What follows belongs to an exercise in optimizing a design on an open flow for small area and a short achievable clock period; a production flow would make more cautious choices. At most, simulation tests tie the RTL to the original design; equivalence was not proved. Some runs may be left out. An edit can pass the tests and still lose a function that they never use. Only the layout flow was run in runs 9 and 10; the RTL was not checked for function there. Power and IR drop assume default switching activity.

### flow/run.sh
#!/bin/bash
# synth_recipe.tcl (not shown) runs the flow's synth.tcl, then flattens the netlist and writes it again
# the make line also repeats each setting of config.mk as NAME=value (left out here)
make -C /OpenROAD-flow-scripts/flow DESIGN_CONFIG=/design/flow/config.mk WORK_HOME=/design/flow/orfs CLKGATE_MAP_FILE= SYNTH_SCRIPT=/design/flow/synth_recipe.tcl finish
### flow/config.mk
export PLATFORM = sky130hd
export DESIGN_NAME = CPU
export DESIGN_NICKNAME = CPU
export VERILOG_FILES = /design/flow/design.v
export SDC_FILE = /design/flow/constraint.sdc
export NUM_CORES = 4
export LEC_CHECK = 0
export CAP_MARGIN = 20
export CORE_MARGIN = 2
export CORE_UTILIZATION = 30
export PLACE_DENSITY = 0.5
export SETUP_SLACK_MARGIN = 3
export SLEW_MARGIN = 20
export SYNTH_HIERARCHICAL = 1
### flow/constraint.sdc
create_clock -name core_clock -period 12.0 [get_ports {clk}]
set_input_delay 2.4000 -clock core_clock [delete_from_list [all_inputs] [get_ports {clk}]]
set_output_delay 2.4000 -clock core_clock [all_outputs]
set_load 0.01 [all_outputs]
### flow/design.v
module addr_add(a, imm, y);
input  [31:0] a;
input  [11:0] imm;
output [31:0] y;
wire g1;
wire t2;
wire x3;
wire g7;
wire t8;
wire x9;
wire g13;
wire t14;
wire x15;
wire g19;
wire t20;
wire x21;
wire g25;
wire t26;
wire x27;
wire g31;
wire t32;
wire x33;
wire g37;
wire t38;
wire x39;
wire g43;
wire t44;
wire x45;
wire g49;
wire t50;
wire x51;
wire g55;
wire t56;
wire x57;
wire g61;
wire t62;
wire x63;
wire g67;
wire t68;
wire x69;
wire G73;
wire T75;
wire G77;
wire T79;
wire G81;
wire T83;
wire G85;
wire T87;
wire G89;
wire T91;
wire G93;
wire T95;
wire n97;
wire n99;
wire G101;
wire T103;
wire G105;
wire T107;
wire n109;
wire n111;
wire G113;
wire T115;
wire G117;
wire T119;
wire n121;
wire n123;
wire G125;
wire T127;
wire G129;
wire T131;
wire G133;
wire T135;
wire n137;
wire n139;
wire G141;
wire T143;
wire n145;
wire n147;
wire G149;
wire T151;
wire G153;
wire T155;
wire n157;
wire n159;
wire G161;
wire T163;
wire G165;
wire T167;
wire G169;
wire T171;
wire n173;
wire n175;
wire G177;
wire T179;
wire n192;
wire sn194;
wire inc196;
wire dec198;
wire incn200;
wire decn202;
wire p204;
wire p206;
wire p208;
wire p210;
wire p212;
wire p214;
wire p216;
wire p218;
wire p220;
wire n222;
wire p224;
wire p226;
wire n228;
wire p230;
wire p232;
wire n234;
wire p236;
wire p238;
wire n240;
wire p242;
wire p244;
wire n246;
wire p248;
wire p250;
wire n252;
wire p254;
wire n256;
wire p258;
wire p260;
wire p262;
wire n264;
wire p266;
wire n268;
wire p270;
wire p272;
wire n274;
wire p276;
wire p278;
wire p280;
wire n282;
wire p284;
wire p286;
wire n288;
wire p290;
wire n292;
wire p294;
wire p296;
wire p298;
wire n300;
wire p302;
wire n304;
wire p306;
wire p308;
wire p310;
wire p312;
wire p314;
wire p316;
wire p318;
wire p320;
wire p322;
wire p324;
wire n326;
wire p328;
wire p330;
wire n332;
wire p334;
wire p336;
wire n338;
wire p340;
wire p342;
wire n344;
wire p346;
wire p348;
wire n350;
wire p352;
wire p354;
wire n356;
wire p358;
wire n360;
wire p362;
wire p364;
wire p366;
wire n368;
wire p370;
wire n372;
wire p374;
wire p376;
wire n378;
wire p380;
wire p382;
wire p384;
wire n386;
wire p388;
wire p390;
wire n392;
wire p394;
wire n396;
wire p398;
wire p400;
wire p402;
wire n404;
wire p406;
wire n408;
wire p410;
wire f412;
wire n415;
wire f417;
wire n420;
wire f422;
wire n425;
wire f427;
wire n430;
wire f432;
wire n435;
wire f437;
wire n440;
wire f442;
wire n445;
wire f447;
wire n450;
wire f452;
wire n455;
wire f457;
wire n460;
wire f462;
wire n465;
wire f467;
wire n470;
wire f472;
wire n475;
wire f477;
wire n480;
wire f482;
wire n485;
wire f487;
wire n490;
wire f492;
wire n495;
wire f497;
wire n500;
wire f502;
wire n505;
wire f507;
c_nand2 u4(a[0], imm[0], g1);
c_nor2 u5(a[0], imm[0], t2);
c_xor2 u6(a[0], imm[0], x3);
c_nand2 u10(a[1], imm[1], g7);
c_nor2 u11(a[1], imm[1], t8);
c_xor2 u12(a[1], imm[1], x9);
c_nand2 u16(a[2], imm[2], g13);
c_nor2 u17(a[2], imm[2], t14);
c_xor2 u18(a[2], imm[2], x15);
c_nand2 u22(a[3], imm[3], g19);
c_nor2 u23(a[3], imm[3], t20);
c_xor2 u24(a[3], imm[3], x21);
c_nand2 u28(a[4], imm[4], g25);
c_nor2 u29(a[4], imm[4], t26);
c_xor2 u30(a[4], imm[4], x27);
c_nand2 u34(a[5], imm[5], g31);
c_nor2 u35(a[5], imm[5], t32);
c_xor2 u36(a[5], imm[5], x33);
c_nand2 u40(a[6], imm[6], g37);
c_nor2 u41(a[6], imm[6], t38);
c_xor2 u42(a[6], imm[6], x39);
c_nand2 u46(a[7], imm[7], g43);
c_nor2 u47(a[7], imm[7], t44);
c_xor2 u48(a[7], imm[7], x45);
c_nand2 u52(a[8], imm[8], g49);
c_nor2 u53(a[8], imm[8], t50);
c_xor2 u54(a[8], imm[8], x51);
c_nand2 u58(a[9], imm[9], g55);
c_nor2 u59(a[9], imm[9], t56);
c_xor2 u60(a[9], imm[9], x57);
c_nand2 u64(a[10], imm[10], g61);
c_nor2 u65(a[10], imm[10], t62);
c_xor2 u66(a[10], imm[10], x63);
c_nand2 u70(a[11], imm[11], g67);
c_nor2 u71(a[11], imm[11], t68);
c_xor2 u72(a[11], imm[11], x69);
c_oai21 u74(t8, g1, g7, G73);
c_nor2 u76(t8, t2, T75);
c_oai21 u78(t20, g13, g19, G77);
c_nor2 u80(t20, t14, T79);
c_oai21 u82(t32, g25, g31, G81);
c_nor2 u84(t32, t26, T83);
c_oai21 u86(t44, g37, g43, G85);
c_nor2 u88(t44, t38, T87);
c_oai21 u90(t56, g49, g55, G89);
c_nor2 u92(t56, t50, T91);
c_oai21 u94(t68, g61, g67, G93);
c_nor2 u96(t68, t62, T95);
c_inv u98(G73, n97);
c_inv u100(T75, n99);
c_oai21 u102(t14, n97, g13, G101);
c_nor2 u104(t14, n99, T103);
c_aoi21 u106(T79, G73, G77, G105);
c_nand2 u108(T79, T75, T107);
c_inv u110(G81, n109);
c_inv u112(T83, n111);
c_oai21 u114(t38, n109, g37, G113);
c_nor2 u116(t38, n111, T115);
c_aoi21 u118(T87, G81, G85, G117);
c_nand2 u120(T87, T83, T119);
c_inv u122(G89, n121);
c_inv u124(T91, n123);
c_oai21 u126(t62, n121, g61, G125);
c_nor2 u128(t62, n123, T127);
c_aoi21 u130(T95, G89, G93, G129);
c_nand2 u132(T95, T91, T131);
c_oai21 u134(t26, G105, g25, G133);
c_nor2 u136(t26, T107, T135);
c_inv u138(G105, n137);
c_inv u140(T107, n139);
c_aoi21 u142(T83, n137, G81, G141);
c_nand2 u144(T83, n139, T143);
c_inv u146(G105, n145);
c_inv u148(T107, n147);
c_aoi21 u150(T115, n145, G113, G149);
c_nand2 u152(T115, n147, T151);
c_oai21 u154(T119, G105, G117, G153);
c_nor2 u156(T119, T107, T155);
c_inv u158(G153, n157);
c_inv u160(T155, n159);
c_oai21 u162(t50, n157, g49, G161);
c_nor2 u164(t50, n159, T163);
c_aoi21 u166(T91, G153, G89, G165);
c_nand2 u168(T91, T155, T167);
c_aoi21 u170(T127, G153, G125, G169);
c_nand2 u172(T127, T155, T171);
c_inv u174(G153, n173);
c_inv u176(T155, n175);
c_oai21 u178(T131, n173, G129, G177);
c_nor2 u180(T131, n175, T179);
assign y[0] = x3;
c_xnor2 u181(x9, g1, y[1]);
c_xor2 u182(x15, G73, y[2]);
c_xor2 u183(x21, G101, y[3]);
c_xnor2 u184(x27, G105, y[4]);
c_xor2 u185(x33, G133, y[5]);
c_xnor2 u186(x39, G141, y[6]);
c_xnor2 u187(x45, G149, y[7]);
c_xor2 u188(x51, G153, y[8]);
c_xor2 u189(x57, G161, y[9]);
c_xnor2 u190(x63, G165, y[10]);
c_xnor2 u191(x69, G169, y[11]);
c_inv u193(G177, n192);
c_inv u195(imm[11], sn194);
c_nor2 u197(n192, imm[11], inc196);
c_nor2 u199(G177, sn194, dec198);
c_inv u201(inc196, incn200);
c_inv u203(dec198, decn202);
c_nand2 u205(a[13], a[12], p204);
c_nand2 u207(a[15], a[14], p206);
c_nand2 u209(a[17], a[16], p208);
c_nand2 u211(a[19], a[18], p210);
c_nand2 u213(a[21], a[20], p212);
c_nand2 u215(a[23], a[22], p214);
c_nand2 u217(a[25], a[24], p216);
c_nand2 u219(a[27], a[26], p218);
c_nand2 u221(a[29], a[28], p220);
c_inv u223(p204, n222);
c_nand2 u225(a[14], n222, p224);
c_nor2 u227(p206, p204, p226);
c_inv u229(p208, n228);
c_nand2 u231(a[18], n228, p230);
c_nor2 u233(p210, p208, p232);
c_inv u235(p212, n234);
c_nand2 u237(a[22], n234, p236);
c_nor2 u239(p214, p212, p238);
c_inv u241(p216, n240);
c_nand2 u243(a[26], n240, p242);
c_nor2 u245(p218, p216, p244);
c_inv u247(p220, n246);
c_nand2 u249(a[30], n246, p248);
c_nand2 u251(a[16], p226, p250);
c_inv u253(p226, n252);
c_nor2 u255(p208, n252, p254);
c_inv u257(p226, n256);
c_nor2 u259(p230, n256, p258);
c_nand2 u261(p232, p226, p260);
c_nand2 u263(a[24], p238, p262);
c_inv u265(p238, n264);
c_nor2 u267(p216, n264, p266);
c_inv u269(p238, n268);
c_nor2 u271(p242, n268, p270);
c_nand2 u273(p244, p238, p272);
c_inv u275(p260, n274);
c_nand2 u277(a[20], n274, p276);
c_nor2 u279(p212, p260, p278);
c_nor2 u281(p236, p260, p280);
c_inv u283(p260, n282);
c_nand2 u285(p238, n282, p284);
c_nor2 u287(p262, p260, p286);
c_inv u289(p260, n288);
c_nand2 u291(p266, n288, p290);
c_inv u293(p260, n292);
c_nand2 u295(p270, n292, p294);
c_nor2 u297(p272, p260, p296);
c_nand2 u299(a[28], p296, p298);
c_inv u301(p296, n300);
c_nor2 u303(p220, n300, p302);
c_inv u305(p296, n304);
c_nor2 u307(p248, n304, p306);
c_nor2 u309(a[13], a[12], p308);
c_nor2 u311(a[15], a[14], p310);
c_nor2 u313(a[17], a[16], p312);
c_nor2 u315(a[19], a[18], p314);
c_nor2 u317(a[21], a[20], p316);
c_nor2 u319(a[23], a[22], p318);
c_nor2 u321(a[25], a[24], p320);
c_nor2 u323(a[27], a[26], p322);
c_nor2 u325(a[29], a[28], p324);
c_inv u327(p308, n326);
c_nor2 u329(a[14], n326, p328);
c_nand2 u331(p310, p308, p330);
c_inv u333(p312, n332);
c_nor2 u335(a[18], n332, p334);
c_nand2 u337(p314, p312, p336);
c_inv u339(p316, n338);
c_nor2 u341(a[22], n338, p340);
c_nand2 u343(p318, p316, p342);
c_inv u345(p320, n344);
c_nor2 u347(a[26], n344, p346);
c_nand2 u349(p322, p320, p348);
c_inv u351(p324, n350);
c_nor2 u353(a[30], n350, p352);
c_nor2 u355(a[16], p330, p354);
c_inv u357(p330, n356);
c_nand2 u359(p312, n356, p358);
c_inv u361(p330, n360);
c_nand2 u363(p334, n360, p362);
c_nor2 u365(p336, p330, p364);
c_nor2 u367(a[24], p342, p366);
c_inv u369(p342, n368);
c_nand2 u371(p320, n368, p370);
c_inv u373(p342, n372);
c_nand2 u375(p346, n372, p374);
c_nor2 u377(p348, p342, p376);
c_inv u379(p364, n378);
c_nor2 u381(a[20], n378, p380);
c_nand2 u383(p316, p364, p382);
c_nand2 u385(p340, p364, p384);
c_inv u387(p364, n386);
c_nor2 u389(p342, n386, p388);
c_nand2 u391(p366, p364, p390);
c_inv u393(p364, n392);
c_nor2 u395(p370, n392, p394);
c_inv u397(p364, n396);
c_nor2 u399(p374, n396, p398);
c_nand2 u401(p376, p364, p400);
c_nor2 u403(a[28], p400, p402);
c_inv u405(p400, n404);
c_nand2 u407(p324, n404, p406);
c_inv u409(p400, n408);
c_nand2 u411(p352, n408, p410);
c_nor2 u413(inc196, dec198, f412);
c_xnor2 u414(a[12], f412, y[12]);
c_inv u416(a[12], n415);
c_aoi22 u418(inc196, a[12], dec198, n415, f417);
c_xnor2 u419(a[13], f417, y[13]);
c_inv u421(p308, n420);
c_oai22 u423(p204, incn200, n420, decn202, f422);
c_xor2 u424(a[14], f422, y[14]);
c_inv u426(p328, n425);
c_oai22 u428(p224, incn200, n425, decn202, f427);
c_xor2 u429(a[15], f427, y[15]);
c_inv u431(p330, n430);
c_aoi22 u433(inc196, p226, dec198, n430, f432);
c_xnor2 u434(a[16], f432, y[16]);
c_inv u436(p354, n435);
c_oai22 u438(p250, incn200, n435, decn202, f437);
c_xor2 u439(a[17], f437, y[17]);
c_inv u441(p358, n440);
c_aoi22 u443(inc196, p254, dec198, n440, f442);
c_xnor2 u444(a[18], f442, y[18]);
c_inv u446(p362, n445);
c_aoi22 u448(inc196, p258, dec198, n445, f447);
c_xnor2 u449(a[19], f447, y[19]);
c_inv u451(p364, n450);
c_oai22 u453(p260, incn200, n450, decn202, f452);
c_xor2 u454(a[20], f452, y[20]);
c_inv u456(p380, n455);
c_oai22 u458(p276, incn200, n455, decn202, f457);
c_xor2 u459(a[21], f457, y[21]);
c_inv u461(p382, n460);
c_aoi22 u463(inc196, p278, dec198, n460, f462);
c_xnor2 u464(a[22], f462, y[22]);
c_inv u466(p384, n465);
c_aoi22 u468(inc196, p280, dec198, n465, f467);
c_xnor2 u469(a[23], f467, y[23]);
c_inv u471(p388, n470);
c_oai22 u473(p284, incn200, n470, decn202, f472);
c_xor2 u474(a[24], f472, y[24]);
c_inv u476(p390, n475);
c_aoi22 u478(inc196, p286, dec198, n475, f477);
c_xnor2 u479(a[25], f477, y[25]);
c_inv u481(p394, n480);
c_oai22 u483(p290, incn200, n480, decn202, f482);
c_xor2 u484(a[26], f482, y[26]);
c_inv u486(p398, n485);
c_oai22 u488(p294, incn200, n485, decn202, f487);
c_xor2 u489(a[27], f487, y[27]);
c_inv u491(p400, n490);
c_aoi22 u493(inc196, p296, dec198, n490, f492);
c_xnor2 u494(a[28], f492, y[28]);
c_inv u496(p402, n495);
c_oai22 u498(p298, incn200, n495, decn202, f497);
c_xor2 u499(a[29], f497, y[29]);
c_inv u501(p406, n500);
c_aoi22 u503(inc196, p302, dec198, n500, f502);
c_xnor2 u504(a[30], f502, y[30]);
c_inv u506(p410, n505);
c_aoi22 u508(inc196, p306, dec198, n505, f507);
c_xnor2 u509(a[31], f507, y[31]);
endmodule
module c_inv(a, y);             input a; output y;             assign y = ~a; endmodule
module c_nand2(a, b, y);        input a, b; output y;          assign y = ~(a & b); endmodule
module c_nor2(a, b, y);         input a, b; output y;          assign y = ~(a | b); endmodule
module c_xor2(a, b, y);         input a, b; output y;          assign y = a ^ b; endmodule
module c_xnor2(a, b, y);        input a, b; output y;          assign y = ~(a ^ b); endmodule
module c_aoi21(a, b, c, y);     input a, b, c; output y;       assign y = ~((a & b) | c); endmodule
module c_oai21(a, b, c, y);     input a, b, c; output y;       assign y = ~((a | b) & c); endmodule
module c_aoi22(a, b, c, d, y);  input a, b, c, d; output y;    assign y = ~((a & b) | (c & d)); endmodule
module c_oai22(a, b, c, d, y);  input a, b, c, d; output y;    assign y = ~((a | b) & (c | d)); endmodule
module c_mxi2(a, b, s, y);      input a, b, s; output y;       assign y = ~(s ? b : a); endmodule
module c_mx4(a, b, c, d, s0, s1, y); input a, b, c, d, s0, s1; output y; assign y = s1 ? (s0 ? d : c) : (s0 ? b : a); endmodule
module CPU(clk,rst,data_out,instr_out,instr_read,data_read,instr_addr,data_addr,data_write,data_in);
input             clk;
input             rst;
input      [31:0] data_out;
input      [31:0] instr_out;
output            instr_read;
output     [31:0] instr_addr;
output            data_read;
output     [31:0] data_addr;
output     [3:0]  data_write;
output     [31:0] data_in;
assign instr_read = 1'b1;
wire [31:0] ins = instr_out;
wire [6:0]  op  = ins[6:0];
wire [2:0]  f3  = ins[14:12];
wire [4:0]  rd  = ins[11:7];
wire [4:0]  rs1 = ins[19:15];
wire [4:0]  rs2 = ins[24:20];
wire is_lui   = (op == 7'b0110111);
wire is_auipc = (op == 7'b0010111);
wire is_jal   = (op == 7'b1101111);
wire is_jalr  = (op == 7'b1100111);
wire is_br    = (op == 7'b1100011);
wire is_ld    = (op == 7'b0000011);
wire is_st    = (op == 7'b0100011);
wire is_opi   = (op == 7'b0010011);
wire is_op    = (op == 7'b0110011);
wire [31:0] imm_i = {{20{ins[31]}}, ins[31:20]};
wire [31:0] imm_s = {{20{ins[31]}}, ins[31:25], ins[11:7]};
wire [31:0] imm_b = {{20{ins[31]}}, ins[7], ins[30:25], ins[11:8], 1'b0};
wire [31:0] imm_u = {ins[31:12], 12'b0};
wire [31:0] imm_j = {{12{ins[31]}}, ins[19:12], ins[20], ins[30:21], 1'b0};
reg  [31:0] pc;
reg  [31:0] rf [1:31];    
reg  [31:1] valid;        
assign instr_addr = pc;
integer i;
reg [30:0] sel1, sel2;
always @(*) begin
    for (i = 1; i < 32; i = i + 1) begin
        sel1[i-1] = valid[i] & (rs1 == i);
        sel2[i-1] = valid[i] & (rs2 == i);
    end
end
wire [31:0] r1, r2;
genvar gb, ge;
generate for (gb = 0; gb < 32; gb = gb + 1) begin : rdbit
    wire [30:0] col;
    for (ge = 1; ge < 32; ge = ge + 1) begin : ent
        assign col[ge-1] = rf[ge][gb];
    end
    rdmux m1(.sel(sel1), .d(col), .y(r1[gb]));
    rdmux m2(.sel(sel2), .d(col), .y(r2[gb]));
end endgenerate
wire [31:0] addr;
addr_add u_addr(.a(r1), .imm(is_st ? {ins[31:25], ins[11:7]} : ins[31:20]), .y(addr));
assign data_addr = addr;
wire [1:0] idx = addr[1:0];
wire [31:0] pc_rel;                      
add32s u_pcrel(.a(pc), .b(is_jal ? imm_j : (is_br ? imm_b : imm_u)), .y(pc_rel));
wire [31:0] pc4;
inc30 u_pc4(.a(pc[31:2]), .y(pc4[31:2]));
assign pc4[1:0] = pc[1:0];
wire [31:0] b   = is_opi ? imm_i : r2;
wire        sub = is_br | (f3 != 3'd0) | (is_op & ins[30]);
wire [31:0] alu;
wire        lt, ltu, eq;
alu u_alu(.a(r1), .b(b), .sub(sub), .f3(f3), .arith(ins[30]),
          .y(alu), .lt(lt), .ltu(ltu), .eq(eq));
reg cond;
always @(*) begin
    case (f3)
        3'd0: cond = eq;
        3'd1: cond = ~eq;
        3'd4: cond = lt;
        3'd5: cond = ~lt;
        3'd6: cond = ltu;
        3'd7: cond = ~ltu;
        default: cond = 1'b0;
    endcase
end
wire take = is_jal | is_jalr | (is_br & cond);
wire [31:0] target = is_jalr ? addr : pc_rel;
always @(posedge clk or posedge rst) begin
    if (rst) pc <= 32'd0;
    else     pc <= take ? target : pc4;
end
assign data_read = is_ld;
reg [3:0] strobe;
always @(*) begin
    strobe = 4'd0;
    if (is_st) begin
        case (f3)
            3'd0: strobe = 4'd1 << idx;
            3'd1: strobe = (idx == 2'd0) ? 4'b0011 : 4'b1100;
            3'd2: strobe = 4'b1111;
            default: strobe = 4'd0;
        endcase
    end
end
assign data_write = strobe;
assign data_in[7:0]   = r2[7:0];
assign data_in[15:8]  = (f3[1] | f3[0]) ? r2[15:8] : r2[7:0];
assign data_in[23:16] = f3[1] ? r2[23:16] : r2[7:0];
assign data_in[31:24] = f3[1] ? r2[31:24] : (f3[0] ? r2[15:8] : r2[7:0]);
wire [31:0] ldata;
ldalign u_ld(.d(data_out), .idx(idx), .f3(f3), .y(ldata));
wire we = is_op | is_opi | is_ld | is_auipc | is_lui | is_jal | is_jalr;
reg [31:0] wd;
always @(*) begin
    if (is_ld)                 wd = ldata;
    else if (is_jal | is_jalr) wd = pc4;
    else if (is_lui)           wd = imm_u;
    else if (is_auipc)         wd = pc_rel;
    else                       wd = alu;
end
always @(posedge clk) begin
    for (i = 1; i < 32; i = i + 1)
        if (we && rd == i) rf[i] <= wd;
end
always @(posedge clk or posedge rst) begin
    if (rst) valid <= 31'd0;
    else begin
        for (i = 1; i < 32; i = i + 1)
            if (we && rd == i) valid[i] <= 1'b1;
    end
end
endmodule
module alu(a, b, sub, f3, arith, y, lt, ltu, eq);
input  [31:0] a, b;
input         sub;
input  [2:0]  f3;
input         arith;
output reg [31:0] y;
output        lt, ltu, eq;
wire [32:0] as  = {1'b0, a} + {1'b0, b ^ {32{sub}}} + {32'd0, sub};
wire [31:0] sum = as[31:0];
assign ltu = ~as[32];
assign lt  = (a[31] ^ b[31]) ? a[31] : sum[31];
assign eq  = (sum == 32'd0);
wire [31:0] shn;
shifter u_sh(.a(a), .shamt(b[4:0]), .left(~f3[2]), .arith(arith), .yn(shn));
wire [31:0] sh = ~shn;
always @(*) begin
    case (f3)
        3'd0: y = sum;
        3'd1: y = sh;
        3'd2: y = {31'd0, lt};
        3'd3: y = {31'd0, ltu};
        3'd4: y = a ^ b;
        3'd5: y = sh;
        3'd6: y = a | b;
        default: y = a & b;
    endcase
end
endmodule
module shifter(a, shamt, left, arith, yn);
input  [31:0] a;
input  [4:0]  shamt;
input         left, arith;
output [31:0] yn;   
wire fill  = arith & a[31] & ~left;
wire filln = ~fill;
wire [31:0] xn, l2n, l4n, r;
genvar i;
generate for (i = 0; i < 32; i = i + 1) begin : g
    c_mxi2 rin(.a(a[i]), .b(a[31-i]), .s(left), .y(xn[i]));
    c_mx4  s01(.a(xn[i]),
               .b(i + 1 < 32 ? xn[i+1] : filln),
               .c(i + 2 < 32 ? xn[i+2] : filln),
               .d(i + 3 < 32 ? xn[i+3] : filln),
               .s0(shamt[0]), .s1(shamt[1]), .y(l2n[i]));
    c_mx4  s23(.a(l2n[i]),
               .b(i + 4  < 32 ? l2n[i+4]  : filln),
               .c(i + 8  < 32 ? l2n[i+8]  : filln),
               .d(i + 12 < 32 ? l2n[i+12] : filln),
               .s0(shamt[2]), .s1(shamt[3]), .y(l4n[i]));
    c_mxi2 s4(.a(l4n[i]), .b(i + 16 < 32 ? l4n[i+16] : filln), .s(shamt[4]), .y(r[i]));
    c_mxi2 rout(.a(r[i]), .b(r[31-i]), .s(left), .y(yn[i]));
end endgenerate
endmodule
module add32s(a, b, y);
input  [31:0] a, b;
output [31:0] y;
assign y = a + b;
endmodule
module inc30(a, y);
input  [29:0] a;
output [29:0] y;
assign y = a + 30'd1;
endmodule
module ldalign(d, idx, f3, y);
input  [31:0] d;
input  [1:0]  idx;
input  [2:0]  f3;
output reg [31:0] y;
reg [7:0]  lbyte;
reg [15:0] lhalf;
always @(*) begin
    case (idx)
        2'd0: lbyte = d[7:0];
        2'd1: lbyte = d[15:8];
        2'd2: lbyte = d[23:16];
        default: lbyte = d[31:24];
    endcase
    lhalf = (idx == 2'd0) ? d[15:0] : d[31:16];
    case (f3)
        3'd0: y = {{24{lbyte[7]}}, lbyte};
        3'd4: y = {24'd0, lbyte};
        3'd1: y = {{16{lhalf[15]}}, lhalf};
        3'd5: y = {16'd0, lhalf};
        3'd2: y = d;
        default: y = 32'd0;
    endcase
end
endmodule
module rdmux(sel, d, y);
input  [30:0] sel;
input  [30:0] d;
output        y;
wire [10:0] n;
genvar k;
generate for (k = 0; k < 10; k = k + 1) begin : grp
    aoi3 u(.a0(sel[3*k]), .b0(d[3*k]), .a1(sel[3*k+1]), .b1(d[3*k+1]),
           .a2(sel[3*k+2]), .b2(d[3*k+2]), .y(n[k]));
end endgenerate
assign n[10] = ~(sel[30] & d[30]);
assign y = ~(&n);
endmodule
module aoi3(a0, b0, a1, b1, a2, b2, y);
input a0, b0, a1, b1, a2, b2;
output y;
assign y = ~((a0 & b0) | (a1 & b1) | (a2 & b2));
endmodule
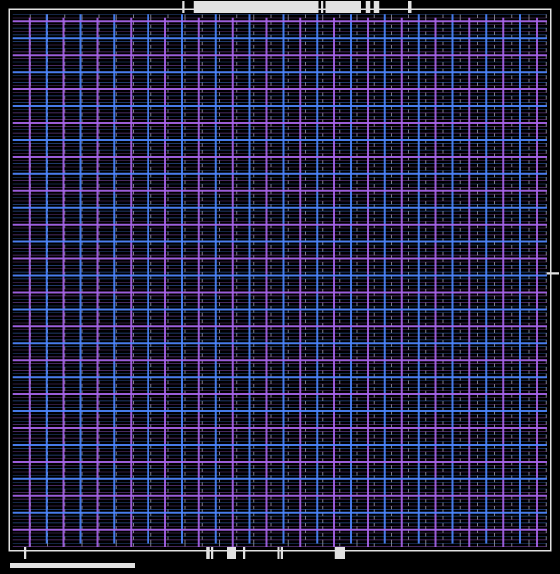
Run 1: power grid
Bar = 100 µm. Pins as bars on the die edge. Tap cells in grey.
legend:
  VDD:
    colour: blue
  VSS:
    colour: purple
met1 rails: 158
rows: 157
signal pins: 168
met5 straps: 31
chip width: 433 µm
Worst VDD drop: 0.121 mV
die height: 433 µm

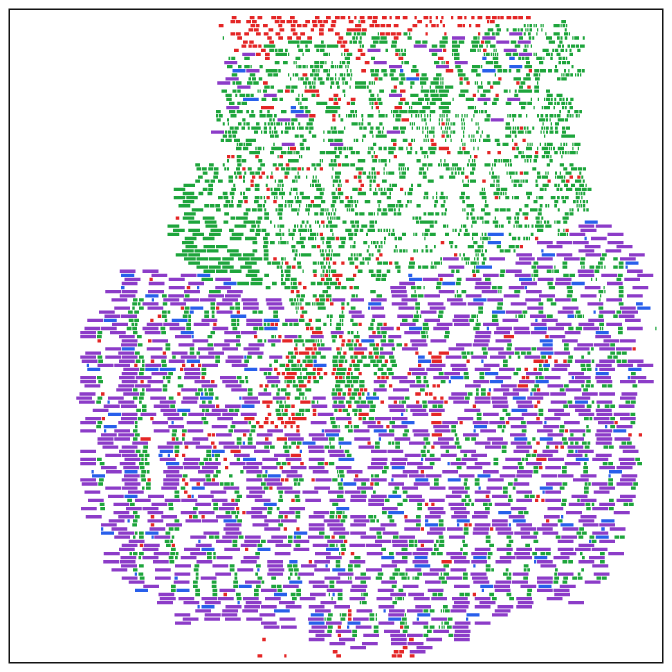
Run 1: cell classes on the final placement
legend:
  clock drivers and dummy loads:
    colour: blue
    cells: 213
    share_of_their_area: 5.7%
  remaining buffers and delay cells:
    colour: red
    cells: 563
    share_of_their_area: 7.7%
  combinational and other logic:
    colour: green
    cells: 2950
    share_of_their_area: 38%
  sequential cells:
    colour: purple
    cells: 1055
    share_of_their_area: 48%
sequential cell area share: 46.0%
final instance area: 68200 µm²
core footprint: 183000 µm²
cell row count: 157

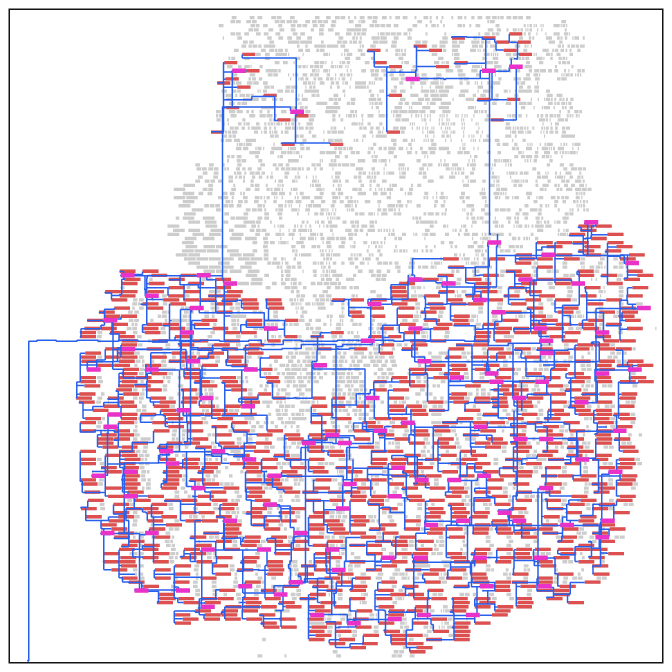
Run 1: clock network drawn from the DEF
legend:
  clock drivers:
    colour: magenta
    count: 113
  flip-flops:
    colour: red
    count: 1055
  clock wires:
    colour: blue
    length: 13900 µm
routed clock nets: 114

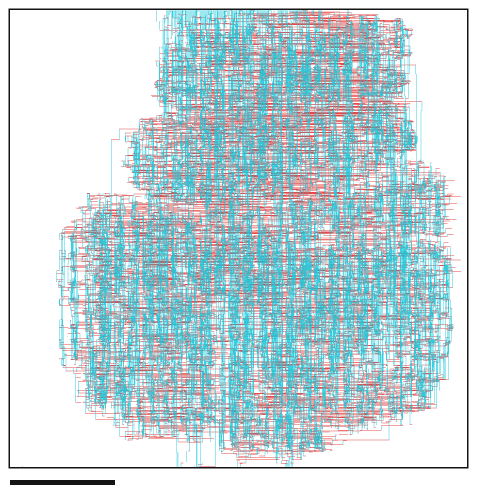
Run 1: wiring by layer
Bar = 100 µm. Two of the layers only.
legend:
  metal 2:
    colour: cyan
    wire_length: 119 mm
  metal 1:
    colour: red
    wire_length: 107 mm

[run 1: per-stage QoR]
stage / cell area, µm² / setup WS, ns / utilization (%) / cells / hold WS (ns)
3_3_place_gp: 61800 / 1.03 / 33.8 / 6837 / 0.463
5_1_grt: 68200 / 2.95 / 37.3 / 7250 / 0.513
4_1_cts: 66900 / 2.89 / 36.6 / 7146 / 0.508
6_report: 68200 / 2.80 / 37.3 / 7260 / 0.511
3_5_place_dp: 61800 / 0.906 / 33.8 / 6837 / 0.460
2_1_floorplan: 55300 / 3.01 / - / 4105 / 0.433
[run 1: final timing paths]
path                                  to          start  depth (start not counted)  slack (ns)
setup / recovery           data_addr[21]  instr_out[16]                         18        2.80
hold / removal                  valid[5]       valid[5]                          1        0.51
setup reg to reg                  pc[21]      valid[30]                         25        4.61
hold reg to reg                 valid[5]       valid[5]                          1        0.51
max in group asynchronous      valid[10]            rst                          3        8.88
min in group asynchronous          pc[0]            rst                          2        1.84
[run 1: registers in the layout (all words and copies together) (netlist names)]
register,flops
pc,32
rf,992
valid,31
[run 1: per-layer routing]
layer	GRT usage [%]	vias to the layer above
met2	41.6	3711
met1	37.7	24600
met5	0	-
li1	-	19200
met3	8.66	684
met4	15.2	18
==> flow_summary.yaml, run 1 <==
outcome:
  status: "finished clean"
power:
  internal-power_mw: 6.86
  pwr-share-clk_pct: 36.0
  p_clk_mw: 3.55
  combPwrFrac_pct: 20.7
  powerSeq_mw: 4.28
timing:
  setup_violations: 0
  rsz0062_at_grt: "yes"
  fin_skew_ns: 0.0675
  hold_viol: 0
  maxSlewHeadroom_pct: 22.3
  worst_pin_slew_ns: 1.17
global_routing:
  grt_pass1_vias: 44200
  antenna_found_initial: 32
  grt_pass1_wl_mm: 373
  grt_max_degree: 56
placed_design:
  portBuffers: 166
  globalplace.congestion: 1.03
yosys:
  synth_top_area_share_pct: 53.8
  synth_most_common_cell: "edfxtp_1"
  yosys_most_used_dff: "edfxtp_1"
  synth-simple-area-share_pct: 8.33
  avgSynthCellArea_um2: 13.5
  syn_inst: 4105
  yosysUniqueCellTypes: 103
  synth_top_family_by_area: "compound AO/OA/AOI/OAI gates"
  synth_area_leaders: "edfxtp_1 54%, a222oi_1 12%, ha_1 2.9%"
  syn-cell-area_um2: 55300
  yosysTopAreaCell: "edfxtp_1"
worst_setup_path:
  cp_cell_sequence: "buf_6 > nor2_4 > buf_4 > and3_4 > buf_4 > a222oi_1 > nand4_1 > a2111o_1 > nor2_2 > o21ai_2 > a21oi_2 > o21ai_4 > nor2_4 > buf_6 > inv_6 > o22ai_2 > xor2_2 > buf_2"
  cpPeakStageDelay_ns: 0.67
  cp.arrival_ns: 6.80
  critical-path-top-delay-family: "compound AO/OA/AOI/OAI gates"
  crit_slowest_cell: "a2111o_1"
floorplan:
  io_pins: 168
  initial_core_util_pct: 30.2
layout:
  nets: 4881
  layout.cells.most_common_list: "992 x edfxtp_1, 661 x a222oi_1, 357 x buf_4"
  final_common_cell: "edfxtp_1"
  nNonClkInverters: 156
  multi_input_area_share_pct: 35.8
  n_antenna_cell: 15
  design.seq.count: 1055
clocking:
  tritoncts: "done"
  clkLatencyLatePin_ns: 0.80
  cts.sinks: 1055
  ctsResizeCount: 262
  htree_levels: 3
detailed_routing:
  top_layer_used: "met5"
  wl_met2_mm: 119
## Run 2: what changed since run 1
--- a/flow/config.mk
+++ b/flow/config.mk
@@ -8,7 +8,8 @@
 export CAP_MARGIN = 20
 export CORE_MARGIN = 2
 export CORE_UTILIZATION = 30
+export CTS_BUF_LIST = sky130_fd_sc_hd__clkbuf_8
 export PLACE_DENSITY = 0.5
-export SETUP_SLACK_MARGIN = 3
+export SETUP_SLACK_MARGIN = 4.5
 export SLEW_MARGIN = 20
 export SYNTH_HIERARCHICAL = 1
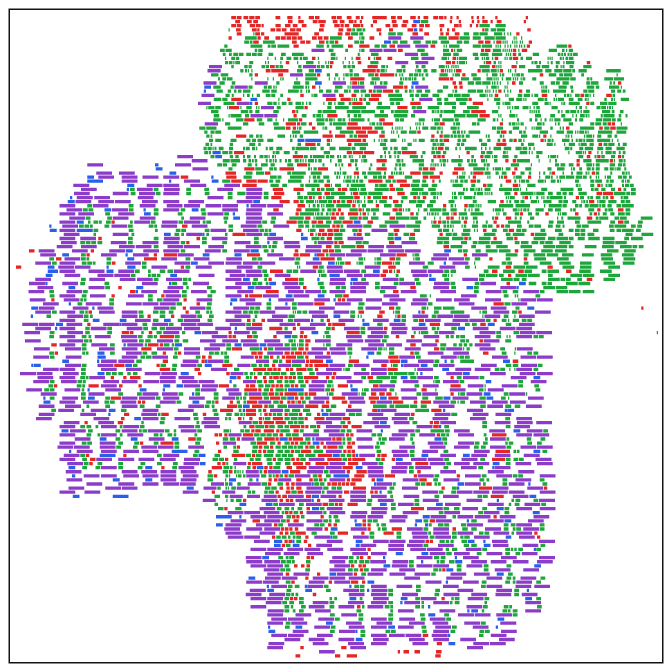
Run 2: cell classes on the final placement
legend:
  combinational and other logic:
    colour: green
    cells: 3003
    share_of_their_area: 38%
  remaining buffers and delay cells:
    colour: red
    cells: 977
    share_of_their_area: 15%
  clock drivers and dummy loads:
    colour: blue
    cells: 301
    share_of_their_area: 4.5%
  sequential cells:
    colour: purple
    cells: 1055
    share_of_their_area: 42%

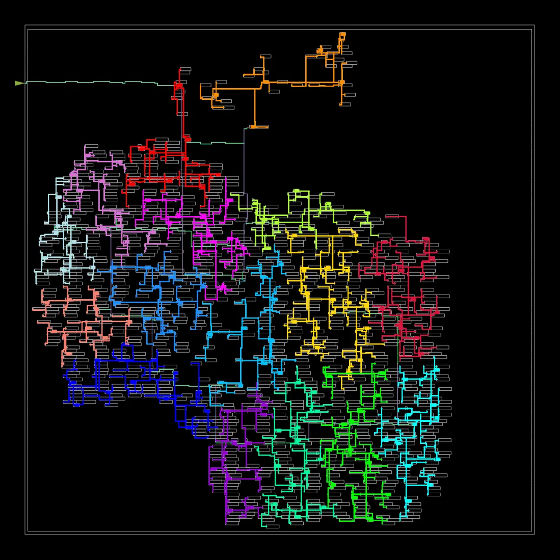
Run 2: clock tree branches
CTS buffer count: 173
H-tree depth: 4
clock root buffer: clkbuf_8

==> run 2 against run 1 <==
Against the previous run: still clean; count of clock-buffer cells in the layout increased by 29; clock power fell by 12%; non-clock buffer count grew 414; flip-flop and latch count unchanged; worst setup slack better by 0.25 ns; cell count rose by 7.8%; via count increased by 11%; combinational power up 39%; critical endpoint is now data_addr[29]; largest cell class unchanged.
==> flow_summary.yaml, run 2 <==
timing:
  hold_viol: 0
  fin_skew_ns: 0.113
  maxSlewHeadroom_pct: 11.7
  worst_pin_slew_ns: 1.32
  setup_violations: 0
yosys:
  synth_top_area_share_pct: 53.8
  yosys_most_used_dff: "edfxtp_1"
  syn-cell-area_um2: 55300
  synth_most_common_cell: "edfxtp_1"
  yosysUniqueCellTypes: 103
  avgSynthCellArea_um2: 13.5
worst_setup_path:
  critical-path-top-delay-family: "simple AND/OR/NAND/NOR gates"
  cp_cell_sequence: "buf_16 > and2_4 > buf_4 > and3_4 > buf_12 > a222oi_1 > nand4_1 > a2111o_2 > buf_6 > nor2_1 > nand2_1 > nor2_4 > buf_4 > nand2_2 > nor2_1 > inv_1 > o22ai_4 > xor2_2 > buf_2"
  cp.arrival_ns: 6.55
power:
  powerSeq_mw: 4.29
  p_clk_mw: 3.14
  combPwrFrac_pct: 27.7
  internal-power_mw: 6.87
clocking:
  cts.sinks: 1055
  tritoncts: "done"
  ctsResizeCount: 1011
placed_design:
  globalplace.congestion: 0.978
  placed_cell_area_um2: 61700
  placedCellCount: 6741
  pre_cts_ws_ns: 1.03
  portBuffers: 166
layout:
  top_register: "rf"
  layout.cells.most_common_list: "992 x edfxtp_1, 661 x a222oi_1, 476 x buf_4"
  final_util_pct: 42.1
  largest_reg_flops: 992
  nets: 5408
global_routing:
  grt_max_degree: 64
  grtUsageMet3_pct: 12.3
  antenna_found_initial: 37
  grt-busiest-layer: "met2"
outcome:
  status: "finished clean"
detailed_routing:
  top_layer_used: "met5"
floorplan:
  placementRows: 157
  chipWidth_um: 433
==> run 2: cell counts after synthesis <==
Identical to the previous run, type by type.
==> run 2: final timing paths <==
check,start,slack [ns],to,depth (start not counted)
max,instr_out[17],3.05,data_addr[29],19
min,valid[10],0.55,valid[10],1
max reg2reg,valid[25],4.61,pc[1],26
min reg2reg,valid[10],0.55,valid[10],1
max in group asynchronous,rst,9.24,pc[27],3
min in group asynchronous,rst,2.10,valid[8],3
==> run 2: cell type report <==
cell class / instances / area share, %
flip-flops and latches: 1055 / 40.7
multi-input cells: 2847 / 36.1
repair buffers: 977 / 14.0
well taps: 2464 / 4.00
clock buffers: 176 / 3.15
clock inverters: 125 / 1.15
inverters: 155 / 0.775
diodes: 29 / 0.0942
repair inverters: 1 / 0.00975
==> run 2: logic make-up after synthesis <==
| group | Yosys count |
|---|---|
| AOI/OAI and AO/OA | 1245 |
| DFF | 1055 |
| other | 2 |
| buffers and inverters | 287 |
| muxes | 306 |
| adders and majority gates | 132 |
| xor gates and xnor gates | 160 |
| and+or+nand+nor | 918 |
## Run 3: what changed since run 2
--- a/flow/design.v
+++ b/flow/design.v
@@ -524,6 +524,423 @@
 module c_oai22(a, b, c, d, y);  input a, b, c, d; output y;    assign y = ~((a | b) & (c | d)); endmodule
 module c_mxi2(a, b, s, y);      input a, b, s; output y;       assign y = ~(s ? b : a); endmodule
 module c_mx4(a, b, c, d, s0, s1, y); input a, b, c, d, s0, s1; output y; assign y = s1 ? (s0 ? d : c) : (s0 ? b : a); endmodule
+module c_nand3(a, b, c, y);     input a, b, c; output y;       assign y = ~(a & b & c); endmodule
+module c_nand4(a, b, c, d, y);  input a, b, c, d; output y;    assign y = ~(a & b & c & d); endmodule
+module c_or3(a, b, c, y);       input a, b, c; output y;       assign y = a | b | c; endmodule
+module add32s(a, b, y);
+input  [31:0] a, b;
+output [31:0] y;
+wire g1;
+wire t2;
+wire x3;
+wire g7;
+wire t8;
+wire x9;
+wire g13;
+wire t14;
+wire x15;
+wire g19;
+wire t20;
+wire x21;
+wire g25;
+wire t26;
+wire x27;
+wire g31;
+wire t32;
+wire x33;
+wire g37;
+wire t38;
+wire x39;
+wire g43;
+wire t44;
+wire x45;
+wire g49;
+wire t50;
+wire x51;
+wire g55;
+wire t56;
+wire x57;
+wire g61;
+wire t62;
+wire x63;
+wire g67;
+wire t68;
+wire x69;
+wire g73;
+wire t74;
+wire x75;
+wire g79;
+wire t80;
+wire x81;
+wire g85;
+wire t86;
+wire x87;
+wire g91;
+wire t92;
+wire x93;
+wire g97;
+wire t98;
+wire x99;
+wire g103;
+wire t104;
+wire x105;
+wire g109;
+wire t110;
+wire x111;
+wire g115;
+wire t116;
+wire x117;
+wire g121;
+wire t122;
+wire x123;
+wire g127;
+wire t128;
+wire x129;
+wire g133;
+wire t134;
+wire x135;
+wire g139;
+wire t140;
+wire x141;
+wire g145;
+wire t146;
+wire x147;
+wire g151;
+wire t152;
+wire x153;
+wire g157;
+wire t158;
+wire x159;
+wire g163;
+wire t164;
+wire x165;
+wire g169;
+wire t170;
+wire x171;
+wire g175;
+wire t176;
+wire x177;
+wire g181;
+wire t182;
+wire x183;
+wire g187;
+wire t188;
+wire x189;
+wire G193;
+wire G195;
+wire T197;
+wire G199;
+wire T201;
+wire G203;
+wire T205;
+wire G207;
+wire T209;
+wire G211;
+wire T213;
+wire G215;
+wire T217;
+wire G219;
+wire T221;
+wire G223;
+wire T225;
+wire G227;
+wire T229;
+wire G231;
+wire T233;
+wire G235;
+wire T237;
+wire G239;
+wire T241;
+wire G243;
+wire T245;
+wire G247;
+wire T249;
+wire G251;
+wire T253;
+wire G255;
+wire G257;
+wire T259;
+wire G261;
+wire T263;
+wire G265;
+wire T267;
+wire G269;
+wire T271;
+wire G273;
+wire T275;
+wire G277;
+wire T279;
+wire G281;
+wire T283;
+wire G285;
+wire G287;
+wire T289;
+wire G291;
+wire T293;
+wire G295;
+wire T297;
+wire G299;
+wire G301;
+wire T303;
+wire G305;
+wire n307;
+wire G309;
+wire n311;
+wire G313;
+wire G315;
+wire G317;
+wire n319;
+wire G321;
+wire G323;
+wire G325;
+wire n327;
+wire G329;
+wire G331;
+wire n333;
+wire G335;
+wire G337;
+wire n339;
+wire G341;
+wire G343;
+wire G345;
+wire n347;
+wire G349;
+wire G351;
+wire n353;
+wire G355;
+wire G357;
+wire G359;
+wire G361;
+wire n363;
+wire G365;
+wire G367;
+wire G369;
+wire G371;
+wire n373;
+wire G375;
+wire G377;
+c_nand2 u4(a[0], b[0], g1);
+c_nor2 u5(a[0], b[0], t2);
+c_xor2 u6(a[0], b[0], x3);
+c_nand2 u10(a[1], b[1], g7);
+c_nor2 u11(a[1], b[1], t8);
+c_xor2 u12(a[1], b[1], x9);
+c_nand2 u16(a[2], b[2], g13);
+c_nor2 u17(a[2], b[2], t14);
+c_xor2 u18(a[2], b[2], x15);
+c_nand2 u22(a[3], b[3], g19);
+c_nor2 u23(a[3], b[3], t20);
+c_xor2 u24(a[3], b[3], x21);
+c_nand2 u28(a[4], b[4], g25);
+c_nor2 u29(a[4], b[4], t26);
+c_xor2 u30(a[4], b[4], x27);
+c_nand2 u34(a[5], b[5], g31);
+c_nor2 u35(a[5], b[5], t32);
+c_xor2 u36(a[5], b[5], x33);
+c_nand2 u40(a[6], b[6], g37);
+c_nor2 u41(a[6], b[6], t38);
+c_xor2 u42(a[6], b[6], x39);
+c_nand2 u46(a[7], b[7], g43);
+c_nor2 u47(a[7], b[7], t44);
+c_xor2 u48(a[7], b[7], x45);
+c_nand2 u52(a[8], b[8], g49);
+c_nor2 u53(a[8], b[8], t50);
+c_xor2 u54(a[8], b[8], x51);
+c_nand2 u58(a[9], b[9], g55);
+c_nor2 u59(a[9], b[9], t56);
+c_xor2 u60(a[9], b[9], x57);
+c_nand2 u64(a[10], b[10], g61);
+c_nor2 u65(a[10], b[10], t62);
+c_xor2 u66(a[10], b[10], x63);
+c_nand2 u70(a[11], b[11], g67);
+c_nor2 u71(a[11], b[11], t68);
+c_xor2 u72(a[11], b[11], x69);
+c_nand2 u76(a[12], b[12], g73);
+c_nor2 u77(a[12], b[12], t74);
+c_xor2 u78(a[12], b[12], x75);
+c_nand2 u82(a[13], b[13], g79);
+c_nor2 u83(a[13], b[13], t80);
+c_xor2 u84(a[13], b[13], x81);
+c_nand2 u88(a[14], b[14], g85);
+c_nor2 u89(a[14], b[14], t86);
+c_xor2 u90(a[14], b[14], x87);
+c_nand2 u94(a[15], b[15], g91);
+c_nor2 u95(a[15], b[15], t92);
+c_xor2 u96(a[15], b[15], x93);
+c_nand2 u100(a[16], b[16], g97);
+c_nor2 u101(a[16], b[16], t98);
+c_xor2 u102(a[16], b[16], x99);
+c_nand2 u106(a[17], b[17], g103);
+c_nor2 u107(a[17], b[17], t104);
+c_xor2 u108(a[17], b[17], x105);
+c_nand2 u112(a[18], b[18], g109);
+c_nor2 u113(a[18], b[18], t110);
+c_xor2 u114(a[18], b[18], x111);
+c_nand2 u118(a[19], b[19], g115);
+c_nor2 u119(a[19], b[19], t116);
+c_xor2 u120(a[19], b[19], x117);
+c_nand2 u124(a[20], b[20], g121);
+c_nor2 u125(a[20], b[20], t122);
+c_xor2 u126(a[20], b[20], x123);
+c_nand2 u130(a[21], b[21], g127);
+c_nor2 u131(a[21], b[21], t128);
+c_xor2 u132(a[21], b[21], x129);
+c_nand2 u136(a[22], b[22], g133);
+c_nor2 u137(a[22], b[22], t134);
+c_xor2 u138(a[22], b[22], x135);
+c_nand2 u142(a[23], b[23], g139);
+c_nor2 u143(a[23], b[23], t140);
+c_xor2 u144(a[23], b[23], x141);
+c_nand2 u148(a[24], b[24], g145);
+c_nor2 u149(a[24], b[24], t146);
+c_xor2 u150(a[24], b[24], x147);
+c_nand2 u154(a[25], b[25], g151);
+c_nor2 u155(a[25], b[25], t152);
+c_xor2 u156(a[25], b[25], x153);
+c_nand2 u160(a[26], b[26], g157);
+c_nor2 u161(a[26], b[26], t158);
+c_xor2 u162(a[26], b[26], x159);
+c_nand2 u166(a[27], b[27], g163);
+c_nor2 u167(a[27], b[27], t164);
+c_xor2 u168(a[27], b[27], x165);
+c_nand2 u172(a[28], b[28], g169);
+c_nor2 u173(a[28], b[28], t170);
+c_xor2 u174(a[28], b[28], x171);
+c_nand2 u178(a[29], b[29], g175);
+c_nor2 u179(a[29], b[29], t176);
+c_xor2 u180(a[29], b[29], x177);
+c_nand2 u184(a[30], b[30], g181);
+c_nor2 u185(a[30], b[30], t182);
+c_xor2 u186(a[30], b[30], x183);
+c_nand2 u190(a[31], b[31], g187);
+c_nor2 u191(a[31], b[31], t188);
+c_xor2 u192(a[31], b[31], x189);
+c_oai21 u194(t8, g1, g7, G193);
+c_oai21 u196(t20, g13, g19, G195);
+c_nor2 u198(t20, t14, T197);
+c_oai21 u200(t32, g25, g31, G199);
+c_nor2 u202(t32, t26, T201);
+c_oai21 u204(t44, g37, g43, G203);
+c_nor2 u206(t44, t38, T205);
+c_oai21 u208(t56, g49, g55, G207);
+c_nor2 u210(t56, t50, T209);
+c_oai21 u212(t68, g61, g67, G211);
+c_nor2 u214(t68, t62, T213);
+c_oai21 u216(t80, g73, g79, G215);
+c_nor2 u218(t80, t74, T217);
+c_oai21 u220(t92, g85, g91, G219);
+c_nor2 u222(t92, t86, T221);
+c_oai21 u224(t104, g97, g103, G223);
+c_nor2 u226(t104, t98, T225);
+c_oai21 u228(t116, g109, g115, G227);
+c_nor2 u230(t116, t110, T229);
+c_oai21 u232(t128, g121, g127, G231);
+c_nor2 u234(t128, t122, T233);
+c_oai21 u236(t140, g133, g139, G235);
+c_nor2 u238(t140, t134, T237);
+c_oai21 u240(t152, g145, g151, G239);
+c_nor2 u242(t152, t146, T241);
+c_oai21 u244(t164, g157, g163, G243);
+c_nor2 u246(t164, t158, T245);
+c_oai21 u248(t176, g169, g175, G247);
+c_nor2 u250(t176, t170, T249);
+c_oai21 u252(t188, g181, g187, G251);
+c_nor2 u254(t188, t182, T253);
+c_aoi21 u256(T197, G193, G195, G255);
+c_aoi21 u258(T205, G199, G203, G257);
+c_nand2 u260(T205, T201, T259);
+c_aoi21 u262(T213, G207, G211, G261);
+c_nand2 u264(T213, T209, T263);
+c_aoi21 u266(T221, G215, G219, G265);
+c_nand2 u268(T221, T217, T267);
+c_aoi21 u270(T229, G223, G227, G269);
+c_nand2 u272(T229, T225, T271);
+c_aoi21 u274(T237, G231, G235, G273);
+c_nand2 u276(T237, T233, T275);
+c_aoi21 u278(T245, G239, G243, G277);
+c_nand2 u280(T245, T241, T279);
+c_aoi21 u282(T253, G247, G251, G281);
+c_nand2 u284(T253, T249, T283);
+c_oai21 u286(T259, G255, G257, G285);
+c_oai21 u288(T267, G261, G265, G287);
+c_nor2 u290(T267, T263, T289);
+c_oai21 u292(T275, G269, G273, G291);
+c_nor2 u294(T275, T271, T293);
+c_oai21 u296(T283, G277, G281, G295);
+c_nor2 u298(T283, T279, T297);
+c_aoi21 u300(T289, G285, G287, G299);
+c_aoi21 u302(T297, G291, G295, G301);
+c_nand2 u304(T297, T293, T303);
+c_oai21 u306(T303, G299, G301, G305);
+c_inv u308(G299, n307);
+c_aoi21 u310(T293, n307, G291, G309);
+c_inv u312(G285, n311);
+c_oai21 u314(T263, n311, G261, G313);
+c_oai21 u316(T271, G299, G269, G315);
+c_oai21 u318(T279, G309, G277, G317);
+c_inv u320(G255, n319);
+c_aoi21 u322(T201, n319, G199, G321);
+c_aoi21 u324(T209, G285, G207, G323);
+c_aoi21 u326(T217, G313, G215, G325);
+c_inv u328(G299, n327);
+c_aoi21 u330(T225, n327, G223, G329);
+c_aoi21 u332(T233, G315, G231, G331);
+c_inv u334(G309, n333);
+c_aoi21 u336(T241, n333, G239, G335);
+c_aoi21 u338(T249, G317, G247, G337);
+c_inv u340(G193, n339);
+c_oai21 u342(t14, n339, g13, G341);
+c_oai21 u344(t26, G255, g25, G343);
+c_oai21 u346(t38, G321, g37, G345);
+c_inv u348(G285, n347);
+c_oai21 u350(t50, n347, g49, G349);
+c_oai21 u352(t62, G323, g61, G351);
+c_inv u354(G313, n353);
+c_oai21 u356(t74, n353, g73, G355);
+c_oai21 u358(t86, G325, g85, G357);
+c_oai21 u360(t98, G299, g97, G359);
+c_oai21 u362(t110, G329, g109, G361);
+c_inv u364(G315, n363);
+c_oai21 u366(t122, n363, g121, G365);
+c_oai21 u368(t134, G331, g133, G367);
+c_oai21 u370(t146, G309, g145, G369);
+c_oai21 u372(t158, G335, g157, G371);
+c_inv u374(G317, n373);
+c_oai21 u376(t170, n373, g169, G375);
+c_oai21 u378(t182, G337, g181, G377);
+assign y[0] = x3;
+c_xnor2 u379(x9, g1, y[1]);
+c_xor2 u380(x15, G193, y[2]);
+c_xor2 u381(x21, G341, y[3]);
+c_xnor2 u382(x27, G255, y[4]);
+c_xor2 u383(x33, G343, y[5]);
+c_xnor2 u384(x39, G321, y[6]);
+c_xor2 u385(x45, G345, y[7]);
+c_xor2 u386(x51, G285, y[8]);
+c_xor2 u387(x57, G349, y[9]);
+c_xnor2 u388(x63, G323, y[10]);
+c_xor2 u389(x69, G351, y[11]);
+c_xor2 u390(x75, G313, y[12]);
+c_xor2 u391(x81, G355, y[13]);
+c_xnor2 u392(x87, G325, y[14]);
+c_xor2 u393(x93, G357, y[15]);
+c_xnor2 u394(x99, G299, y[16]);
+c_xor2 u395(x105, G359, y[17]);
+c_xnor2 u396(x111, G329, y[18]);
+c_xor2 u397(x117, G361, y[19]);
+c_xor2 u398(x123, G315, y[20]);
+c_xor2 u399(x129, G365, y[21]);
+c_xnor2 u400(x135, G331, y[22]);
+c_xor2 u401(x141, G367, y[23]);
+c_xnor2 u402(x147, G309, y[24]);
+c_xor2 u403(x153, G369, y[25]);
+c_xnor2 u404(x159, G335, y[26]);
+c_xor2 u405(x165, G371, y[27]);
+c_xor2 u406(x171, G317, y[28]);
+c_xor2 u407(x177, G375, y[29]);
+c_xnor2 u408(x183, G337, y[30]);
+c_xor2 u409(x189, G377, y[31]);
+endmodule
 module CPU(clk,rst,data_out,instr_out,instr_read,data_read,instr_addr,data_addr,data_write,data_in);
 input             clk;
 input             rst;
@@ -587,12 +1004,13 @@
 wire [31:0] pc4;
 inc30 u_pc4(.a(pc[31:2]), .y(pc4[31:2]));
 assign pc4[1:0] = pc[1:0];
-wire [31:0] b   = is_opi ? imm_i : r2;
-wire        sub = is_br | (f3 != 3'd0) | (is_op & ins[30]);
+wire        eq, lt, ltu, lti, ltiu;
+brcmp  u_cmp(.a(r1), .b(r2), .eq(eq), .lt(lt), .ltu(ltu));
+immcmp u_icmp(.a(r1), .imm(ins[31:20]), .lt(lti), .ltu(ltiu));
 wire [31:0] alu;
-wire        lt, ltu, eq;
-alu u_alu(.a(r1), .b(b), .sub(sub), .f3(f3), .arith(ins[30]),
-          .y(alu), .lt(lt), .ltu(ltu), .eq(eq));
+alu u_alu(.a(r1), .r2(r2), .imm(imm_i), .addi(addr), .isimm(is_opi),
+          .sub(is_op & ins[30]), .f3(f3), .arith(ins[30]),
+          .lt(is_opi ? lti : lt), .ltu(is_opi ? ltiu : ltu), .y(alu));
 reg cond;
 always @(*) begin
     case (f3)
@@ -652,24 +1070,20 @@
     end
 end
 endmodule
-module alu(a, b, sub, f3, arith, y, lt, ltu, eq);
-input  [31:0] a, b;
-input         sub;
+module alu(a, r2, imm, addi, isimm, sub, f3, arith, lt, ltu, y);
+input  [31:0] a, r2, imm, addi;
+input         isimm, sub;
 input  [2:0]  f3;
-input         arith;
+input         arith, lt, ltu;
 output reg [31:0] y;
-output        lt, ltu, eq;
-wire [32:0] as  = {1'b0, a} + {1'b0, b ^ {32{sub}}} + {32'd0, sub};
-wire [31:0] sum = as[31:0];
-assign ltu = ~as[32];
-assign lt  = (a[31] ^ b[31]) ? a[31] : sum[31];
-assign eq  = (sum == 32'd0);
+wire [31:0] b   = isimm ? imm : r2;
+wire [31:0] sum = a + (r2 ^ {32{sub}}) + {31'd0, sub};
 wire [31:0] shn;
 shifter u_sh(.a(a), .shamt(b[4:0]), .left(~f3[2]), .arith(arith), .yn(shn));
 wire [31:0] sh = ~shn;
 always @(*) begin
     case (f3)
-        3'd0: y = sum;
+        3'd0: y = isimm ? addi : sum;
         3'd1: y = sh;
         3'd2: y = {31'd0, lt};
         3'd3: y = {31'd0, ltu};
@@ -680,6 +1094,25 @@
     endcase
 end
 endmodule
+module brcmp(a, b, eq, lt, ltu);
+input  [31:0] a, b;
+output        eq, lt, ltu;
+assign eq  = (a == b);
+assign ltu = (a < b);
+assign lt  = (a[31] ^ b[31]) ? a[31] : ltu;
+endmodule
+module immcmp(a, imm, lt, ltu);
+input  [31:0] a;
+input  [11:0] imm;
+output        lt, ltu;
+wire s     = imm[11];
+wire ones  = &a[30:11];
+wire zeros = ~|a[30:11];
+wire lo    = (a[10:0] < imm[10:0]);
+wire hi_eq = s ? (a[31] & ones) : (~a[31] & zeros);
+assign lt  = s ? (a[31] & (~ones | lo)) : (a[31] | (zeros & lo));
+assign ltu = s ? (~(a[31] & ones) | lo) : (~a[31] & zeros & lo);
+endmodule
 module shifter(a, shamt, left, arith, yn);
 input  [31:0] a;
 input  [4:0]  shamt;
@@ -705,11 +1138,6 @@
     c_mxi2 rout(.a(r[i]), .b(r[31-i]), .s(left), .y(yn[i]));
 end endgenerate
 endmodule
-module add32s(a, b, y);
-input  [31:0] a, b;
-output [31:0] y;
-assign y = a + b;
-endmodule
 module inc30(a, y);
 input  [29:0] a;
 output [29:0] y;
@@ -745,13 +1173,17 @@
 input  [30:0] d;
 output        y;
 wire [10:0] n;
+wire [2:0]  x;
 genvar k;
 generate for (k = 0; k < 10; k = k + 1) begin : grp
     aoi3 u(.a0(sel[3*k]), .b0(d[3*k]), .a1(sel[3*k+1]), .b1(d[3*k+1]),
            .a2(sel[3*k+2]), .b2(d[3*k+2]), .y(n[k]));
 end endgenerate
-assign n[10] = ~(sel[30] & d[30]);
-assign y = ~(&n);
+c_nand2 u10(.a(sel[30]), .b(d[30]), .y(n[10]));
+c_nand4 c0(.a(n[0]), .b(n[1]), .c(n[2]), .d(n[3]), .y(x[0]));
+c_nand4 c1(.a(n[4]), .b(n[5]), .c(n[6]), .d(n[7]), .y(x[1]));
+c_nand3 c2(.a(n[8]), .b(n[9]), .c(n[10]), .y(x[2]));
+c_or3   c3(.a(x[0]), .b(x[1]), .c(x[2]), .y(y));
 endmodule
 module aoi3(a0, b0, a1, b1, a2, b2, y);
 input a0, b0, a1, b1, a2, b2;
--- a/flow/config.mk
+++ b/flow/config.mk
@@ -8,8 +8,7 @@
 export CAP_MARGIN = 20
 export CORE_MARGIN = 2
 export CORE_UTILIZATION = 30
-export CTS_BUF_LIST = sky130_fd_sc_hd__clkbuf_8
 export PLACE_DENSITY = 0.5
-export SETUP_SLACK_MARGIN = 4.5
+export SETUP_SLACK_MARGIN = 3
 export SLEW_MARGIN = 20
 export SYNTH_HIERARCHICAL = 1
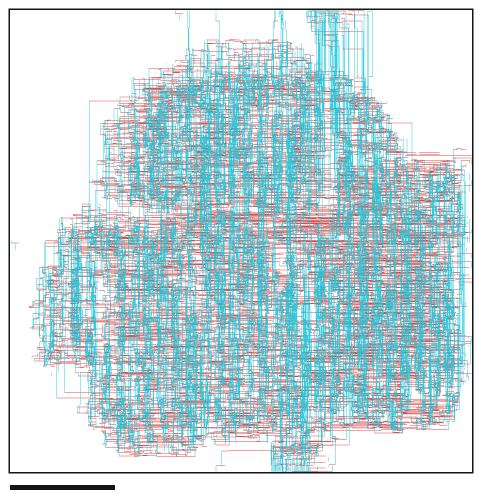
Run 3: wiring by layer
Bar = 100 µm. Two of the layers only.
legend:
  metal 2:
    colour: cyan
    wire_length: 120 mm
  metal 1:
    colour: red
    wire_length: 101 mm

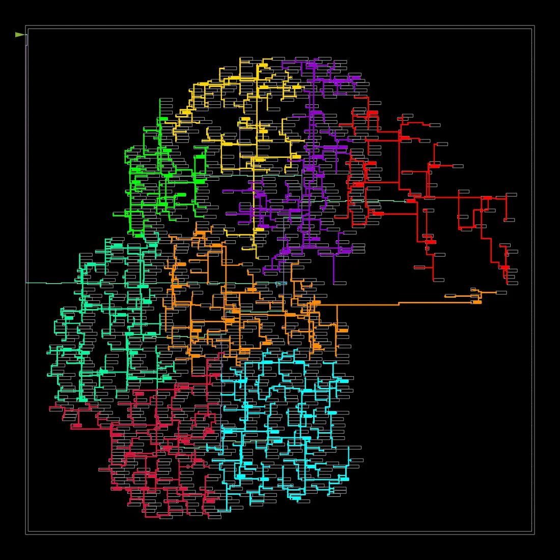
Run 3: clock tree branches
clock sink total: 1055
clock root buffer: clkbuf_16
H-tree depth: 3
Seq cells: 1055
CTS buffer count: 114

==> run 3 against run 2 <==
Against the previous run: still clean; sequential share of layout area increased by 4.8 points; utilization decreased by 5.3 points; die area increased by 2.1%; clock power increased by 14%; first-iteration DRC count decreased by 16%; critical endpoint is now data_addr[15]; largest cell class unchanged.
==> flow_summary.yaml, run 3 <==
outcome:
  status: "finished clean"
timing:
  setup_violations: 0
  hold_slack_ns: 0.499
  worst_pin_slew_ns: 1.25
  fin_skew_ns: 0.0997
  rsz0062_at_grt: "yes"
  hold_viol: 0
  timing.final.ws_setup_ns: 2.68
layout:
  top_register: "rf"
  biggestCellCategory: "sequential cells"
  final_util_pct: 36.7
  top_regs: "rf: 992 flops, pc: 32 flops, valid: 31 flops"
  multi_input_gates: 2984
  multi_input_area_share_pct: 36.1
  final_common_cell: "edfxtp_1"
  layout.cells.most_common_list: "992 x edfxtp_1, 656 x a222oi_1, 327 x buf_4"
  nets: 5115
  buffers_excl_clock: 535
  nNonClkInverters: 216
  largest_reg_flops: 992
  seq_share_pct: 45.6
yosys:
  synth_area_leaders: "edfxtp_1 53%, a222oi_1 12%, ha_1 3.1%"
  syn-cell-area_um2: 56500
  syn_inst: 4383
  yosys_most_used_dff: "edfxtp_1"
  synth_top_area_share_pct: 52.7
  yosysUniqueCellTypes: 100
  synth_most_common_cell: "edfxtp_1"
global_routing:
  grt_pass1_wl_mm: 370
  use_met1_pct: 35.1
  grt_max_degree: 64
  grt_use_met2_pct: 42.2
  grt_pass1_vias: 45300
  antenna_found_initial: 28
  grtUsageMet3_pct: 5.57
min_path:
  whs_path_depth: 1
  hold_end: "valid[26]"
detailed_routing:
  wl_met2_mm: 120
  top_layer_used: "met5"
worst_setup_path:
  cp.arrival_ns: 6.92
  critical_path.reg2reg.endpoint: "rf[24][0]"
  cpPeakStageDelay_ns: 0.61
  r2r.worst_path.cells: 21
  cp_cell_sequence: "buf_2 > buf_6 > nand2_1 > nor2_4 > and3_4 > buf_4 > a222oi_1 > nand4_1 > or3_4 > buf_6 > nand2_1 > o21ai_1 > a21oi_2 > o21ai_4 > nor2_4 > inv_4 > o22ai_1 > xor2_1 > buf_4 > clkdlybuf4s50_1"
  rrSetupSlack_ns: 4.69
  r2r_start: "valid[1]"
  critical-path-top-delay-family: "simple AND/OR/NAND/NOR gates"
floorplan:
  placementRows: 159
  chipWidth_um: 438
  io_pins: 168
power:
  powerSeq_mw: 4.27
  pwr-share-clk_pct: 36.3
  combPwrFrac_pct: 20.5
  p_clk_mw: 3.59
placed_design:
  portBuffers: 166
  globalplace.congestion: 0.970
  pre_cts_ws_ns: 0.561
  placed_cell_area_um2: 63500
clocking:
  tritoncts: "done"
[run 3: repair_timing]
item,4_1_cts,5_1_grt
setup buffers,85,8
endpoints found under the setup margin,1089,465
hold buffers,0,0
pin swaps,72,27
gates cloned,8,0
resized for setup,200,44
[run 3: worst max-delay path by stage]
| stage | start | to | slack [ns] | depth (start not counted) |
|---|---|---|---|---|
| final | instr_out[15] | data_addr[15] | 2.68 | 20 |
| after global routing | instr_out[15] | data_addr[14] | 2.72 | 19 |
| after CTS | instr_out[15] | data_addr[21] | 2.91 | 19 |
| after detailed placement | instr_out[16] | data_addr[21] | 0.56 | 18 |
| after global placement | instr_out[16] | data_addr[21] | 0.82 | 18 |
| after floorplan | instr_out[16] | data_addr[26] | 3.01 | 18 |
[run 3: cell families (layout without fill, tap and decap cells)]
family | after synthesis | in the layout | synth area share, %
XOR/XNOR | 185 | 185 | 2.87
adder cells (fa/ha/maj) | 143 | 143 | 3.18
AO/OA/AOI/OAI | 1230 | 1230 | 18.6
flip-flops | 1055 | 1055 | 55.5
buffers and inverters | 352 | 967 | 2.71
AND/OR/NAND/NOR | 1097 | 1104 | 9.76
multiplexers | 319 | 319 | 7.42
other | 2 | 32 | 0.0133
## Run 4: what changed since run 3
--- a/flow/config.mk
+++ b/flow/config.mk
@@ -7,8 +7,9 @@
 export LEC_CHECK = 0
 export CAP_MARGIN = 20
 export CORE_MARGIN = 2
-export CORE_UTILIZATION = 30
-export PLACE_DENSITY = 0.5
+export CORE_UTILIZATION = 35
+export CTS_BUF_LIST = sky130_fd_sc_hd__clkbuf_8
+export PLACE_DENSITY = 0.6
 export SETUP_SLACK_MARGIN = 3
 export SLEW_MARGIN = 20
 export SYNTH_HIERARCHICAL = 1
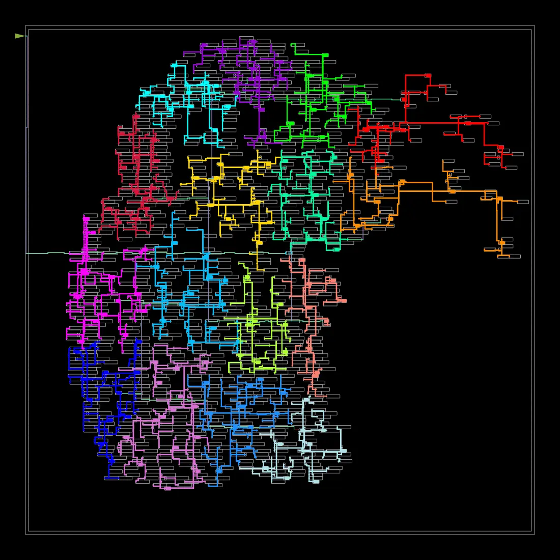
Run 4: clock tree branches
clock root buffer: clkbuf_8
H-tree depth: 4

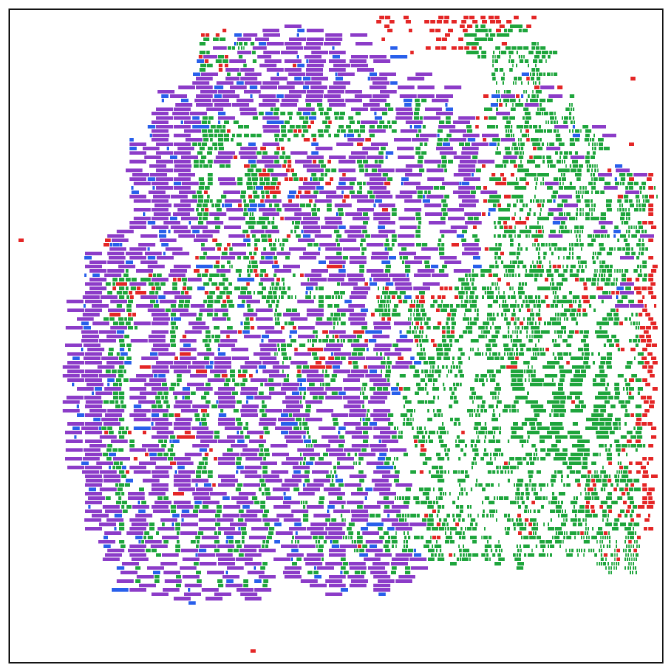
Run 4: cell classes on the final placement
legend:
  clock drivers and dummy loads:
    colour: blue
    cells: 321
    share_of_their_area: 5.4%
  combinational and other logic:
    colour: green
    cells: 3195
    share_of_their_area: 40%
  sequential cells:
    colour: purple
    cells: 1055
    share_of_their_area: 48%
  remaining buffers and delay cells:
    colour: red
    cells: 468
    share_of_their_area: 6.6%
core footprint: 160000 µm²
cell row count: 147

==> run 4 against run 3 <==
Against the previous run: synthesized cell count unchanged; highest routed layer unchanged; cell count down 4.2%; cell area is 1.6% lower; critical path depth up 2; worst hold slack improved by 0.0043 ns; worst setup slack improved by 0.15 ns; wire length decreased by 4.2%; utilization increased by 5.5 points; non-clock buffer count decreased by 67; critical path type is now primary input to register; flip-flop and latch count unchanged; sequential power barely moved.
==> flow_summary.yaml, run 4 <==
global_routing:
  grtUsageMet3_pct: 9.32
  grt_pass1_wl_mm: 355
  grt-busiest-layer: "met2"
  grt_max_degree: 59
worst_setup_path:
  cp.arrival_ns: 9.80
  critical_path.reg2reg.endpoint: "rf[30][0]"
  r2r.worst_path.cells: 20
  crit_slowest_cell: "or3_1"
  rrSetupSlack_ns: 4.58
  startpoint: "instr_out[20]"
  critical-path-top-delay-family: "compound AO/OA/AOI/OAI gates"
  r2r_start: "valid[7]"
  cp_cell_sequence: "clkdlybuf4s15_1 > buf_4 > nor2b_1 > and3_2 > buf_4 > a222oi_1 > nand4_1 > or3_1 > mux2i_2 > clkinvlp_4 > buf_12 > mux4_2 > mux4_2 > mux2i_1 > mux2i_1 > o21ai_0 > a222oi_1 > o32ai_1 > a211o_1 > o211ai_1 > a31oi_4 > buf_4"
power:
  powerSeq_mw: 4.27
  max-vdd-ir-drop_mv: 0.108
  p_clk_mw: 3.21
  internal-power_mw: 6.50
  combPwrFrac_pct: 22.3
min_path:
  hp-start: "valid[26]"
  whs_path_depth: 1
  hold_end: "valid[26]"
yosys:
  synth-compound-area-share_pct: 18.6
  synth.mux.area_fraction_pct: 7.42
  syn-cell-area_um2: 56500
  synth_most_common_cell: "edfxtp_1"
  synth_xor_area_share_pct: 2.87
  synth-simple-area-share_pct: 9.76
  synthAdderAreaFrac_pct: 3.18
  synth_area_leaders: "edfxtp_1 53%, a222oi_1 12%, ha_1 3.1%"
  yosysTopAreaCell: "edfxtp_1"
  yosys_most_used_dff: "edfxtp_1"
  avgSynthCellArea_um2: 12.9
floorplan:
  io_pins: 168
  die_height_um: 406
  initial_core_util_pct: 35.2
layout:
  top_regs: "rf: 992 flops, pc: 32 flops, valid: 31 flops"
  largest_reg_flops: 992
  final_common_cell: "edfxtp_1"
  layout.cells.most_common_list: "992 x edfxtp_1, 656 x a222oi_1, 288 x nand2_1"
  final_cell_area_um2: 67800
  final_util_pct: 42.2
  stdcell_count: 7213
  top_register: "rf"
outcome:
  status: "finished clean"
clocking:
  clkLatencyLatePin_ns: 0.94
  cts.sinks: 1055
  tritoncts: "done"
detailed_routing:
  top_layer_used: "met5"
  wl_met2_mm: 110
timing:
  fin_skew_ns: 0.0592
  setup_violations: 0
  rsz0062_at_grt: "yes"
placed_design:
  globalplace.congestion: 1.04
  pre_cts_ws_ns: 0.661
  placed_cell_area_um2: 62700
  portBuffers: 166
## run 4: cell counts after synthesis
No cell type changed its count.
## run 4: worst max-delay path by stage
stage                               end  slack [ns]  cells past startpoint
final                        rf[27][25]        2.82                     22
after global routing      data_addr[23]        2.87                     21
after CTS                 data_addr[22]        3.00                     21
after detailed placement  data_addr[27]        0.66                     19
after global placement    data_addr[27]        0.69                     19
after floorplan           data_addr[26]        3.01                     18
## run 4: repair_timing
item | in CTS | in global routing
buffers inserted | 37 | 22
hold buffers | 0 | 0
endpoints found under the hold margin | 0 | 0
setup endpoints to repair | 847 | 571
cloned | 2 | 1
gates resized for setup | 204 | 96
pin swaps | 56 | 45
## run 4: area by class of cell
type / count / area [µm²] / area share, %
clock buffers: 181 / 2490 / 3.68
inverters: 216 / 826 / 1.22
flip-flops and latches: 1055 / 31400 / 46.3
diodes: 14 / 35.0 / 0.0517
clock inverters: 140 / 1010 / 1.49
multi-input cells: 2979 / 25000 / 37.0
well taps: 2160 / 2700 / 3.99
repair buffers: 468 / 4290 / 6.33
## Run 5: what changed since run 4
--- a/flow/design.v
+++ b/flow/design.v
@@ -1007,10 +1007,11 @@
 wire        eq, lt, ltu, lti, ltiu;
 brcmp  u_cmp(.a(r1), .b(r2), .eq(eq), .lt(lt), .ltu(ltu));
 immcmp u_icmp(.a(r1), .imm(ins[31:20]), .lt(lti), .ltu(ltiu));
-wire [31:0] alu;
-alu u_alu(.a(r1), .r2(r2), .imm(imm_i), .addi(addr), .isimm(is_opi),
+wire [31:0] sum, sh, lg;
+alu u_alu(.a(r1), .r2(r2), .imm(imm_i), .isimm(is_opi),
           .sub(is_op & ins[30]), .f3(f3), .arith(ins[30]),
-          .lt(is_opi ? lti : lt), .ltu(is_opi ? ltiu : ltu), .y(alu));
+          .lt(is_opi ? lti : lt), .ltu(is_opi ? ltiu : ltu),
+          .sum(sum), .sh(sh), .lg(lg));
 reg cond;
 always @(*) begin
     case (f3)
@@ -1050,14 +1051,17 @@
 wire [31:0] ldata;
 ldalign u_ld(.d(data_out), .idx(idx), .f3(f3), .y(ldata));
 wire we = is_op | is_opi | is_ld | is_auipc | is_lui | is_jal | is_jalr;
-reg [31:0] wd;
-always @(*) begin
-    if (is_ld)                 wd = ldata;
-    else if (is_jal | is_jalr) wd = pc4;
-    else if (is_lui)           wd = imm_u;
-    else if (is_auipc)         wd = pc_rel;
-    else                       wd = alu;
-end
+wire is_alu = is_op | is_opi;
+wire s_sh   = is_alu & (f3 == 3'd1 || f3 == 3'd5);
+wire s_sum  = is_op  & (f3 == 3'd0);
+wire s_addi = is_opi & (f3 == 3'd0);
+wire s_lg   = is_alu & (f3 != 3'd0) & (f3 != 3'd1) & (f3 != 3'd5);
+wire [31:0] rest = ({32{is_ld}} & ldata) | ({32{is_jal | is_jalr}} & pc4) |
+                   ({32{is_lui}} & imm_u) | ({32{is_auipc}} & pc_rel) |
+                   ({32{s_lg}} & lg);
+wire [31:0] wd;
+wbsel u_wb(.s_sh(s_sh), .sh(sh), .s_sum(s_sum), .sum(sum), .s_addi(s_addi),
+           .addi(addr), .rest(rest), .y(wd));
 always @(posedge clk) begin
     for (i = 1; i < 32; i = i + 1)
         if (we && rd == i) rf[i] <= wd;
@@ -1070,30 +1074,41 @@
     end
 end
 endmodule
-module alu(a, r2, imm, addi, isimm, sub, f3, arith, lt, ltu, y);
-input  [31:0] a, r2, imm, addi;
+module alu(a, r2, imm, isimm, sub, f3, arith, lt, ltu, sum, sh, lg);
+input  [31:0] a, r2, imm;
 input         isimm, sub;
 input  [2:0]  f3;
 input         arith, lt, ltu;
-output reg [31:0] y;
-wire [31:0] b   = isimm ? imm : r2;
-wire [31:0] sum = a + (r2 ^ {32{sub}}) + {31'd0, sub};
+output [31:0] sum;       
+output [31:0] sh;        
+output reg [31:0] lg;    
+wire [31:0] b = isimm ? imm : r2;
+assign sum = a + (r2 ^ {32{sub}}) + {31'd0, sub};
 wire [31:0] shn;
 shifter u_sh(.a(a), .shamt(b[4:0]), .left(~f3[2]), .arith(arith), .yn(shn));
-wire [31:0] sh = ~shn;
+assign sh = ~shn;
 always @(*) begin
     case (f3)
-        3'd0: y = isimm ? addi : sum;
-        3'd1: y = sh;
-        3'd2: y = {31'd0, lt};
-        3'd3: y = {31'd0, ltu};
-        3'd4: y = a ^ b;
-        3'd5: y = sh;
-        3'd6: y = a | b;
-        default: y = a & b;
+        3'd2: lg = {31'd0, lt};
+        3'd3: lg = {31'd0, ltu};
+        3'd4: lg = a ^ b;
+        3'd6: lg = a | b;
+        default: lg = a & b;
     endcase
 end
 endmodule
+module wbsel(s_sh, sh, s_sum, sum, s_addi, addi, rest, y);
+input         s_sh, s_sum, s_addi;
+input  [31:0] sh, sum, addi, rest;
+output [31:0] y;
+wire [31:0] n1, n2, n3;
+genvar k;
+generate for (k = 0; k < 32; k = k + 1) begin : g
+    c_aoi22 a1(.a(s_sh), .b(sh[k]), .c(s_sum), .d(sum[k]), .y(n1[k]));
+    c_aoi21 a2(.a(s_addi), .b(addi[k]), .c(rest[k]), .y(n2[k]));
+    c_nand2 o(.a(n1[k]), .b(n2[k]), .y(y[k]));
+end endgenerate
+endmodule
 module brcmp(a, b, eq, lt, ltu);
 input  [31:0] a, b;
 output        eq, lt, ltu;
--- a/flow/config.mk
+++ b/flow/config.mk
@@ -7,9 +7,9 @@
 export LEC_CHECK = 0
 export CAP_MARGIN = 20
 export CORE_MARGIN = 2
-export CORE_UTILIZATION = 35
+export CORE_UTILIZATION = 30
 export CTS_BUF_LIST = sky130_fd_sc_hd__clkbuf_8
-export PLACE_DENSITY = 0.6
+export PLACE_DENSITY = 0.5
 export SETUP_SLACK_MARGIN = 3
 export SLEW_MARGIN = 20
 export SYNTH_HIERARCHICAL = 1
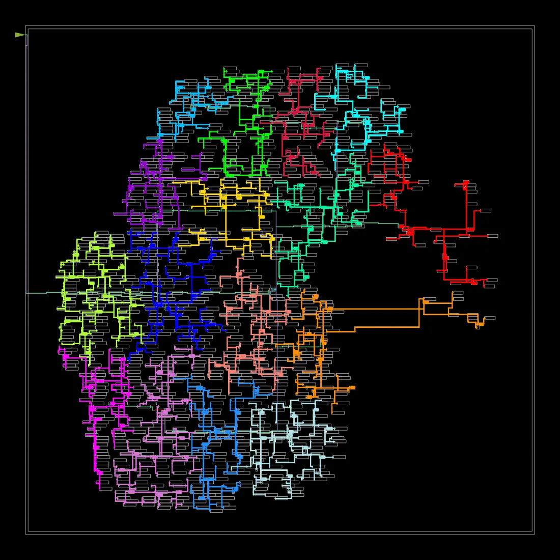
Run 5: clock tree branches
CTS buffer count: 180

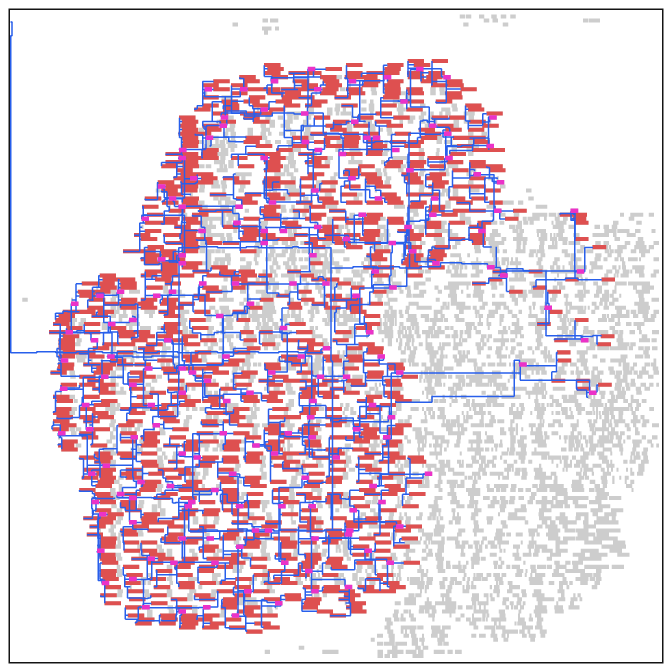
Run 5: clock network drawn from the DEF
legend:
  clock drivers:
    colour: magenta
    count: 180
  clock wires:
    colour: blue
    length: 14300 µm
  flip-flops:
    colour: red
    count: 1055
routed clock nets: 181

==> run 5 against run 4 <==
Against the previous run: clock skew rose by 0.061 ns; first-iteration DRC count fell by 14%; fmax rose by 0.70%; register-to-register slack improved by 0.42 ns; cell area barely moved; sequential share of layout area barely moved; still clean on timing, DRC and antenna; critical endpoint is now data_addr[20]; wire length rose by 1.1%; largest cell class unchanged.
==> flow_summary.yaml, run 5 <==
outcome:
  status: "finished clean"
power:
  pwr-share-clk_pct: 34.2
  internal-power_mw: 6.37
yosys:
  synth_most_common_cell: "edfxtp_1"
  yosysTopAreaCell: "edfxtp_1"
  synth.mux.area_fraction_pct: 7.49
  syn_inst: 4329
  synth_top_area_share_pct: 52.7
  yosys_most_used_dff: "edfxtp_1"
  synth-simple-area-share_pct: 9.43
worst_setup_path:
  startpoint: "instr_out[17]"
  crit_slowest_cell: "or3_4"
  critical_path.reg2reg.endpoint: "rf[8][0]"
layout:
  nNonClkInverters: 239
  n_antenna_cell: 16
  buffers_excl_clock: 473
  layout.cells.most_common_list: "992 x edfxtp_1, 660 x a222oi_1, 303 x nand2_1"
  largest_reg_flops: 992
  biggestCellCategory: "sequential cells"
  design.seq.count: 1055
  final_util_pct: 36.1
detailed_routing:
  wl_met2_mm: 115
clocking:
  tritoncts: "done"
min_path:
  hp-start: "valid[27]"
timing:
  hold_viol: 0
  worst_pin_slew_ns: 1.16
global_routing:
  grt_pass1_wl_mm: 359
  use_met1_pct: 34.2
floorplan:
  placementRows: 159
  chipWidth_um: 438
## run 5: cell types whose count changed in the layout (fill, tap and decap cells not counted), moves of 25 or more
| cell | before | now |
|---|---|---|
| o21bai_1 | 34 | 6 |
| o21ai_0 | 132 | 49 |
| mux2_2 | 70 | 103 |
| inv_1 | 255 | 293 |
| nand3_1 | 106 | 81 |
| nor3_2 | 4 | 31 |
| a21oi_2 | 27 | 60 |
| a22oi_2 | 10 | 42 |
| nor2_4 | 40 | 10 |
| a22oi_1 | 8 | 36 |
## run 5: cell families (layout without fill, tap and decap cells)
logic type               after synthesis  after routing
flip-flops                          1055           1055
other                                  2             19
multiplexers                         320            320
AO/OA/AOI/OAI                       1209           1209
AND/OR/NAND/NOR                     1058           1073
XOR/XNOR                             191            191
buffers and inverters                353           1035
adder cells (fa/ha/maj)              141            141
## run 5: through the flow
stage / instances / hold slack, ns
3_5_place_dp: 7099 / 0.457
2_1_floorplan: 4330 / 0.433
4_1_cts: 7493 / 0.489
6_report: 7538 / 0.493
3_3_place_gp: 7098 / 0.460
5_1_grt: 7529 / 0.512
## Run 6: what changed since run 5
--- a/flow/config.mk
+++ b/flow/config.mk
@@ -10,6 +10,6 @@
 export CORE_UTILIZATION = 30
 export CTS_BUF_LIST = sky130_fd_sc_hd__clkbuf_8
 export PLACE_DENSITY = 0.5
-export SETUP_SLACK_MARGIN = 3
+export SETUP_SLACK_MARGIN = 3.5
 export SLEW_MARGIN = 20
 export SYNTH_HIERARCHICAL = 1
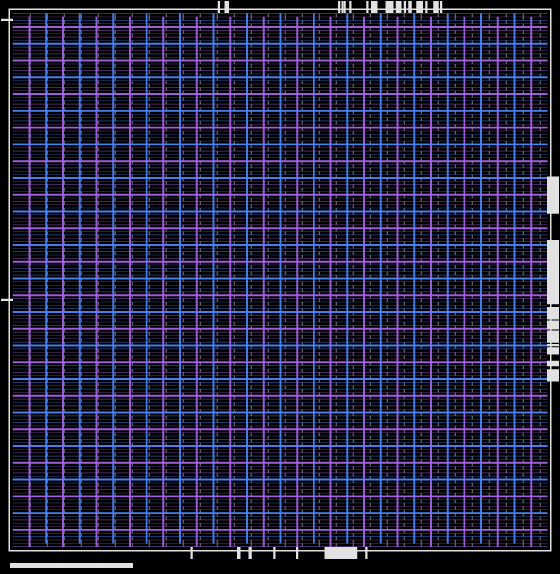
Run 6: power grid
Bar = 100 µm. Pins as bars on the die edge. Tap cells in grey.
legend:
  VSS:
    colour: purple
  VDD:
    colour: blue
met5 straps: 31
rows: 159
met4 straps: 31
core footprint: 188000 µm²
die height: 438 µm

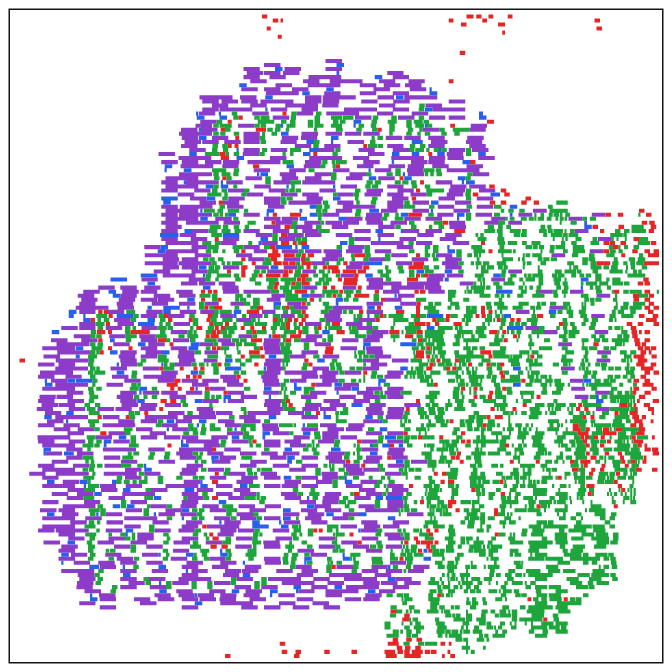
Run 6: cell classes on the final placement
legend:
  combinational and other logic:
    colour: green
    cells: 3204
    share_of_their_area: 40%
  sequential cells:
    colour: purple
    cells: 1055
    share_of_their_area: 47%
  remaining buffers and delay cells:
    colour: red
    cells: 600
    share_of_their_area: 8.1%
  clock drivers and dummy loads:
    colour: blue
    cells: 323
    share_of_their_area: 5.5%
cell row count: 159
final instance area: 70200 µm²

==> run 6 against run 5 <==
Against the previous run: clock skew down 0.022 ns; cell count up 2.0%; worst setup slack better by 0.33 ns; area after synthesis unchanged; wire length up 5.6%; synthesized cell count unchanged.
==> flow_summary.yaml, run 6 <==
outcome:
  status: "finished clean"
floorplan:
  initial_core_util_pct: 30.1
  io_pins: 168
  chipWidth_um: 438
power:
  max-vdd-ir-drop_mv: 0.0957
global_routing:
  grt_use_met2_pct: 41.6
  grt_pass1_wl_mm: 371
  grt_max_degree: 77
yosys:
  synth_top_family_by_area: "compound AO/OA/AOI/OAI gates"
  avgSynthCellArea_um2: 13.1
  yosys_most_used_dff: "edfxtp_1"
  synth-simple-area-share_pct: 9.43
  synth_area_leaders: "edfxtp_1 53%, a222oi_1 12%, ha_1 3.1%"
timing:
  rsz0062_at_grt: "yes"
  timing.final.ws_setup_ns: 3.21
layout:
  stdcell_count: 7692
  n_antenna_cell: 15
  multi_input_gates: 2966
  nets: 5248
  layout.cells.most_common_list: "992 x edfxtp_1, 660 x a222oi_1, 362 x buf_4"
  top_register: "rf"
  buffers_excl_clock: 600
  biggestCellCategory: "sequential cells"
worst_setup_path:
  cp_cell_sequence: "buf_16 > nor2b_4 > buf_6 > buf_4 > and3_4 > buf_4 > a222oi_1 > nand4_1 > or3_4 > nor2_4 > o21ai_4 > a21oi_2 > o21ai_4 > inv_2 > nor2_4 > clkbuf_16 > buf_6 > a22oi_2 > xnor2_2 > buf_2"
placed_design:
  placed_cell_area_um2: 62500
min_path:
  hp-start: "valid[8]"
clocking:
  numCtsBuffers: 180
run 6: cell counts after synthesis:
No cell type changed its count.
run 6: what timing repair did:
item                                    4_1_cts  5_1_grt
gates cloned                                 32       18
endpoints found under the setup margin     1031      196
gates resized for setup                     389      150
buffers inserted                            170       72
pin swaps                                   171      136
hold buffers                                  0        0
run 6: path summary, 6_finish.rpt:
check	endpoint	slack (ns)	depth (start not counted)
max reg2reg	rf[11][11]	5.15	14
min	valid[8]	0.51	1
min in group asynchronous	pc[14]	1.71	2
max in group asynchronous	valid[13]	9.08	3
max	data_addr[31]	3.21	20
min reg2reg	valid[8]	0.51	1
run 6: report_power, final:
| group | total (mW) | internal (mW) | switching (mW) |
|---|---|---|---|
| clock | 3.39 | 1.77 | 1.62 |
| combinational | 1.97 | 0.806 | 1.16 |
| sequential | 4.20 | 4.05 | 0.152 |
run 6: per-layer routing:
metal	part of all wire (%)	vias up
met4	8.5	10
li1	-	20100
met1	36	25000
met5	0.023	-
met3	12	807
met2	43	4224
run 6: modules after synthesis (local to each module, per instance), excerpt:
module	times used	flip-flops and latches
shifter	1	0
ldalign	1	0
c_nand2	184	0
c_or3	64	0
c_mx4	64	0
c_aoi22	42	0
addr_add	1	0
## Run 7: what changed since run 6
--- a/flow/config.mk
+++ b/flow/config.mk
@@ -10,6 +10,6 @@
 export CORE_UTILIZATION = 30
 export CTS_BUF_LIST = sky130_fd_sc_hd__clkbuf_8
 export PLACE_DENSITY = 0.5
-export SETUP_SLACK_MARGIN = 3.5
+export SETUP_SLACK_MARGIN = 4
 export SLEW_MARGIN = 20
 export SYNTH_HIERARCHICAL = 1
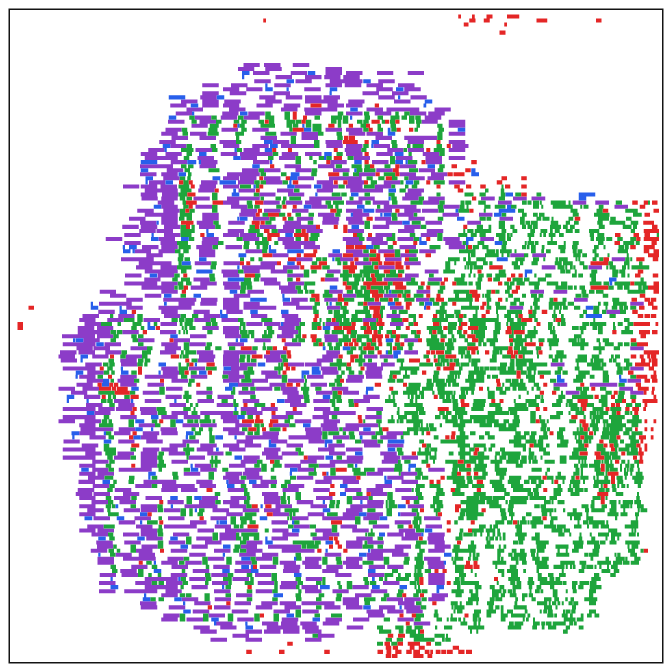
Run 7: cell classes on the final placement
legend:
  combinational and other logic:
    colour: green
    cells: 3229
    share_of_their_area: 40%
  sequential cells:
    colour: purple
    cells: 1055
    share_of_their_area: 46%
  clock drivers and dummy loads:
    colour: blue
    cells: 325
    share_of_their_area: 5.1%
  remaining buffers and delay cells:
    colour: red
    cells: 728
    share_of_their_area: 9.6%

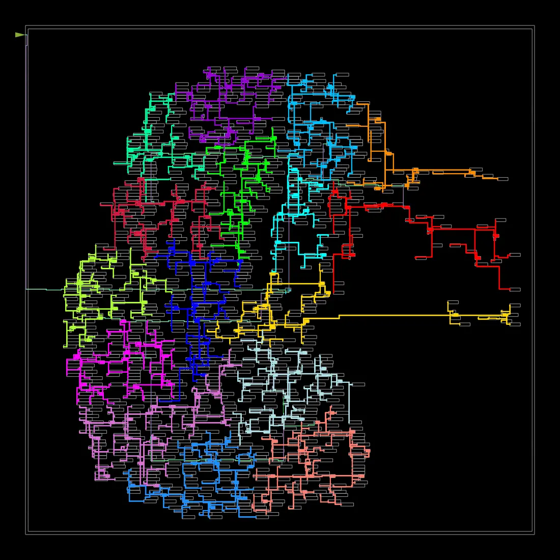
Run 7: clock tree branches
CTS buffer count: 179

==> run 7 against run 6 <==
Against the previous run: synthesized cell count unchanged; flip-flop and latch count unchanged; worst hold slack better by 0.043 ns; sequential share of layout area down 1.0 points; wire length up 6.0%; critical path type unchanged; largest cell class unchanged.
==> flow_summary.yaml, run 7 <==
global_routing:
  grt_pass1_vias: 47300
  grt_pass1_wl_mm: 391
  grtUsageMet3_pct: 10.4
  grt_max_degree: 64
  antenna_found_initial: 32
  grt_use_met2_pct: 44.0
floorplan:
  die_height_um: 438
  placementRows: 159
placed_design:
  portBuffers: 166
  placedCellCount: 7044
  pre_cts_ws_ns: 1.31
detailed_routing:
  top_layer_used: "met5"
  wl_met2_mm: 128
timing:
  maxSlewHeadroom_pct: 24.2
  timing.final.ws_setup_ns: 3.31
  fin_skew_ns: 0.110
  hold_viol: 0
layout:
  top_register: "rf"
  final_util_pct: 38.3
  final_cell_area_um2: 71800
clocking:
  tritoncts: "done"
  postCtsHoldBufs: 0
  clkLatencyLatePin_ns: 0.98
  ctsResizeCount: 503
  htree_levels: 4
power:
  pwr-share-clk_pct: 34.2
  p_switching_mw: 3.01
  powerSeq_mw: 4.22
  p_clk_mw: 3.26
  combPwrFrac_pct: 21.5
  max-vdd-ir-drop_mv: 0.0980
yosys:
  synth.mux.area_fraction_pct: 7.49
  yosys_most_used_dff: "edfxtp_1"
  yosysTopAreaCell: "edfxtp_1"
  avgSynthCellArea_um2: 13.1
  syn-cell-area_um2: 56500
  synth_top_family_by_area: "compound AO/OA/AOI/OAI gates"
min_path:
  hold_end: "valid[31]"
  whs_path_depth: 1
worst_setup_path:
  critical_path.reg2reg.endpoint: "pc[11]"
  rrSetupSlack_ns: 5.20
  r2r_start: "valid[7]"
outcome:
  status: "finished clean"
[run 7: cell type report]
cell class | count | area (µm²)
diodes | 21 | 52.6
clock buffers | 179 | 2460
clock inverters | 146 | 1040
fillers | 17900 | 116000
inverters | 238 | 906
multi-input cells | 2990 | 26200
flip-flops and latches | 1055 | 31400
well taps | 2495 | 3120
repair buffers | 728 | 6600
repair inverters | 1 | 7.51
[run 7: worst max-delay path by stage]
stage                  startpoint             to  depth (start not counted)
detailed placement  instr_out[17]  data_addr[14]                         19
global route        instr_out[15]  data_addr[27]                         20
global placement    instr_out[17]  data_addr[14]                         19
floorplan           instr_out[17]  data_addr[20]                         16
CTS                 instr_out[15]  data_addr[14]                         21
finish              instr_out[17]  data_addr[27]                         18
[run 7: critical path: stages]
cell and delay, ns:
buf_16 0.13, nor3b_4 0.17, buf_6 0.14, buf_12 0.14, and3_4 0.21, buf_4 0.19, a222oi_1 0.43, nand4_1 0.39
or3_4 0.60, nand2_1 0.31, nor2_1 0.20, nand2_2 0.19, buf_12 0.14, inv_1 0.03, nand2_1 0.08, o22ai_2 0.08
xor2_1 0.25, buf_2 0.18
## Run 8: what changed since run 7
--- a/flow/config.mk
+++ b/flow/config.mk
@@ -7,9 +7,9 @@
 export LEC_CHECK = 0
 export CAP_MARGIN = 20
 export CORE_MARGIN = 2
-export CORE_UTILIZATION = 30
+export CORE_UTILIZATION = 35
 export CTS_BUF_LIST = sky130_fd_sc_hd__clkbuf_8
-export PLACE_DENSITY = 0.5
-export SETUP_SLACK_MARGIN = 4
+export PLACE_DENSITY = 0.6
+export SETUP_SLACK_MARGIN = 3
 export SLEW_MARGIN = 20
 export SYNTH_HIERARCHICAL = 1
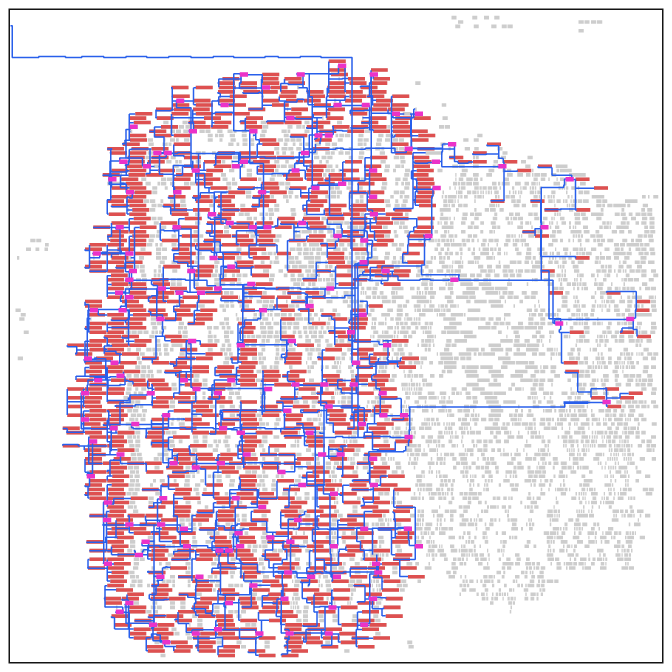
Run 8: clock network drawn from the DEF
legend:
  flip-flops:
    colour: red
    count: 1055
  clock drivers:
    colour: magenta
    count: 172
  clock wires:
    colour: blue
    length: 13400 µm
routed clock nets: 173

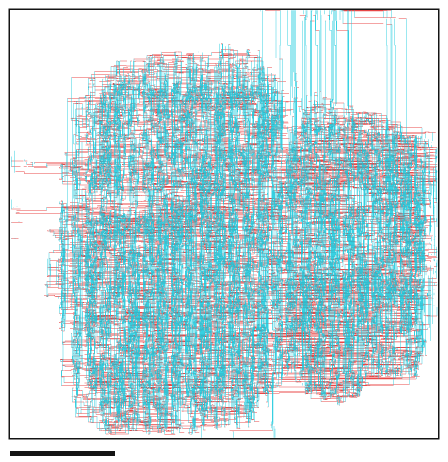
Run 8: wiring by layer
Bar = 100 µm. Two of the layers only.
legend:
  metal 2:
    colour: cyan
    wire_length: 112 mm
  metal 1:
    colour: red
    wire_length: 87.9 mm
drt wl/cell: 36.5 µm
All-Layer GR Usage: 30.8%
final WL: 263 mm
DR vias: 50100

==> run 8 against run 7 <==
Against the previous run: still clean; area after synthesis stayed put; combinational power is about 10% lower; sequential power hardly changed; utilization is 3.7 points higher; critical path type unchanged; highest routed layer unchanged.
==> flow_summary.yaml, run 8 <==
outcome:
  status: "finished clean"
placed_design:
  placedCellCount: 6748
  pre_cts_ws_ns: 0.869
  placed_cell_area_um2: 62200
layout:
  multi_input_area_share_pct: 37.1
  multi_input_area_um2: 25000
  biggestCellCategory: "sequential cells"
  clock_buffers: 175
  nFillCells: 14800
  design.seq.count: 1055
  top_register: "rf"
  final_common_cell: "edfxtp_1"
  stdcell_count: 7219
  nNonClkInverters: 238
  nets: 5111
  clk_share_pct: 4.78
  final_util_pct: 42.0
  layout.nonclk_buf_share_pct: 6.26
  seq_share_pct: 46.5
floorplan:
  core_area_um2: 161000
  die_height_um: 406
  taps: 2160
  initial_core_util_pct: 35.2
detailed_routing:
  wl_met2_mm: 112
  wl_met3_mm: 38.8
  top_layer_used: "met5"
  met1_length_mm: 87.9
global_routing:
  use_met1_pct: 37.5
  grt_max_degree: 64
  antenna_found_initial: 32
  grt_use_met2_pct: 45.9
  grtUsageMet3_pct: 9.91
worst_setup_path:
  rrSetupSlack_ns: 4.82
  startpoint: "instr_out[16]"
  r2r.worst_path.cells: 20
  r2r_start: "valid[4]"
yosys:
  synth_area_leaders: "edfxtp_1 53%, a222oi_1 12%, ha_1 3.1%"
  yosysUniqueCellTypes: 90
  synth_top_area_share_pct: 52.7
  avgSynthCellArea_um2: 13.1
  yosysTopAreaCell: "edfxtp_1"
timing:
  rsz0062_at_grt: "yes"
  maxSlewHeadroom_pct: 16.9
  timing.final.ws_setup_ns: 2.82
  setup_violations: 0
  hold_viol: 0
  hold_slack_ns: 0.496
power:
  max-vdd-ir-drop_mv: 0.105
clocking:
  ctsResizeCount: 225
  numCtsBuffers: 172
  cts.sinks: 1055
  root_buffer: "clkbuf_8"
  clkLatencyLatePin_ns: 0.95
  cts_setup_buffers: 77
min_path:
  hp-start: "valid[30]"
  hold_end: "valid[30]"
## run 8: cell counts after synthesis
Identical to the previous run, type by type.
## run 8: critical path, stage by stage
cell             delay (ns)
buf_4                  0.22
nor3b_4                0.38
and3_4                 0.38
buf_4                  0.24
a222oi_1               0.11
nand4_1                0.35
or3_4                  0.23
buf_4                  0.19
nor2_1                 0.08
nor2_1                 0.27
nand2_1                0.10
o21ai_2                0.30
inv_1                  0.13
nor2_4                 0.19
inv_4                  0.10
o22ai_2                0.22
xor2_2                 0.15
buf_4                  0.17
clkdlybuf4s50_1        0.55
## run 8: cell families after synthesis
kind of cell,count (synthesis),share of synthesized area [%]
compound gates,1209,18.9
other cells,2,0.0133
buf+inv,353,2.60
mux,320,7.49
simple gates,1058,9.43
xor+xnor,191,2.96
flops,1055,55.5
fa+ha+maj,141,3.13
## run 8: where the power goes
group	leakage (nW)	internal (mW)	switching (mW)
logic	12.7	0.740	1.10
clock network	1.85	1.49	1.52
registers	9.66	4.05	0.140
==> run 9: a larger rewrite; changed files in full <==
==> flow/design.v <==
module CPU(clk,rst,data_out,instr_out,instr_read,data_read,instr_addr,data_addr,data_write,data_in);
input             clk;
input             rst;
input      [31:0] data_out;
input      [31:0] instr_out;
output            instr_read;
output     [31:0] instr_addr;
output            data_read;
output     [31:0] data_addr;
output     [3:0]  data_write;
output     [31:0] data_in;
assign instr_read = 1'b1;
wire [31:0] ins = instr_out;
wire [6:0]  op  = ins[6:0];
wire [2:0]  f3  = ins[14:12];
wire [4:0]  rd  = ins[11:7];
wire [4:0]  rs1 = ins[19:15];
wire [4:0]  rs2 = ins[24:20];
wire is_lui   = (op == 7'b0110111);
wire is_auipc = (op == 7'b0010111);
wire is_jal   = (op == 7'b1101111);
wire is_jalr  = (op == 7'b1100111);
wire is_br    = (op == 7'b1100011);
wire is_ld    = (op == 7'b0000011);
wire is_st    = (op == 7'b0100011);
wire is_opi   = (op == 7'b0010011);
wire is_op    = (op == 7'b0110011);
wire [31:0] imm_i = {{20{ins[31]}}, ins[31:20]};
wire [31:0] imm_s = {{20{ins[31]}}, ins[31:25], ins[11:7]};
wire [31:0] imm_b = {{20{ins[31]}}, ins[7], ins[30:25], ins[11:8], 1'b0};
wire [31:0] imm_u = {ins[31:12], 12'b0};
wire [31:0] imm_j = {{12{ins[31]}}, ins[19:12], ins[20], ins[30:21], 1'b0};
reg  [31:0] pc;
reg  [31:0] rf [1:31];    
reg  [31:1] valid;        
assign instr_addr = pc;
reg [31:0] r1, r2;
integer i;
always @(*) begin
    r1 = 32'd0;
    r2 = 32'd0;
    for (i = 1; i < 32; i = i + 1) begin
        r1 = r1 | ({32{valid[i] && rs1 == i}} & rf[i]);
        r2 = r2 | ({32{valid[i] && rs2 == i}} & rf[i]);
    end
end
wire [31:0] addr = r1 + (is_st ? imm_s : imm_i);
assign data_addr = addr;
wire [1:0] idx = addr[1:0];
wire [31:0] pc_imm = is_jal ? imm_j : (is_br ? imm_b : imm_u);
wire [31:0] pc_rel = pc + pc_imm;       
wire [31:0] pc4    = pc + 32'd4;
wire [31:0] b   = is_opi ? imm_i : r2;
wire        sub = is_br | (f3 != 3'd0) | (is_op & ins[30]);
wire [32:0] as  = {1'b0, r1} + {1'b0, b ^ {32{sub}}} + {32'd0, sub};
wire [31:0] sum = as[31:0];
wire        ltu = ~as[32];
wire        lt  = (r1[31] ^ b[31]) ? r1[31] : sum[31];
wire        eq  = (sum == 32'd0);
wire [4:0]  shamt = b[4:0];
wire        shl   = ~f3[2];
wire        sfill = ins[30] & r1[31] & f3[2];
reg  [31:0] sh_in, sh_out_r;
always @(*) begin
    for (i = 0; i < 32; i = i + 1) sh_in[i] = shl ? r1[31-i] : r1[i];
end
wire [31:0] sh_r = $signed({sfill, sh_in}) >>> shamt;
always @(*) begin
    for (i = 0; i < 32; i = i + 1) sh_out_r[i] = shl ? sh_r[31-i] : sh_r[i];
end
reg [31:0] alu;
always @(*) begin
    case (f3)
        3'd0: alu = sum;
        3'd1: alu = sh_out_r;
        3'd2: alu = {31'd0, lt};
        3'd3: alu = {31'd0, ltu};
        3'd4: alu = r1 ^ b;
        3'd5: alu = sh_out_r;
        3'd6: alu = r1 | b;
        default: alu = r1 & b;
    endcase
end
reg cond;
always @(*) begin
    case (f3)
        3'd0: cond = eq;
        3'd1: cond = ~eq;
        3'd4: cond = lt;
        3'd5: cond = ~lt;
        3'd6: cond = ltu;
        3'd7: cond = ~ltu;
        default: cond = 1'b0;
    endcase
end
wire take = is_jal | is_jalr | (is_br & cond);
wire [31:0] target = is_jalr ? addr : pc_rel;
always @(posedge clk or posedge rst) begin
    if (rst) pc <= 32'd0;
    else     pc <= take ? target : pc4;
end
assign data_read = is_ld;
reg [3:0] strobe;
always @(*) begin
    strobe = 4'd0;
    if (is_st) begin
        case (f3)
            3'd0: strobe = 4'd1 << idx;
            3'd1: strobe = (idx == 2'd0) ? 4'b0011 : 4'b1100;
            3'd2: strobe = 4'b1111;
            default: strobe = 4'd0;
        endcase
    end
end
assign data_write = strobe;
assign data_in[7:0]   = r2[7:0];
assign data_in[15:8]  = (f3[1] | f3[0]) ? r2[15:8] : r2[7:0];
assign data_in[23:16] = f3[1] ? r2[23:16] : r2[7:0];
assign data_in[31:24] = f3[1] ? r2[31:24] : (f3[0] ? r2[15:8] : r2[7:0]);
reg [31:0] ldata;
reg [7:0]  lbyte;
reg [15:0] lhalf;
always @(*) begin
    case (idx)
        2'd0: lbyte = data_out[7:0];
        2'd1: lbyte = data_out[15:8];
        2'd2: lbyte = data_out[23:16];
        default: lbyte = data_out[31:24];
    endcase
    lhalf = (idx == 2'd0) ? data_out[15:0] : data_out[31:16];
    case (f3)
        3'd0: ldata = {{24{lbyte[7]}}, lbyte};
        3'd4: ldata = {24'd0, lbyte};
        3'd1: ldata = {{16{lhalf[15]}}, lhalf};
        3'd5: ldata = {16'd0, lhalf};
        3'd2: ldata = data_out;
        default: ldata = 32'd0;
    endcase
end
wire we = is_op | is_opi | is_ld | is_auipc | is_lui | is_jal | is_jalr;
reg [31:0] wd;
always @(*) begin
    if (is_ld)                wd = ldata;
    else if (is_jal | is_jalr) wd = pc4;
    else if (is_lui)          wd = imm_u;
    else if (is_auipc)        wd = pc_rel;
    else                      wd = alu;
end
always @(posedge clk) begin
    for (i = 1; i < 32; i = i + 1)
        if (we && rd == i) rf[i] <= wd;
end
always @(posedge clk or posedge rst) begin
    if (rst) valid <= 31'd0;
    else begin
        for (i = 1; i < 32; i = i + 1)
            if (we && rd == i) valid[i] <= 1'b1;
    end
end
endmodule
==> flow/config.mk <==
export PLATFORM = sky130hd
export DESIGN_NAME = CPU
export DESIGN_NICKNAME = CPU
export VERILOG_FILES = /design/flow/design.v
export SDC_FILE = /design/flow/constraint.sdc
export NUM_CORES = 4
export LEC_CHECK = 0
export CAP_MARGIN = 20
export CORE_MARGIN = 2
export CORE_UTILIZATION = 30
export PLACE_DENSITY = 0.5
export SETUP_SLACK_MARGIN = 0.5
export SLEW_MARGIN = 20
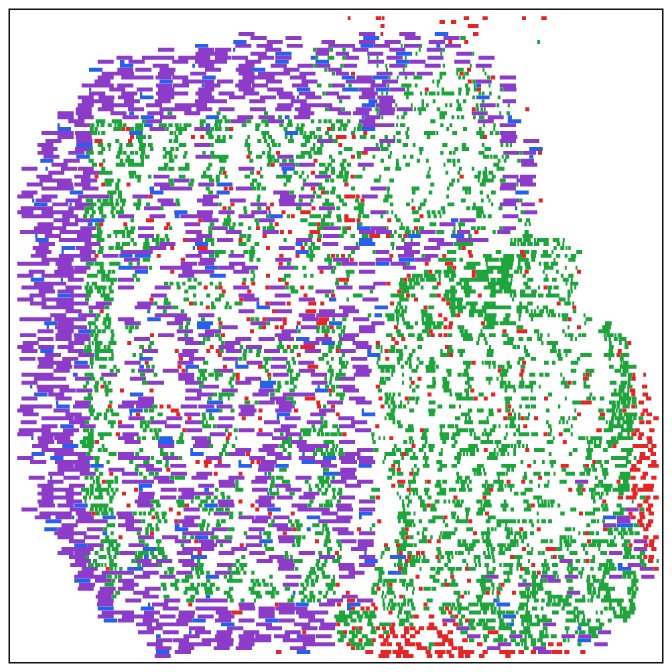
Run 9: cell classes on the final placement
legend:
  sequential cells:
    colour: purple
    cells: 1055
    share_of_their_area: 47%
  clock drivers and dummy loads:
    colour: blue
    cells: 224
    share_of_their_area: 6.2%
  combinational and other logic:
    colour: green
    cells: 3771
    share_of_their_area: 39%
  remaining buffers and delay cells:
    colour: red
    cells: 618
    share_of_their_area: 7.8%

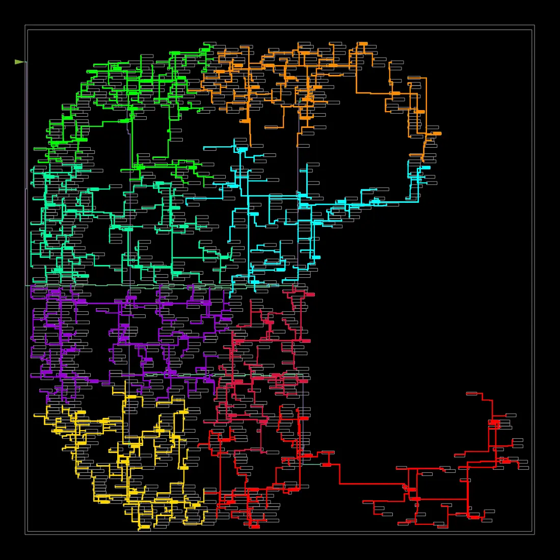
Run 9: clock tree branches
H-tree depth: 3
CTS buffer count: 117

==> run 9 against run 8 <==
Against the previous run: flip-flop and latch count is the same; critical endpoint is now data_addr[31]; still clean on timing, DRC and antenna; power grew 16%; first-iteration DRC count shrank 14%; largest cell class unchanged; clock skew grew 0.011 ns; worst setup slack lost 2.2 ns; critical path depth grew 5; highest routed layer unchanged; synthesized cell count grew 22%; critical path type unchanged; sequential share of layout area shrank 2.2 points; fmax shrank 19%; combinational power grew 21%; die area grew 22%.
==> flow_summary.yaml, run 9 <==
min_path:
  whs_path_depth: 1
  hold_end: "valid[24]"
  hp-start: "valid[24]"
timing:
  rsz0062_at_grt: "yes"
  worst_pin_slew_ns: 1.30
  hold_viol: 0
global_routing:
  use_met1_pct: 46.2
  grt-busiest-layer: "met2"
worst_setup_path:
  r2r.worst_path.cells: 26
  cpPeakStageDelay_ns: 0.78
  worst_path_most_repeated_cell: "buf_4"
  crit_slowest_cell: "and2_1"
layout:
  nFillCells: 19300
  top_register: "rf"
  nets: 5789
  ff_latch_area_um2: 31400
yosys:
  yosysUniqueCellTypes: 91
  avgSynthCellArea_um2: 11.2
  synth_area_leaders: "edfxtp_1 50%, a22oi_1 6.4%, and3_1 3.4%"
  syn_inst: 5262
placed_design:
  portBuffers: 166
  globalplace.congestion: 1.04
detailed_routing:
  wl_per_cell_um: 46.9
  drt_wl_total_mm: 391
  vias: 57600
outcome:
  status: "finished clean"
floorplan:
  initial_core_util_pct: 30.2
  core_area_um2: 195000
  io_pins: 168
clocking:
  clkLatencyLatePin_ns: 0.83
  tritoncts: "done"
  cts.sinks: 1055
-- run 9: logic make-up after synthesis --
logic type               synth area share [%]
flip-flops                               53.1
adder cells (fa/ha/maj)                  3.43
other                                 0.00635
multiplexers                             4.37
buffers and inverters                    3.55
AND/OR/NAND/NOR                          15.4
XOR/XNOR                                 2.03
AO/OA/AOI/OAI                            18.1
-- run 9: per-stage QoR --
step	cells	instance area [µm²]	setup slack, ns
floorplan	5262	59000	2.51
global placement	8066	66400	-0.0304
detailed placement	8067	66400	0.0904
CTS	8291	70600	0.583
global route	8305	70700	0.412
finish	8338	70800	0.646
-- run 9: area by class of cell --
class,count,area share (%)
Sequential cell,1055,44.3
Tap cell,2624,4.64
Inverter,102,0.543
Timing Repair Buffer,618,7.44
Clock buffer,135,4.32
Antenna cell,46,0.163
Multi-Input combinational cell,3669,37.0
Clock inverter,89,1.58
-- run 9: timing repair --
| item | in CTS | in global routing |
|---|---|---|
| setup endpoints to repair | 11 | 5 |
| buffers inserted | 0 | 1 |
| gates resized for setup | 7 | 14 |
| pin swaps | 0 | 1 |
-- run 9: power breakdown --
group          leakage, nW  internal, mW  switching, mW
Clock                 2.00          2.27           1.66
Combinational         14.2         0.740           1.49
Sequential            9.86          4.17          0.127
--- run 10: outline of the changes from run 9 ---
flow/design.v: 160 -> 229 lines; modules unchanged: 0
  CPU: edited, 160 -> 128 lines
  alu: new, 27 lines
  shifter: new, 16 lines
  add32: new, 5 lines
  add32s: new, 5 lines
  inc30: new, 5 lines
  ldalign: new, 25 lines
  rdmux: new, 13 lines
  aoi3: new, 5 lines
==> module inc30 as of run 10 <==
module inc30(a, y);
input  [29:0] a;
output [29:0] y;
assign y = a + 30'd1;
endmodule
==> module aoi3 as of run 10 <==
module aoi3(a0, b0, a1, b1, a2, b2, y);
input a0, b0, a1, b1, a2, b2;
output y;
assign y = ~((a0 & b0) | (a1 & b1) | (a2 & b2));
endmodule
==> module shifter as of run 10 <==
module shifter(a, shamt, left, arith, y);
input  [31:0] a;
input  [4:0]  shamt;
input         left, arith;
output reg [31:0] y;
reg [31:0] x;
integer i;
wire fill = arith & a[31] & ~left;
always @(*) begin
    for (i = 0; i < 32; i = i + 1) x[i] = left ? a[31-i] : a[i];
end
wire [31:0] r = $signed({fill, x}) >>> shamt;
always @(*) begin
    for (i = 0; i < 32; i = i + 1) y[i] = left ? r[31-i] : r[i];
end
endmodule
==> module ldalign as of run 10 <==
module ldalign(d, idx, f3, y);
input  [31:0] d;
input  [1:0]  idx;
input  [2:0]  f3;
output reg [31:0] y;
reg [7:0]  lbyte;
reg [15:0] lhalf;
always @(*) begin
    case (idx)
        2'd0: lbyte = d[7:0];
        2'd1: lbyte = d[15:8];
        2'd2: lbyte = d[23:16];
        default: lbyte = d[31:24];
    endcase
    lhalf = (idx == 2'd0) ? d[15:0] : d[31:16];
    case (f3)
        3'd0: y = {{24{lbyte[7]}}, lbyte};
        3'd4: y = {24'd0, lbyte};
        3'd1: y = {{16{lhalf[15]}}, lhalf};
        3'd5: y = {16'd0, lhalf};
        3'd2: y = d;
        default: y = 32'd0;
    endcase
end
endmodule
==> module alu as of run 10 <==
module alu(a, b, sub, f3, arith, y, lt, ltu, eq);
input  [31:0] a, b;
input         sub;
input  [2:0]  f3;
input         arith;
output reg [31:0] y;
output        lt, ltu, eq;
wire [32:0] as  = {1'b0, a} + {1'b0, b ^ {32{sub}}} + {32'd0, sub};
wire [31:0] sum = as[31:0];
assign ltu = ~as[32];
assign lt  = (a[31] ^ b[31]) ? a[31] : sum[31];
assign eq  = (sum == 32'd0);
wire [31:0] sh;
shifter u_sh(.a(a), .shamt(b[4:0]), .left(~f3[2]), .arith(arith), .y(sh));
always @(*) begin
    case (f3)
        3'd0: y = sum;
        3'd1: y = sh;
        3'd2: y = {31'd0, lt};
        3'd3: y = {31'd0, ltu};
        3'd4: y = a ^ b;
        3'd5: y = sh;
        3'd6: y = a | b;
        default: y = a & b;
    endcase
end
endmodule
==> module rdmux as of run 10 <==
module rdmux(sel, d, y);
input  [30:0] sel;
input  [30:0] d;
output        y;
wire [10:0] n;
genvar k;
generate for (k = 0; k < 10; k = k + 1) begin : grp
    aoi3 u(.a0(sel[3*k]), .b0(d[3*k]), .a1(sel[3*k+1]), .b1(d[3*k+1]),
           .a2(sel[3*k+2]), .b2(d[3*k+2]), .y(n[k]));
end endgenerate
assign n[10] = ~(sel[30] & d[30]);
assign y = ~(&n);
endmodule
==> module add32 as of run 10 <==
module add32(a, b, y);
input  [31:0] a, b;
output [31:0] y;
assign y = a + b;
endmodule
==> module add32s as of run 10 <==
module add32s(a, b, y);
input  [31:0] a, b;
output [31:0] y;
assign y = a + b;
endmodule
--- a/flow/config.mk
+++ b/flow/config.mk
@@ -10,4 +10,5 @@
 export CORE_UTILIZATION = 30
 export PLACE_DENSITY = 0.5
-export SETUP_SLACK_MARGIN = 0.5
+export SETUP_SLACK_MARGIN = 4
 export SLEW_MARGIN = 20
+export SYNTH_HIERARCHICAL = 1
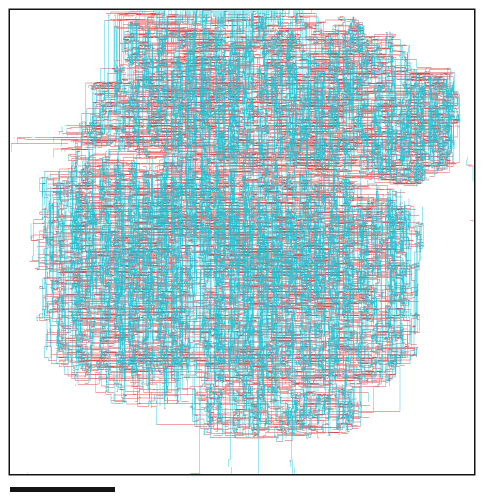
Run 10: wiring by layer
Bar = 100 µm. Two of the layers only.
legend:
  metal 2:
    colour: cyan
    wire_length: 130 mm
  metal 1:
    colour: red
    wire_length: 115 mm
DR vias: 54300
final WL: 320 mm
drt wl/cell: 40.9 µm
All-Layer GR Usage: 30.7%

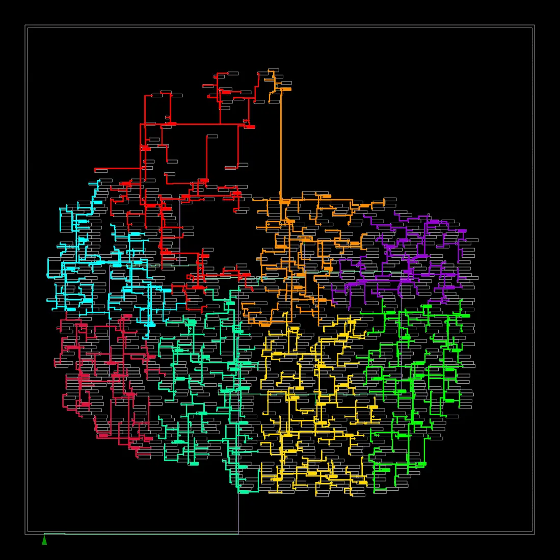
Run 10: clock tree branches
clock root buffer: clkbuf_16
CTS buffer count: 113

==> run 10 against run 9 <==
Against the previous run: clock skew increased by 0.00077 ns; power is 2.3% lower; flip-flop and latch count is the same; largest power group unchanged; critical path type unchanged; area after synthesis fell by 3.2%; non-clock buffer count is 191 higher; critical endpoint is now data_addr[26]; wire length shrank 18%.
==> flow_summary.yaml, run 10 <==
outcome:
  status: "finished clean"
yosys:
  avgSynthCellArea_um2: 13.0
  synth-compound-area-share_pct: 21.9
  yosysUniqueCellTypes: 113
  synth-simple-area-share_pct: 9.01
min_path:
  hp-start: "valid[31]"
global_routing:
  grt_use_met2_pct: 43.1
  antenna_found_initial: 39
  grt_pass1_vias: 48900
  use_met1_pct: 38.3
  grt-busiest-layer: "met2"
layout:
  largest_reg_flops: 992
  nets: 5420
  layout.cells.most_common_list: "992 x edfxtp_1, 661 x a222oi_1, 452 x buf_4"
  stdcell_count: 7830
  top_register: "rf"
  final_common_cell: "edfxtp_1"
  final_util_pct: 39.7
floorplan:
  initial_core_util_pct: 30.1
  core_area_um2: 190000
  die_height_um: 440
worst_setup_path:
  r2r_start: "valid[18]"
  cp.arrival_ns: 7.05
  cpPeakStageDelay_ns: 0.79
  crit_end: "data_addr[26]"
  path_buf_inv: 3
  rrSetupSlack_ns: 4.79
  cp_cell_sequence: "buf_16 > nor3b_4 > buf_4 > and3_2 > a222oi_1 > nand4_1 > a2111o_2 > ha_4 > a211oi_2 > o21ai_4 > o311ai_4 > o21ai_0 > a311oi_1 > o21bai_1 > xor2_1 > buf_2"
  crit_slowest_cell: "a2111o_2"
power:
  maxPowerGroup: "registers"
  combPwrFrac_pct: 24.3
  max-vdd-ir-drop_mv: 0.125
  p_switching_mw: 3.20
  pwr-share-clk_pct: 33.5
  swShare_pct: 31.3
timing:
  setup_violations: 0
  hold_slack_ns: 0.553
  hold_viol: 0
  rsz0062_at_grt: "yes"
detailed_routing:
  top_layer_used: "met5"
  wl_met2_mm: 130
  met1_length_mm: 115
placed_design:
  portBuffers: 166
  placed_cell_area_um2: 63100
clocking:
  htree_levels: 3
  postCtsHoldBufs: 0
  cts_setup_buffers: 314
[run 10: cell families (layout without fill, tap and decap cells)]
family                     count (synthesis)  in the layout
buffers and inverters                    301           1127
and+or+nand+nor                         1011           1069
other                                      2             36
DFF                                     1055           1055
xor gates and xnor gates                 146            146
muxes                                    273            273
AOI/OAI and AO/OA                       1449           1449
adders and majority gates                164            164
[run 10: area by class of cell]
cell class / count / area, µm² / area share [%]
Antenna cell: 34 / 85.1 / 0.113
Clock buffer: 134 / 2930 / 3.88
Clock inverter: 76 / 631 / 0.837
Inverter: 108 / 407 / 0.540
Multi-Input combinational cell: 3103 / 28400 / 37.7
Sequential cell: 1055 / 31400 / 41.6
Tap cell: 2511 / 3140 / 4.17
Timing Repair Buffer: 809 / 8370 / 11.1
[run 10: Yosys stat by module, one instance, submodules excluded, excerpt]
| module | area, µm² | times used | flops+latches |
|---|---|---|---|
| add32 | 1740 | 1 | 0 |
| shifter | 3690 | 1 | 0 |
| CPU | 35900 | 1 | 1055 |
| inc30 | 566 | 1 | 0 |
| alu | 4540 | 1 | 0 |
| ldalign | 831 | 1 | 0 |
| add32s | 1740 | 1 | 0 |

## Gallery

Clock network drawn from the DEF.
panel A
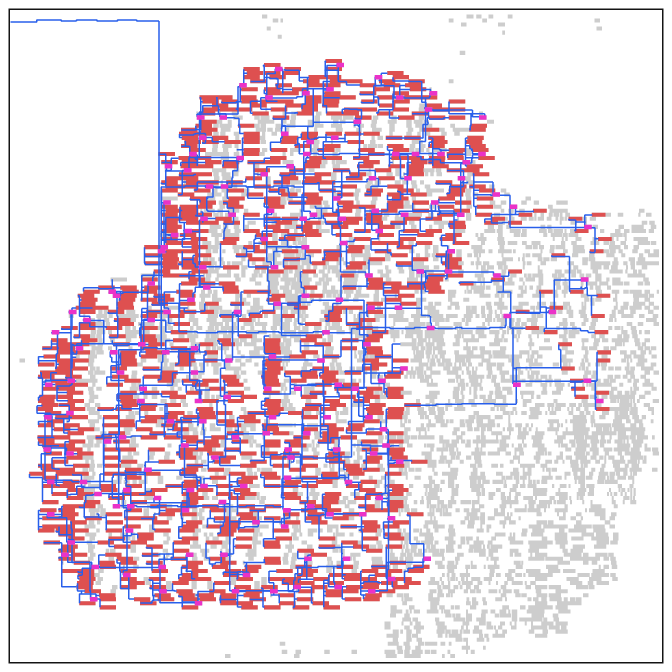
panel B
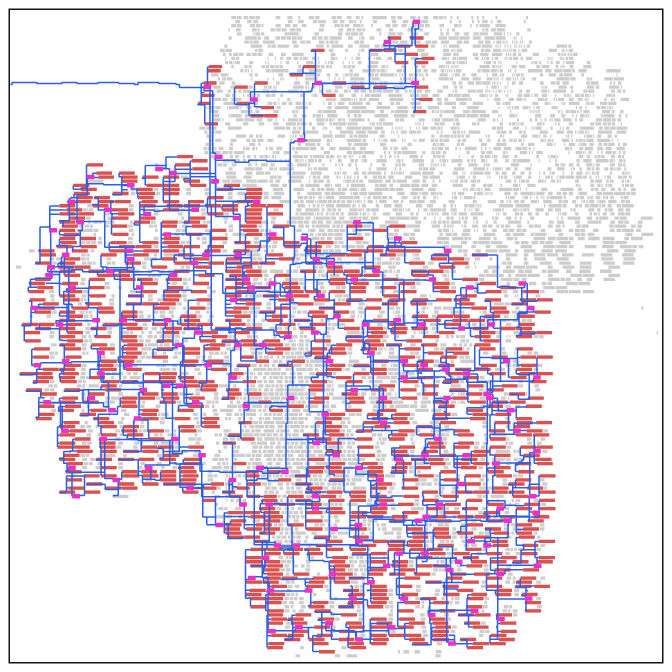
panel C
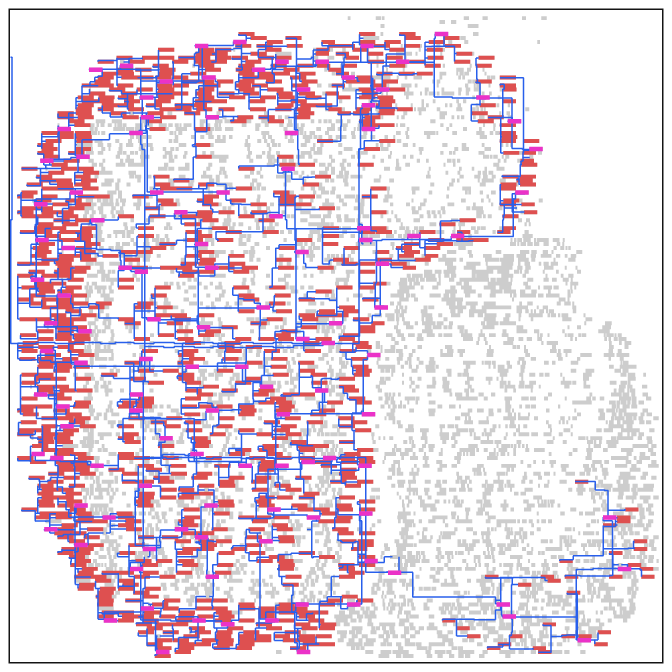
panel D
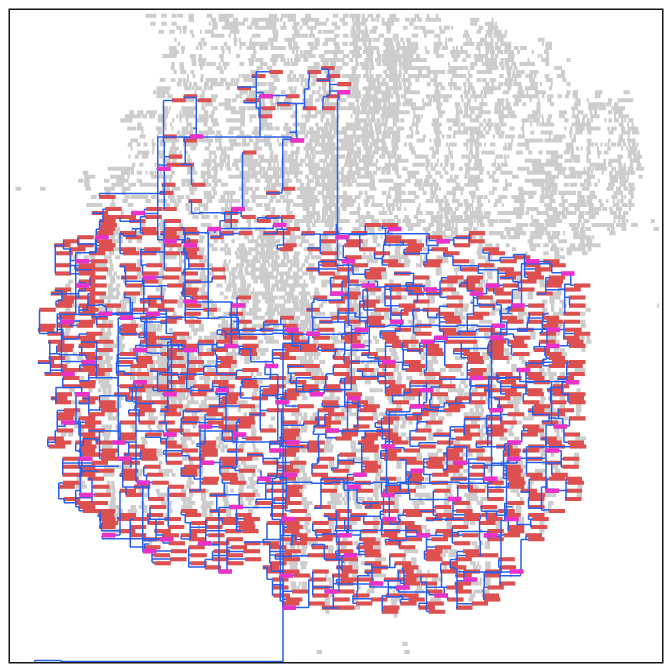
panel D: run 10
panel A: run 6
panel C: run 9
panel B: run 2

Key to panel A:
legend:
  flip-flops:
    colour: red
    count: 1055
  clock drivers:
    colour: magenta
    count: 180
  clock wires:
    colour: blue
    length: 14600 µm
routed clock nets: 181


==> screenshots <==
Clock tree branches.
image #1
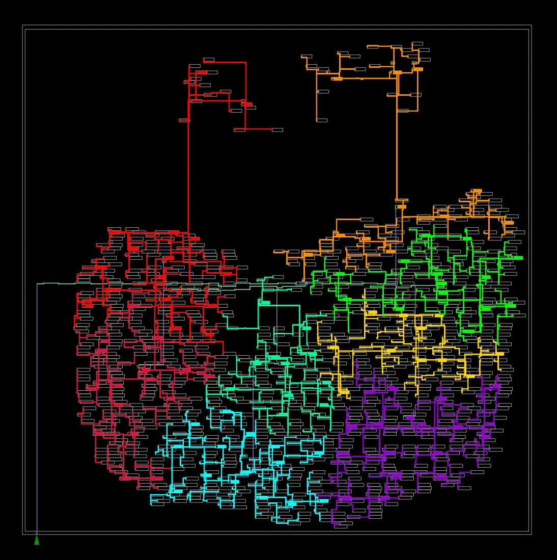
image #2
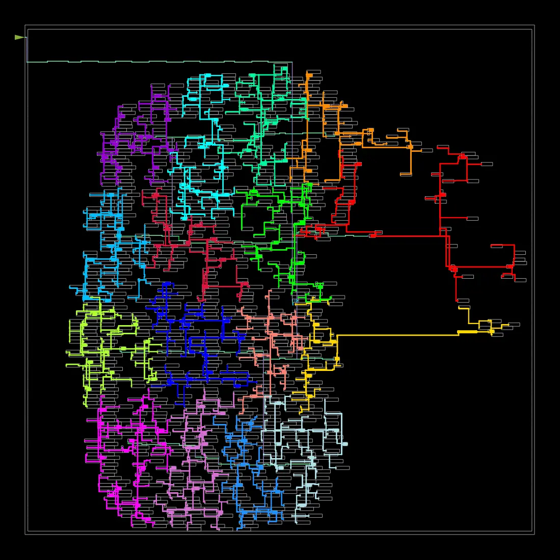
run 1 -> image #1
run 8 -> image #2

what the ideal ports hide:
No port has a modelled driver above. Below, the same layouts with a new extraction and two added sets of constraints. Step 1 (the two cells are an assumption about what drives the block):
set clk [get_ports {clk}]
set_driving_cell -lib_cell sky130_fd_sc_hd__clkbuf_16 $clk
set_driving_cell -lib_cell sky130_fd_sc_hd__buf_2 [delete_from_list [all_inputs] $clk]
Step 2 also shifts input and output timing later by t, the mid clock arrival at the registers, as if the neighbouring blocks saw the same clock. Three values: ideal ports, drivers, drivers and shift; two values: the first two.
run | t (ns) | setup slack, ns | hold WS [ns] | worst register clock-pin slew, ns | cell pins on the clock port's net
run 1 | 0.851 | 2.797 / 2.715 / 2.112 | 0.511 / 0.511 / 0.511 | 0.07 / 0.07 | 1
run 2 | 1.030 | 3.046 / 2.845 / 2.388 | 0.546 / 0.546 / 0.546 | 0.07 / 0.07 | 1
run 3 | 0.837 | 2.676 / 2.636 / 2.045 | 0.499 / 0.499 / 0.499 | 0.07 / 0.07 | 1
run 4 | 0.984 | 2.824 / 2.758 / 1.870 | 0.503 / 0.503 / 0.503 | 0.07 / 0.07 | 1
run 5 | 1.006 | 2.888 / 2.778 / 2.249 | 0.493 / 0.493 / 0.493 | 0.10 / 0.10 | 1
run 6 | 0.998 | 3.214 / 3.039 / 2.664 | 0.512 / 0.512 / 0.512 | 0.08 / 0.08 | 1
run 7 | 1.014 | 3.306 / 3.124 / 2.813 | 0.555 / 0.555 / 0.555 | 0.07 / 0.07 | 1
run 8 | 0.997 | 2.822 / 2.681 / 2.148 | 0.496 / 0.496 / 0.496 | 0.07 / 0.07 | 1
run 9 | 0.875 | 0.646 / 0.624 / 0.624 | 0.558 / 0.558 / 0.558 | 0.07 / 0.07 | 1
run 10 | 0.836 | 2.555 / 2.414 / 2.414 | 0.553 / 0.553 / 0.553 | 0.07 / 0.07 | 1
After both steps every run listed still meets setup and hold. For run 4, which loses most, drivers alone change the setup slack by -0.066 ns; drivers and shift together by -0.954 ns.
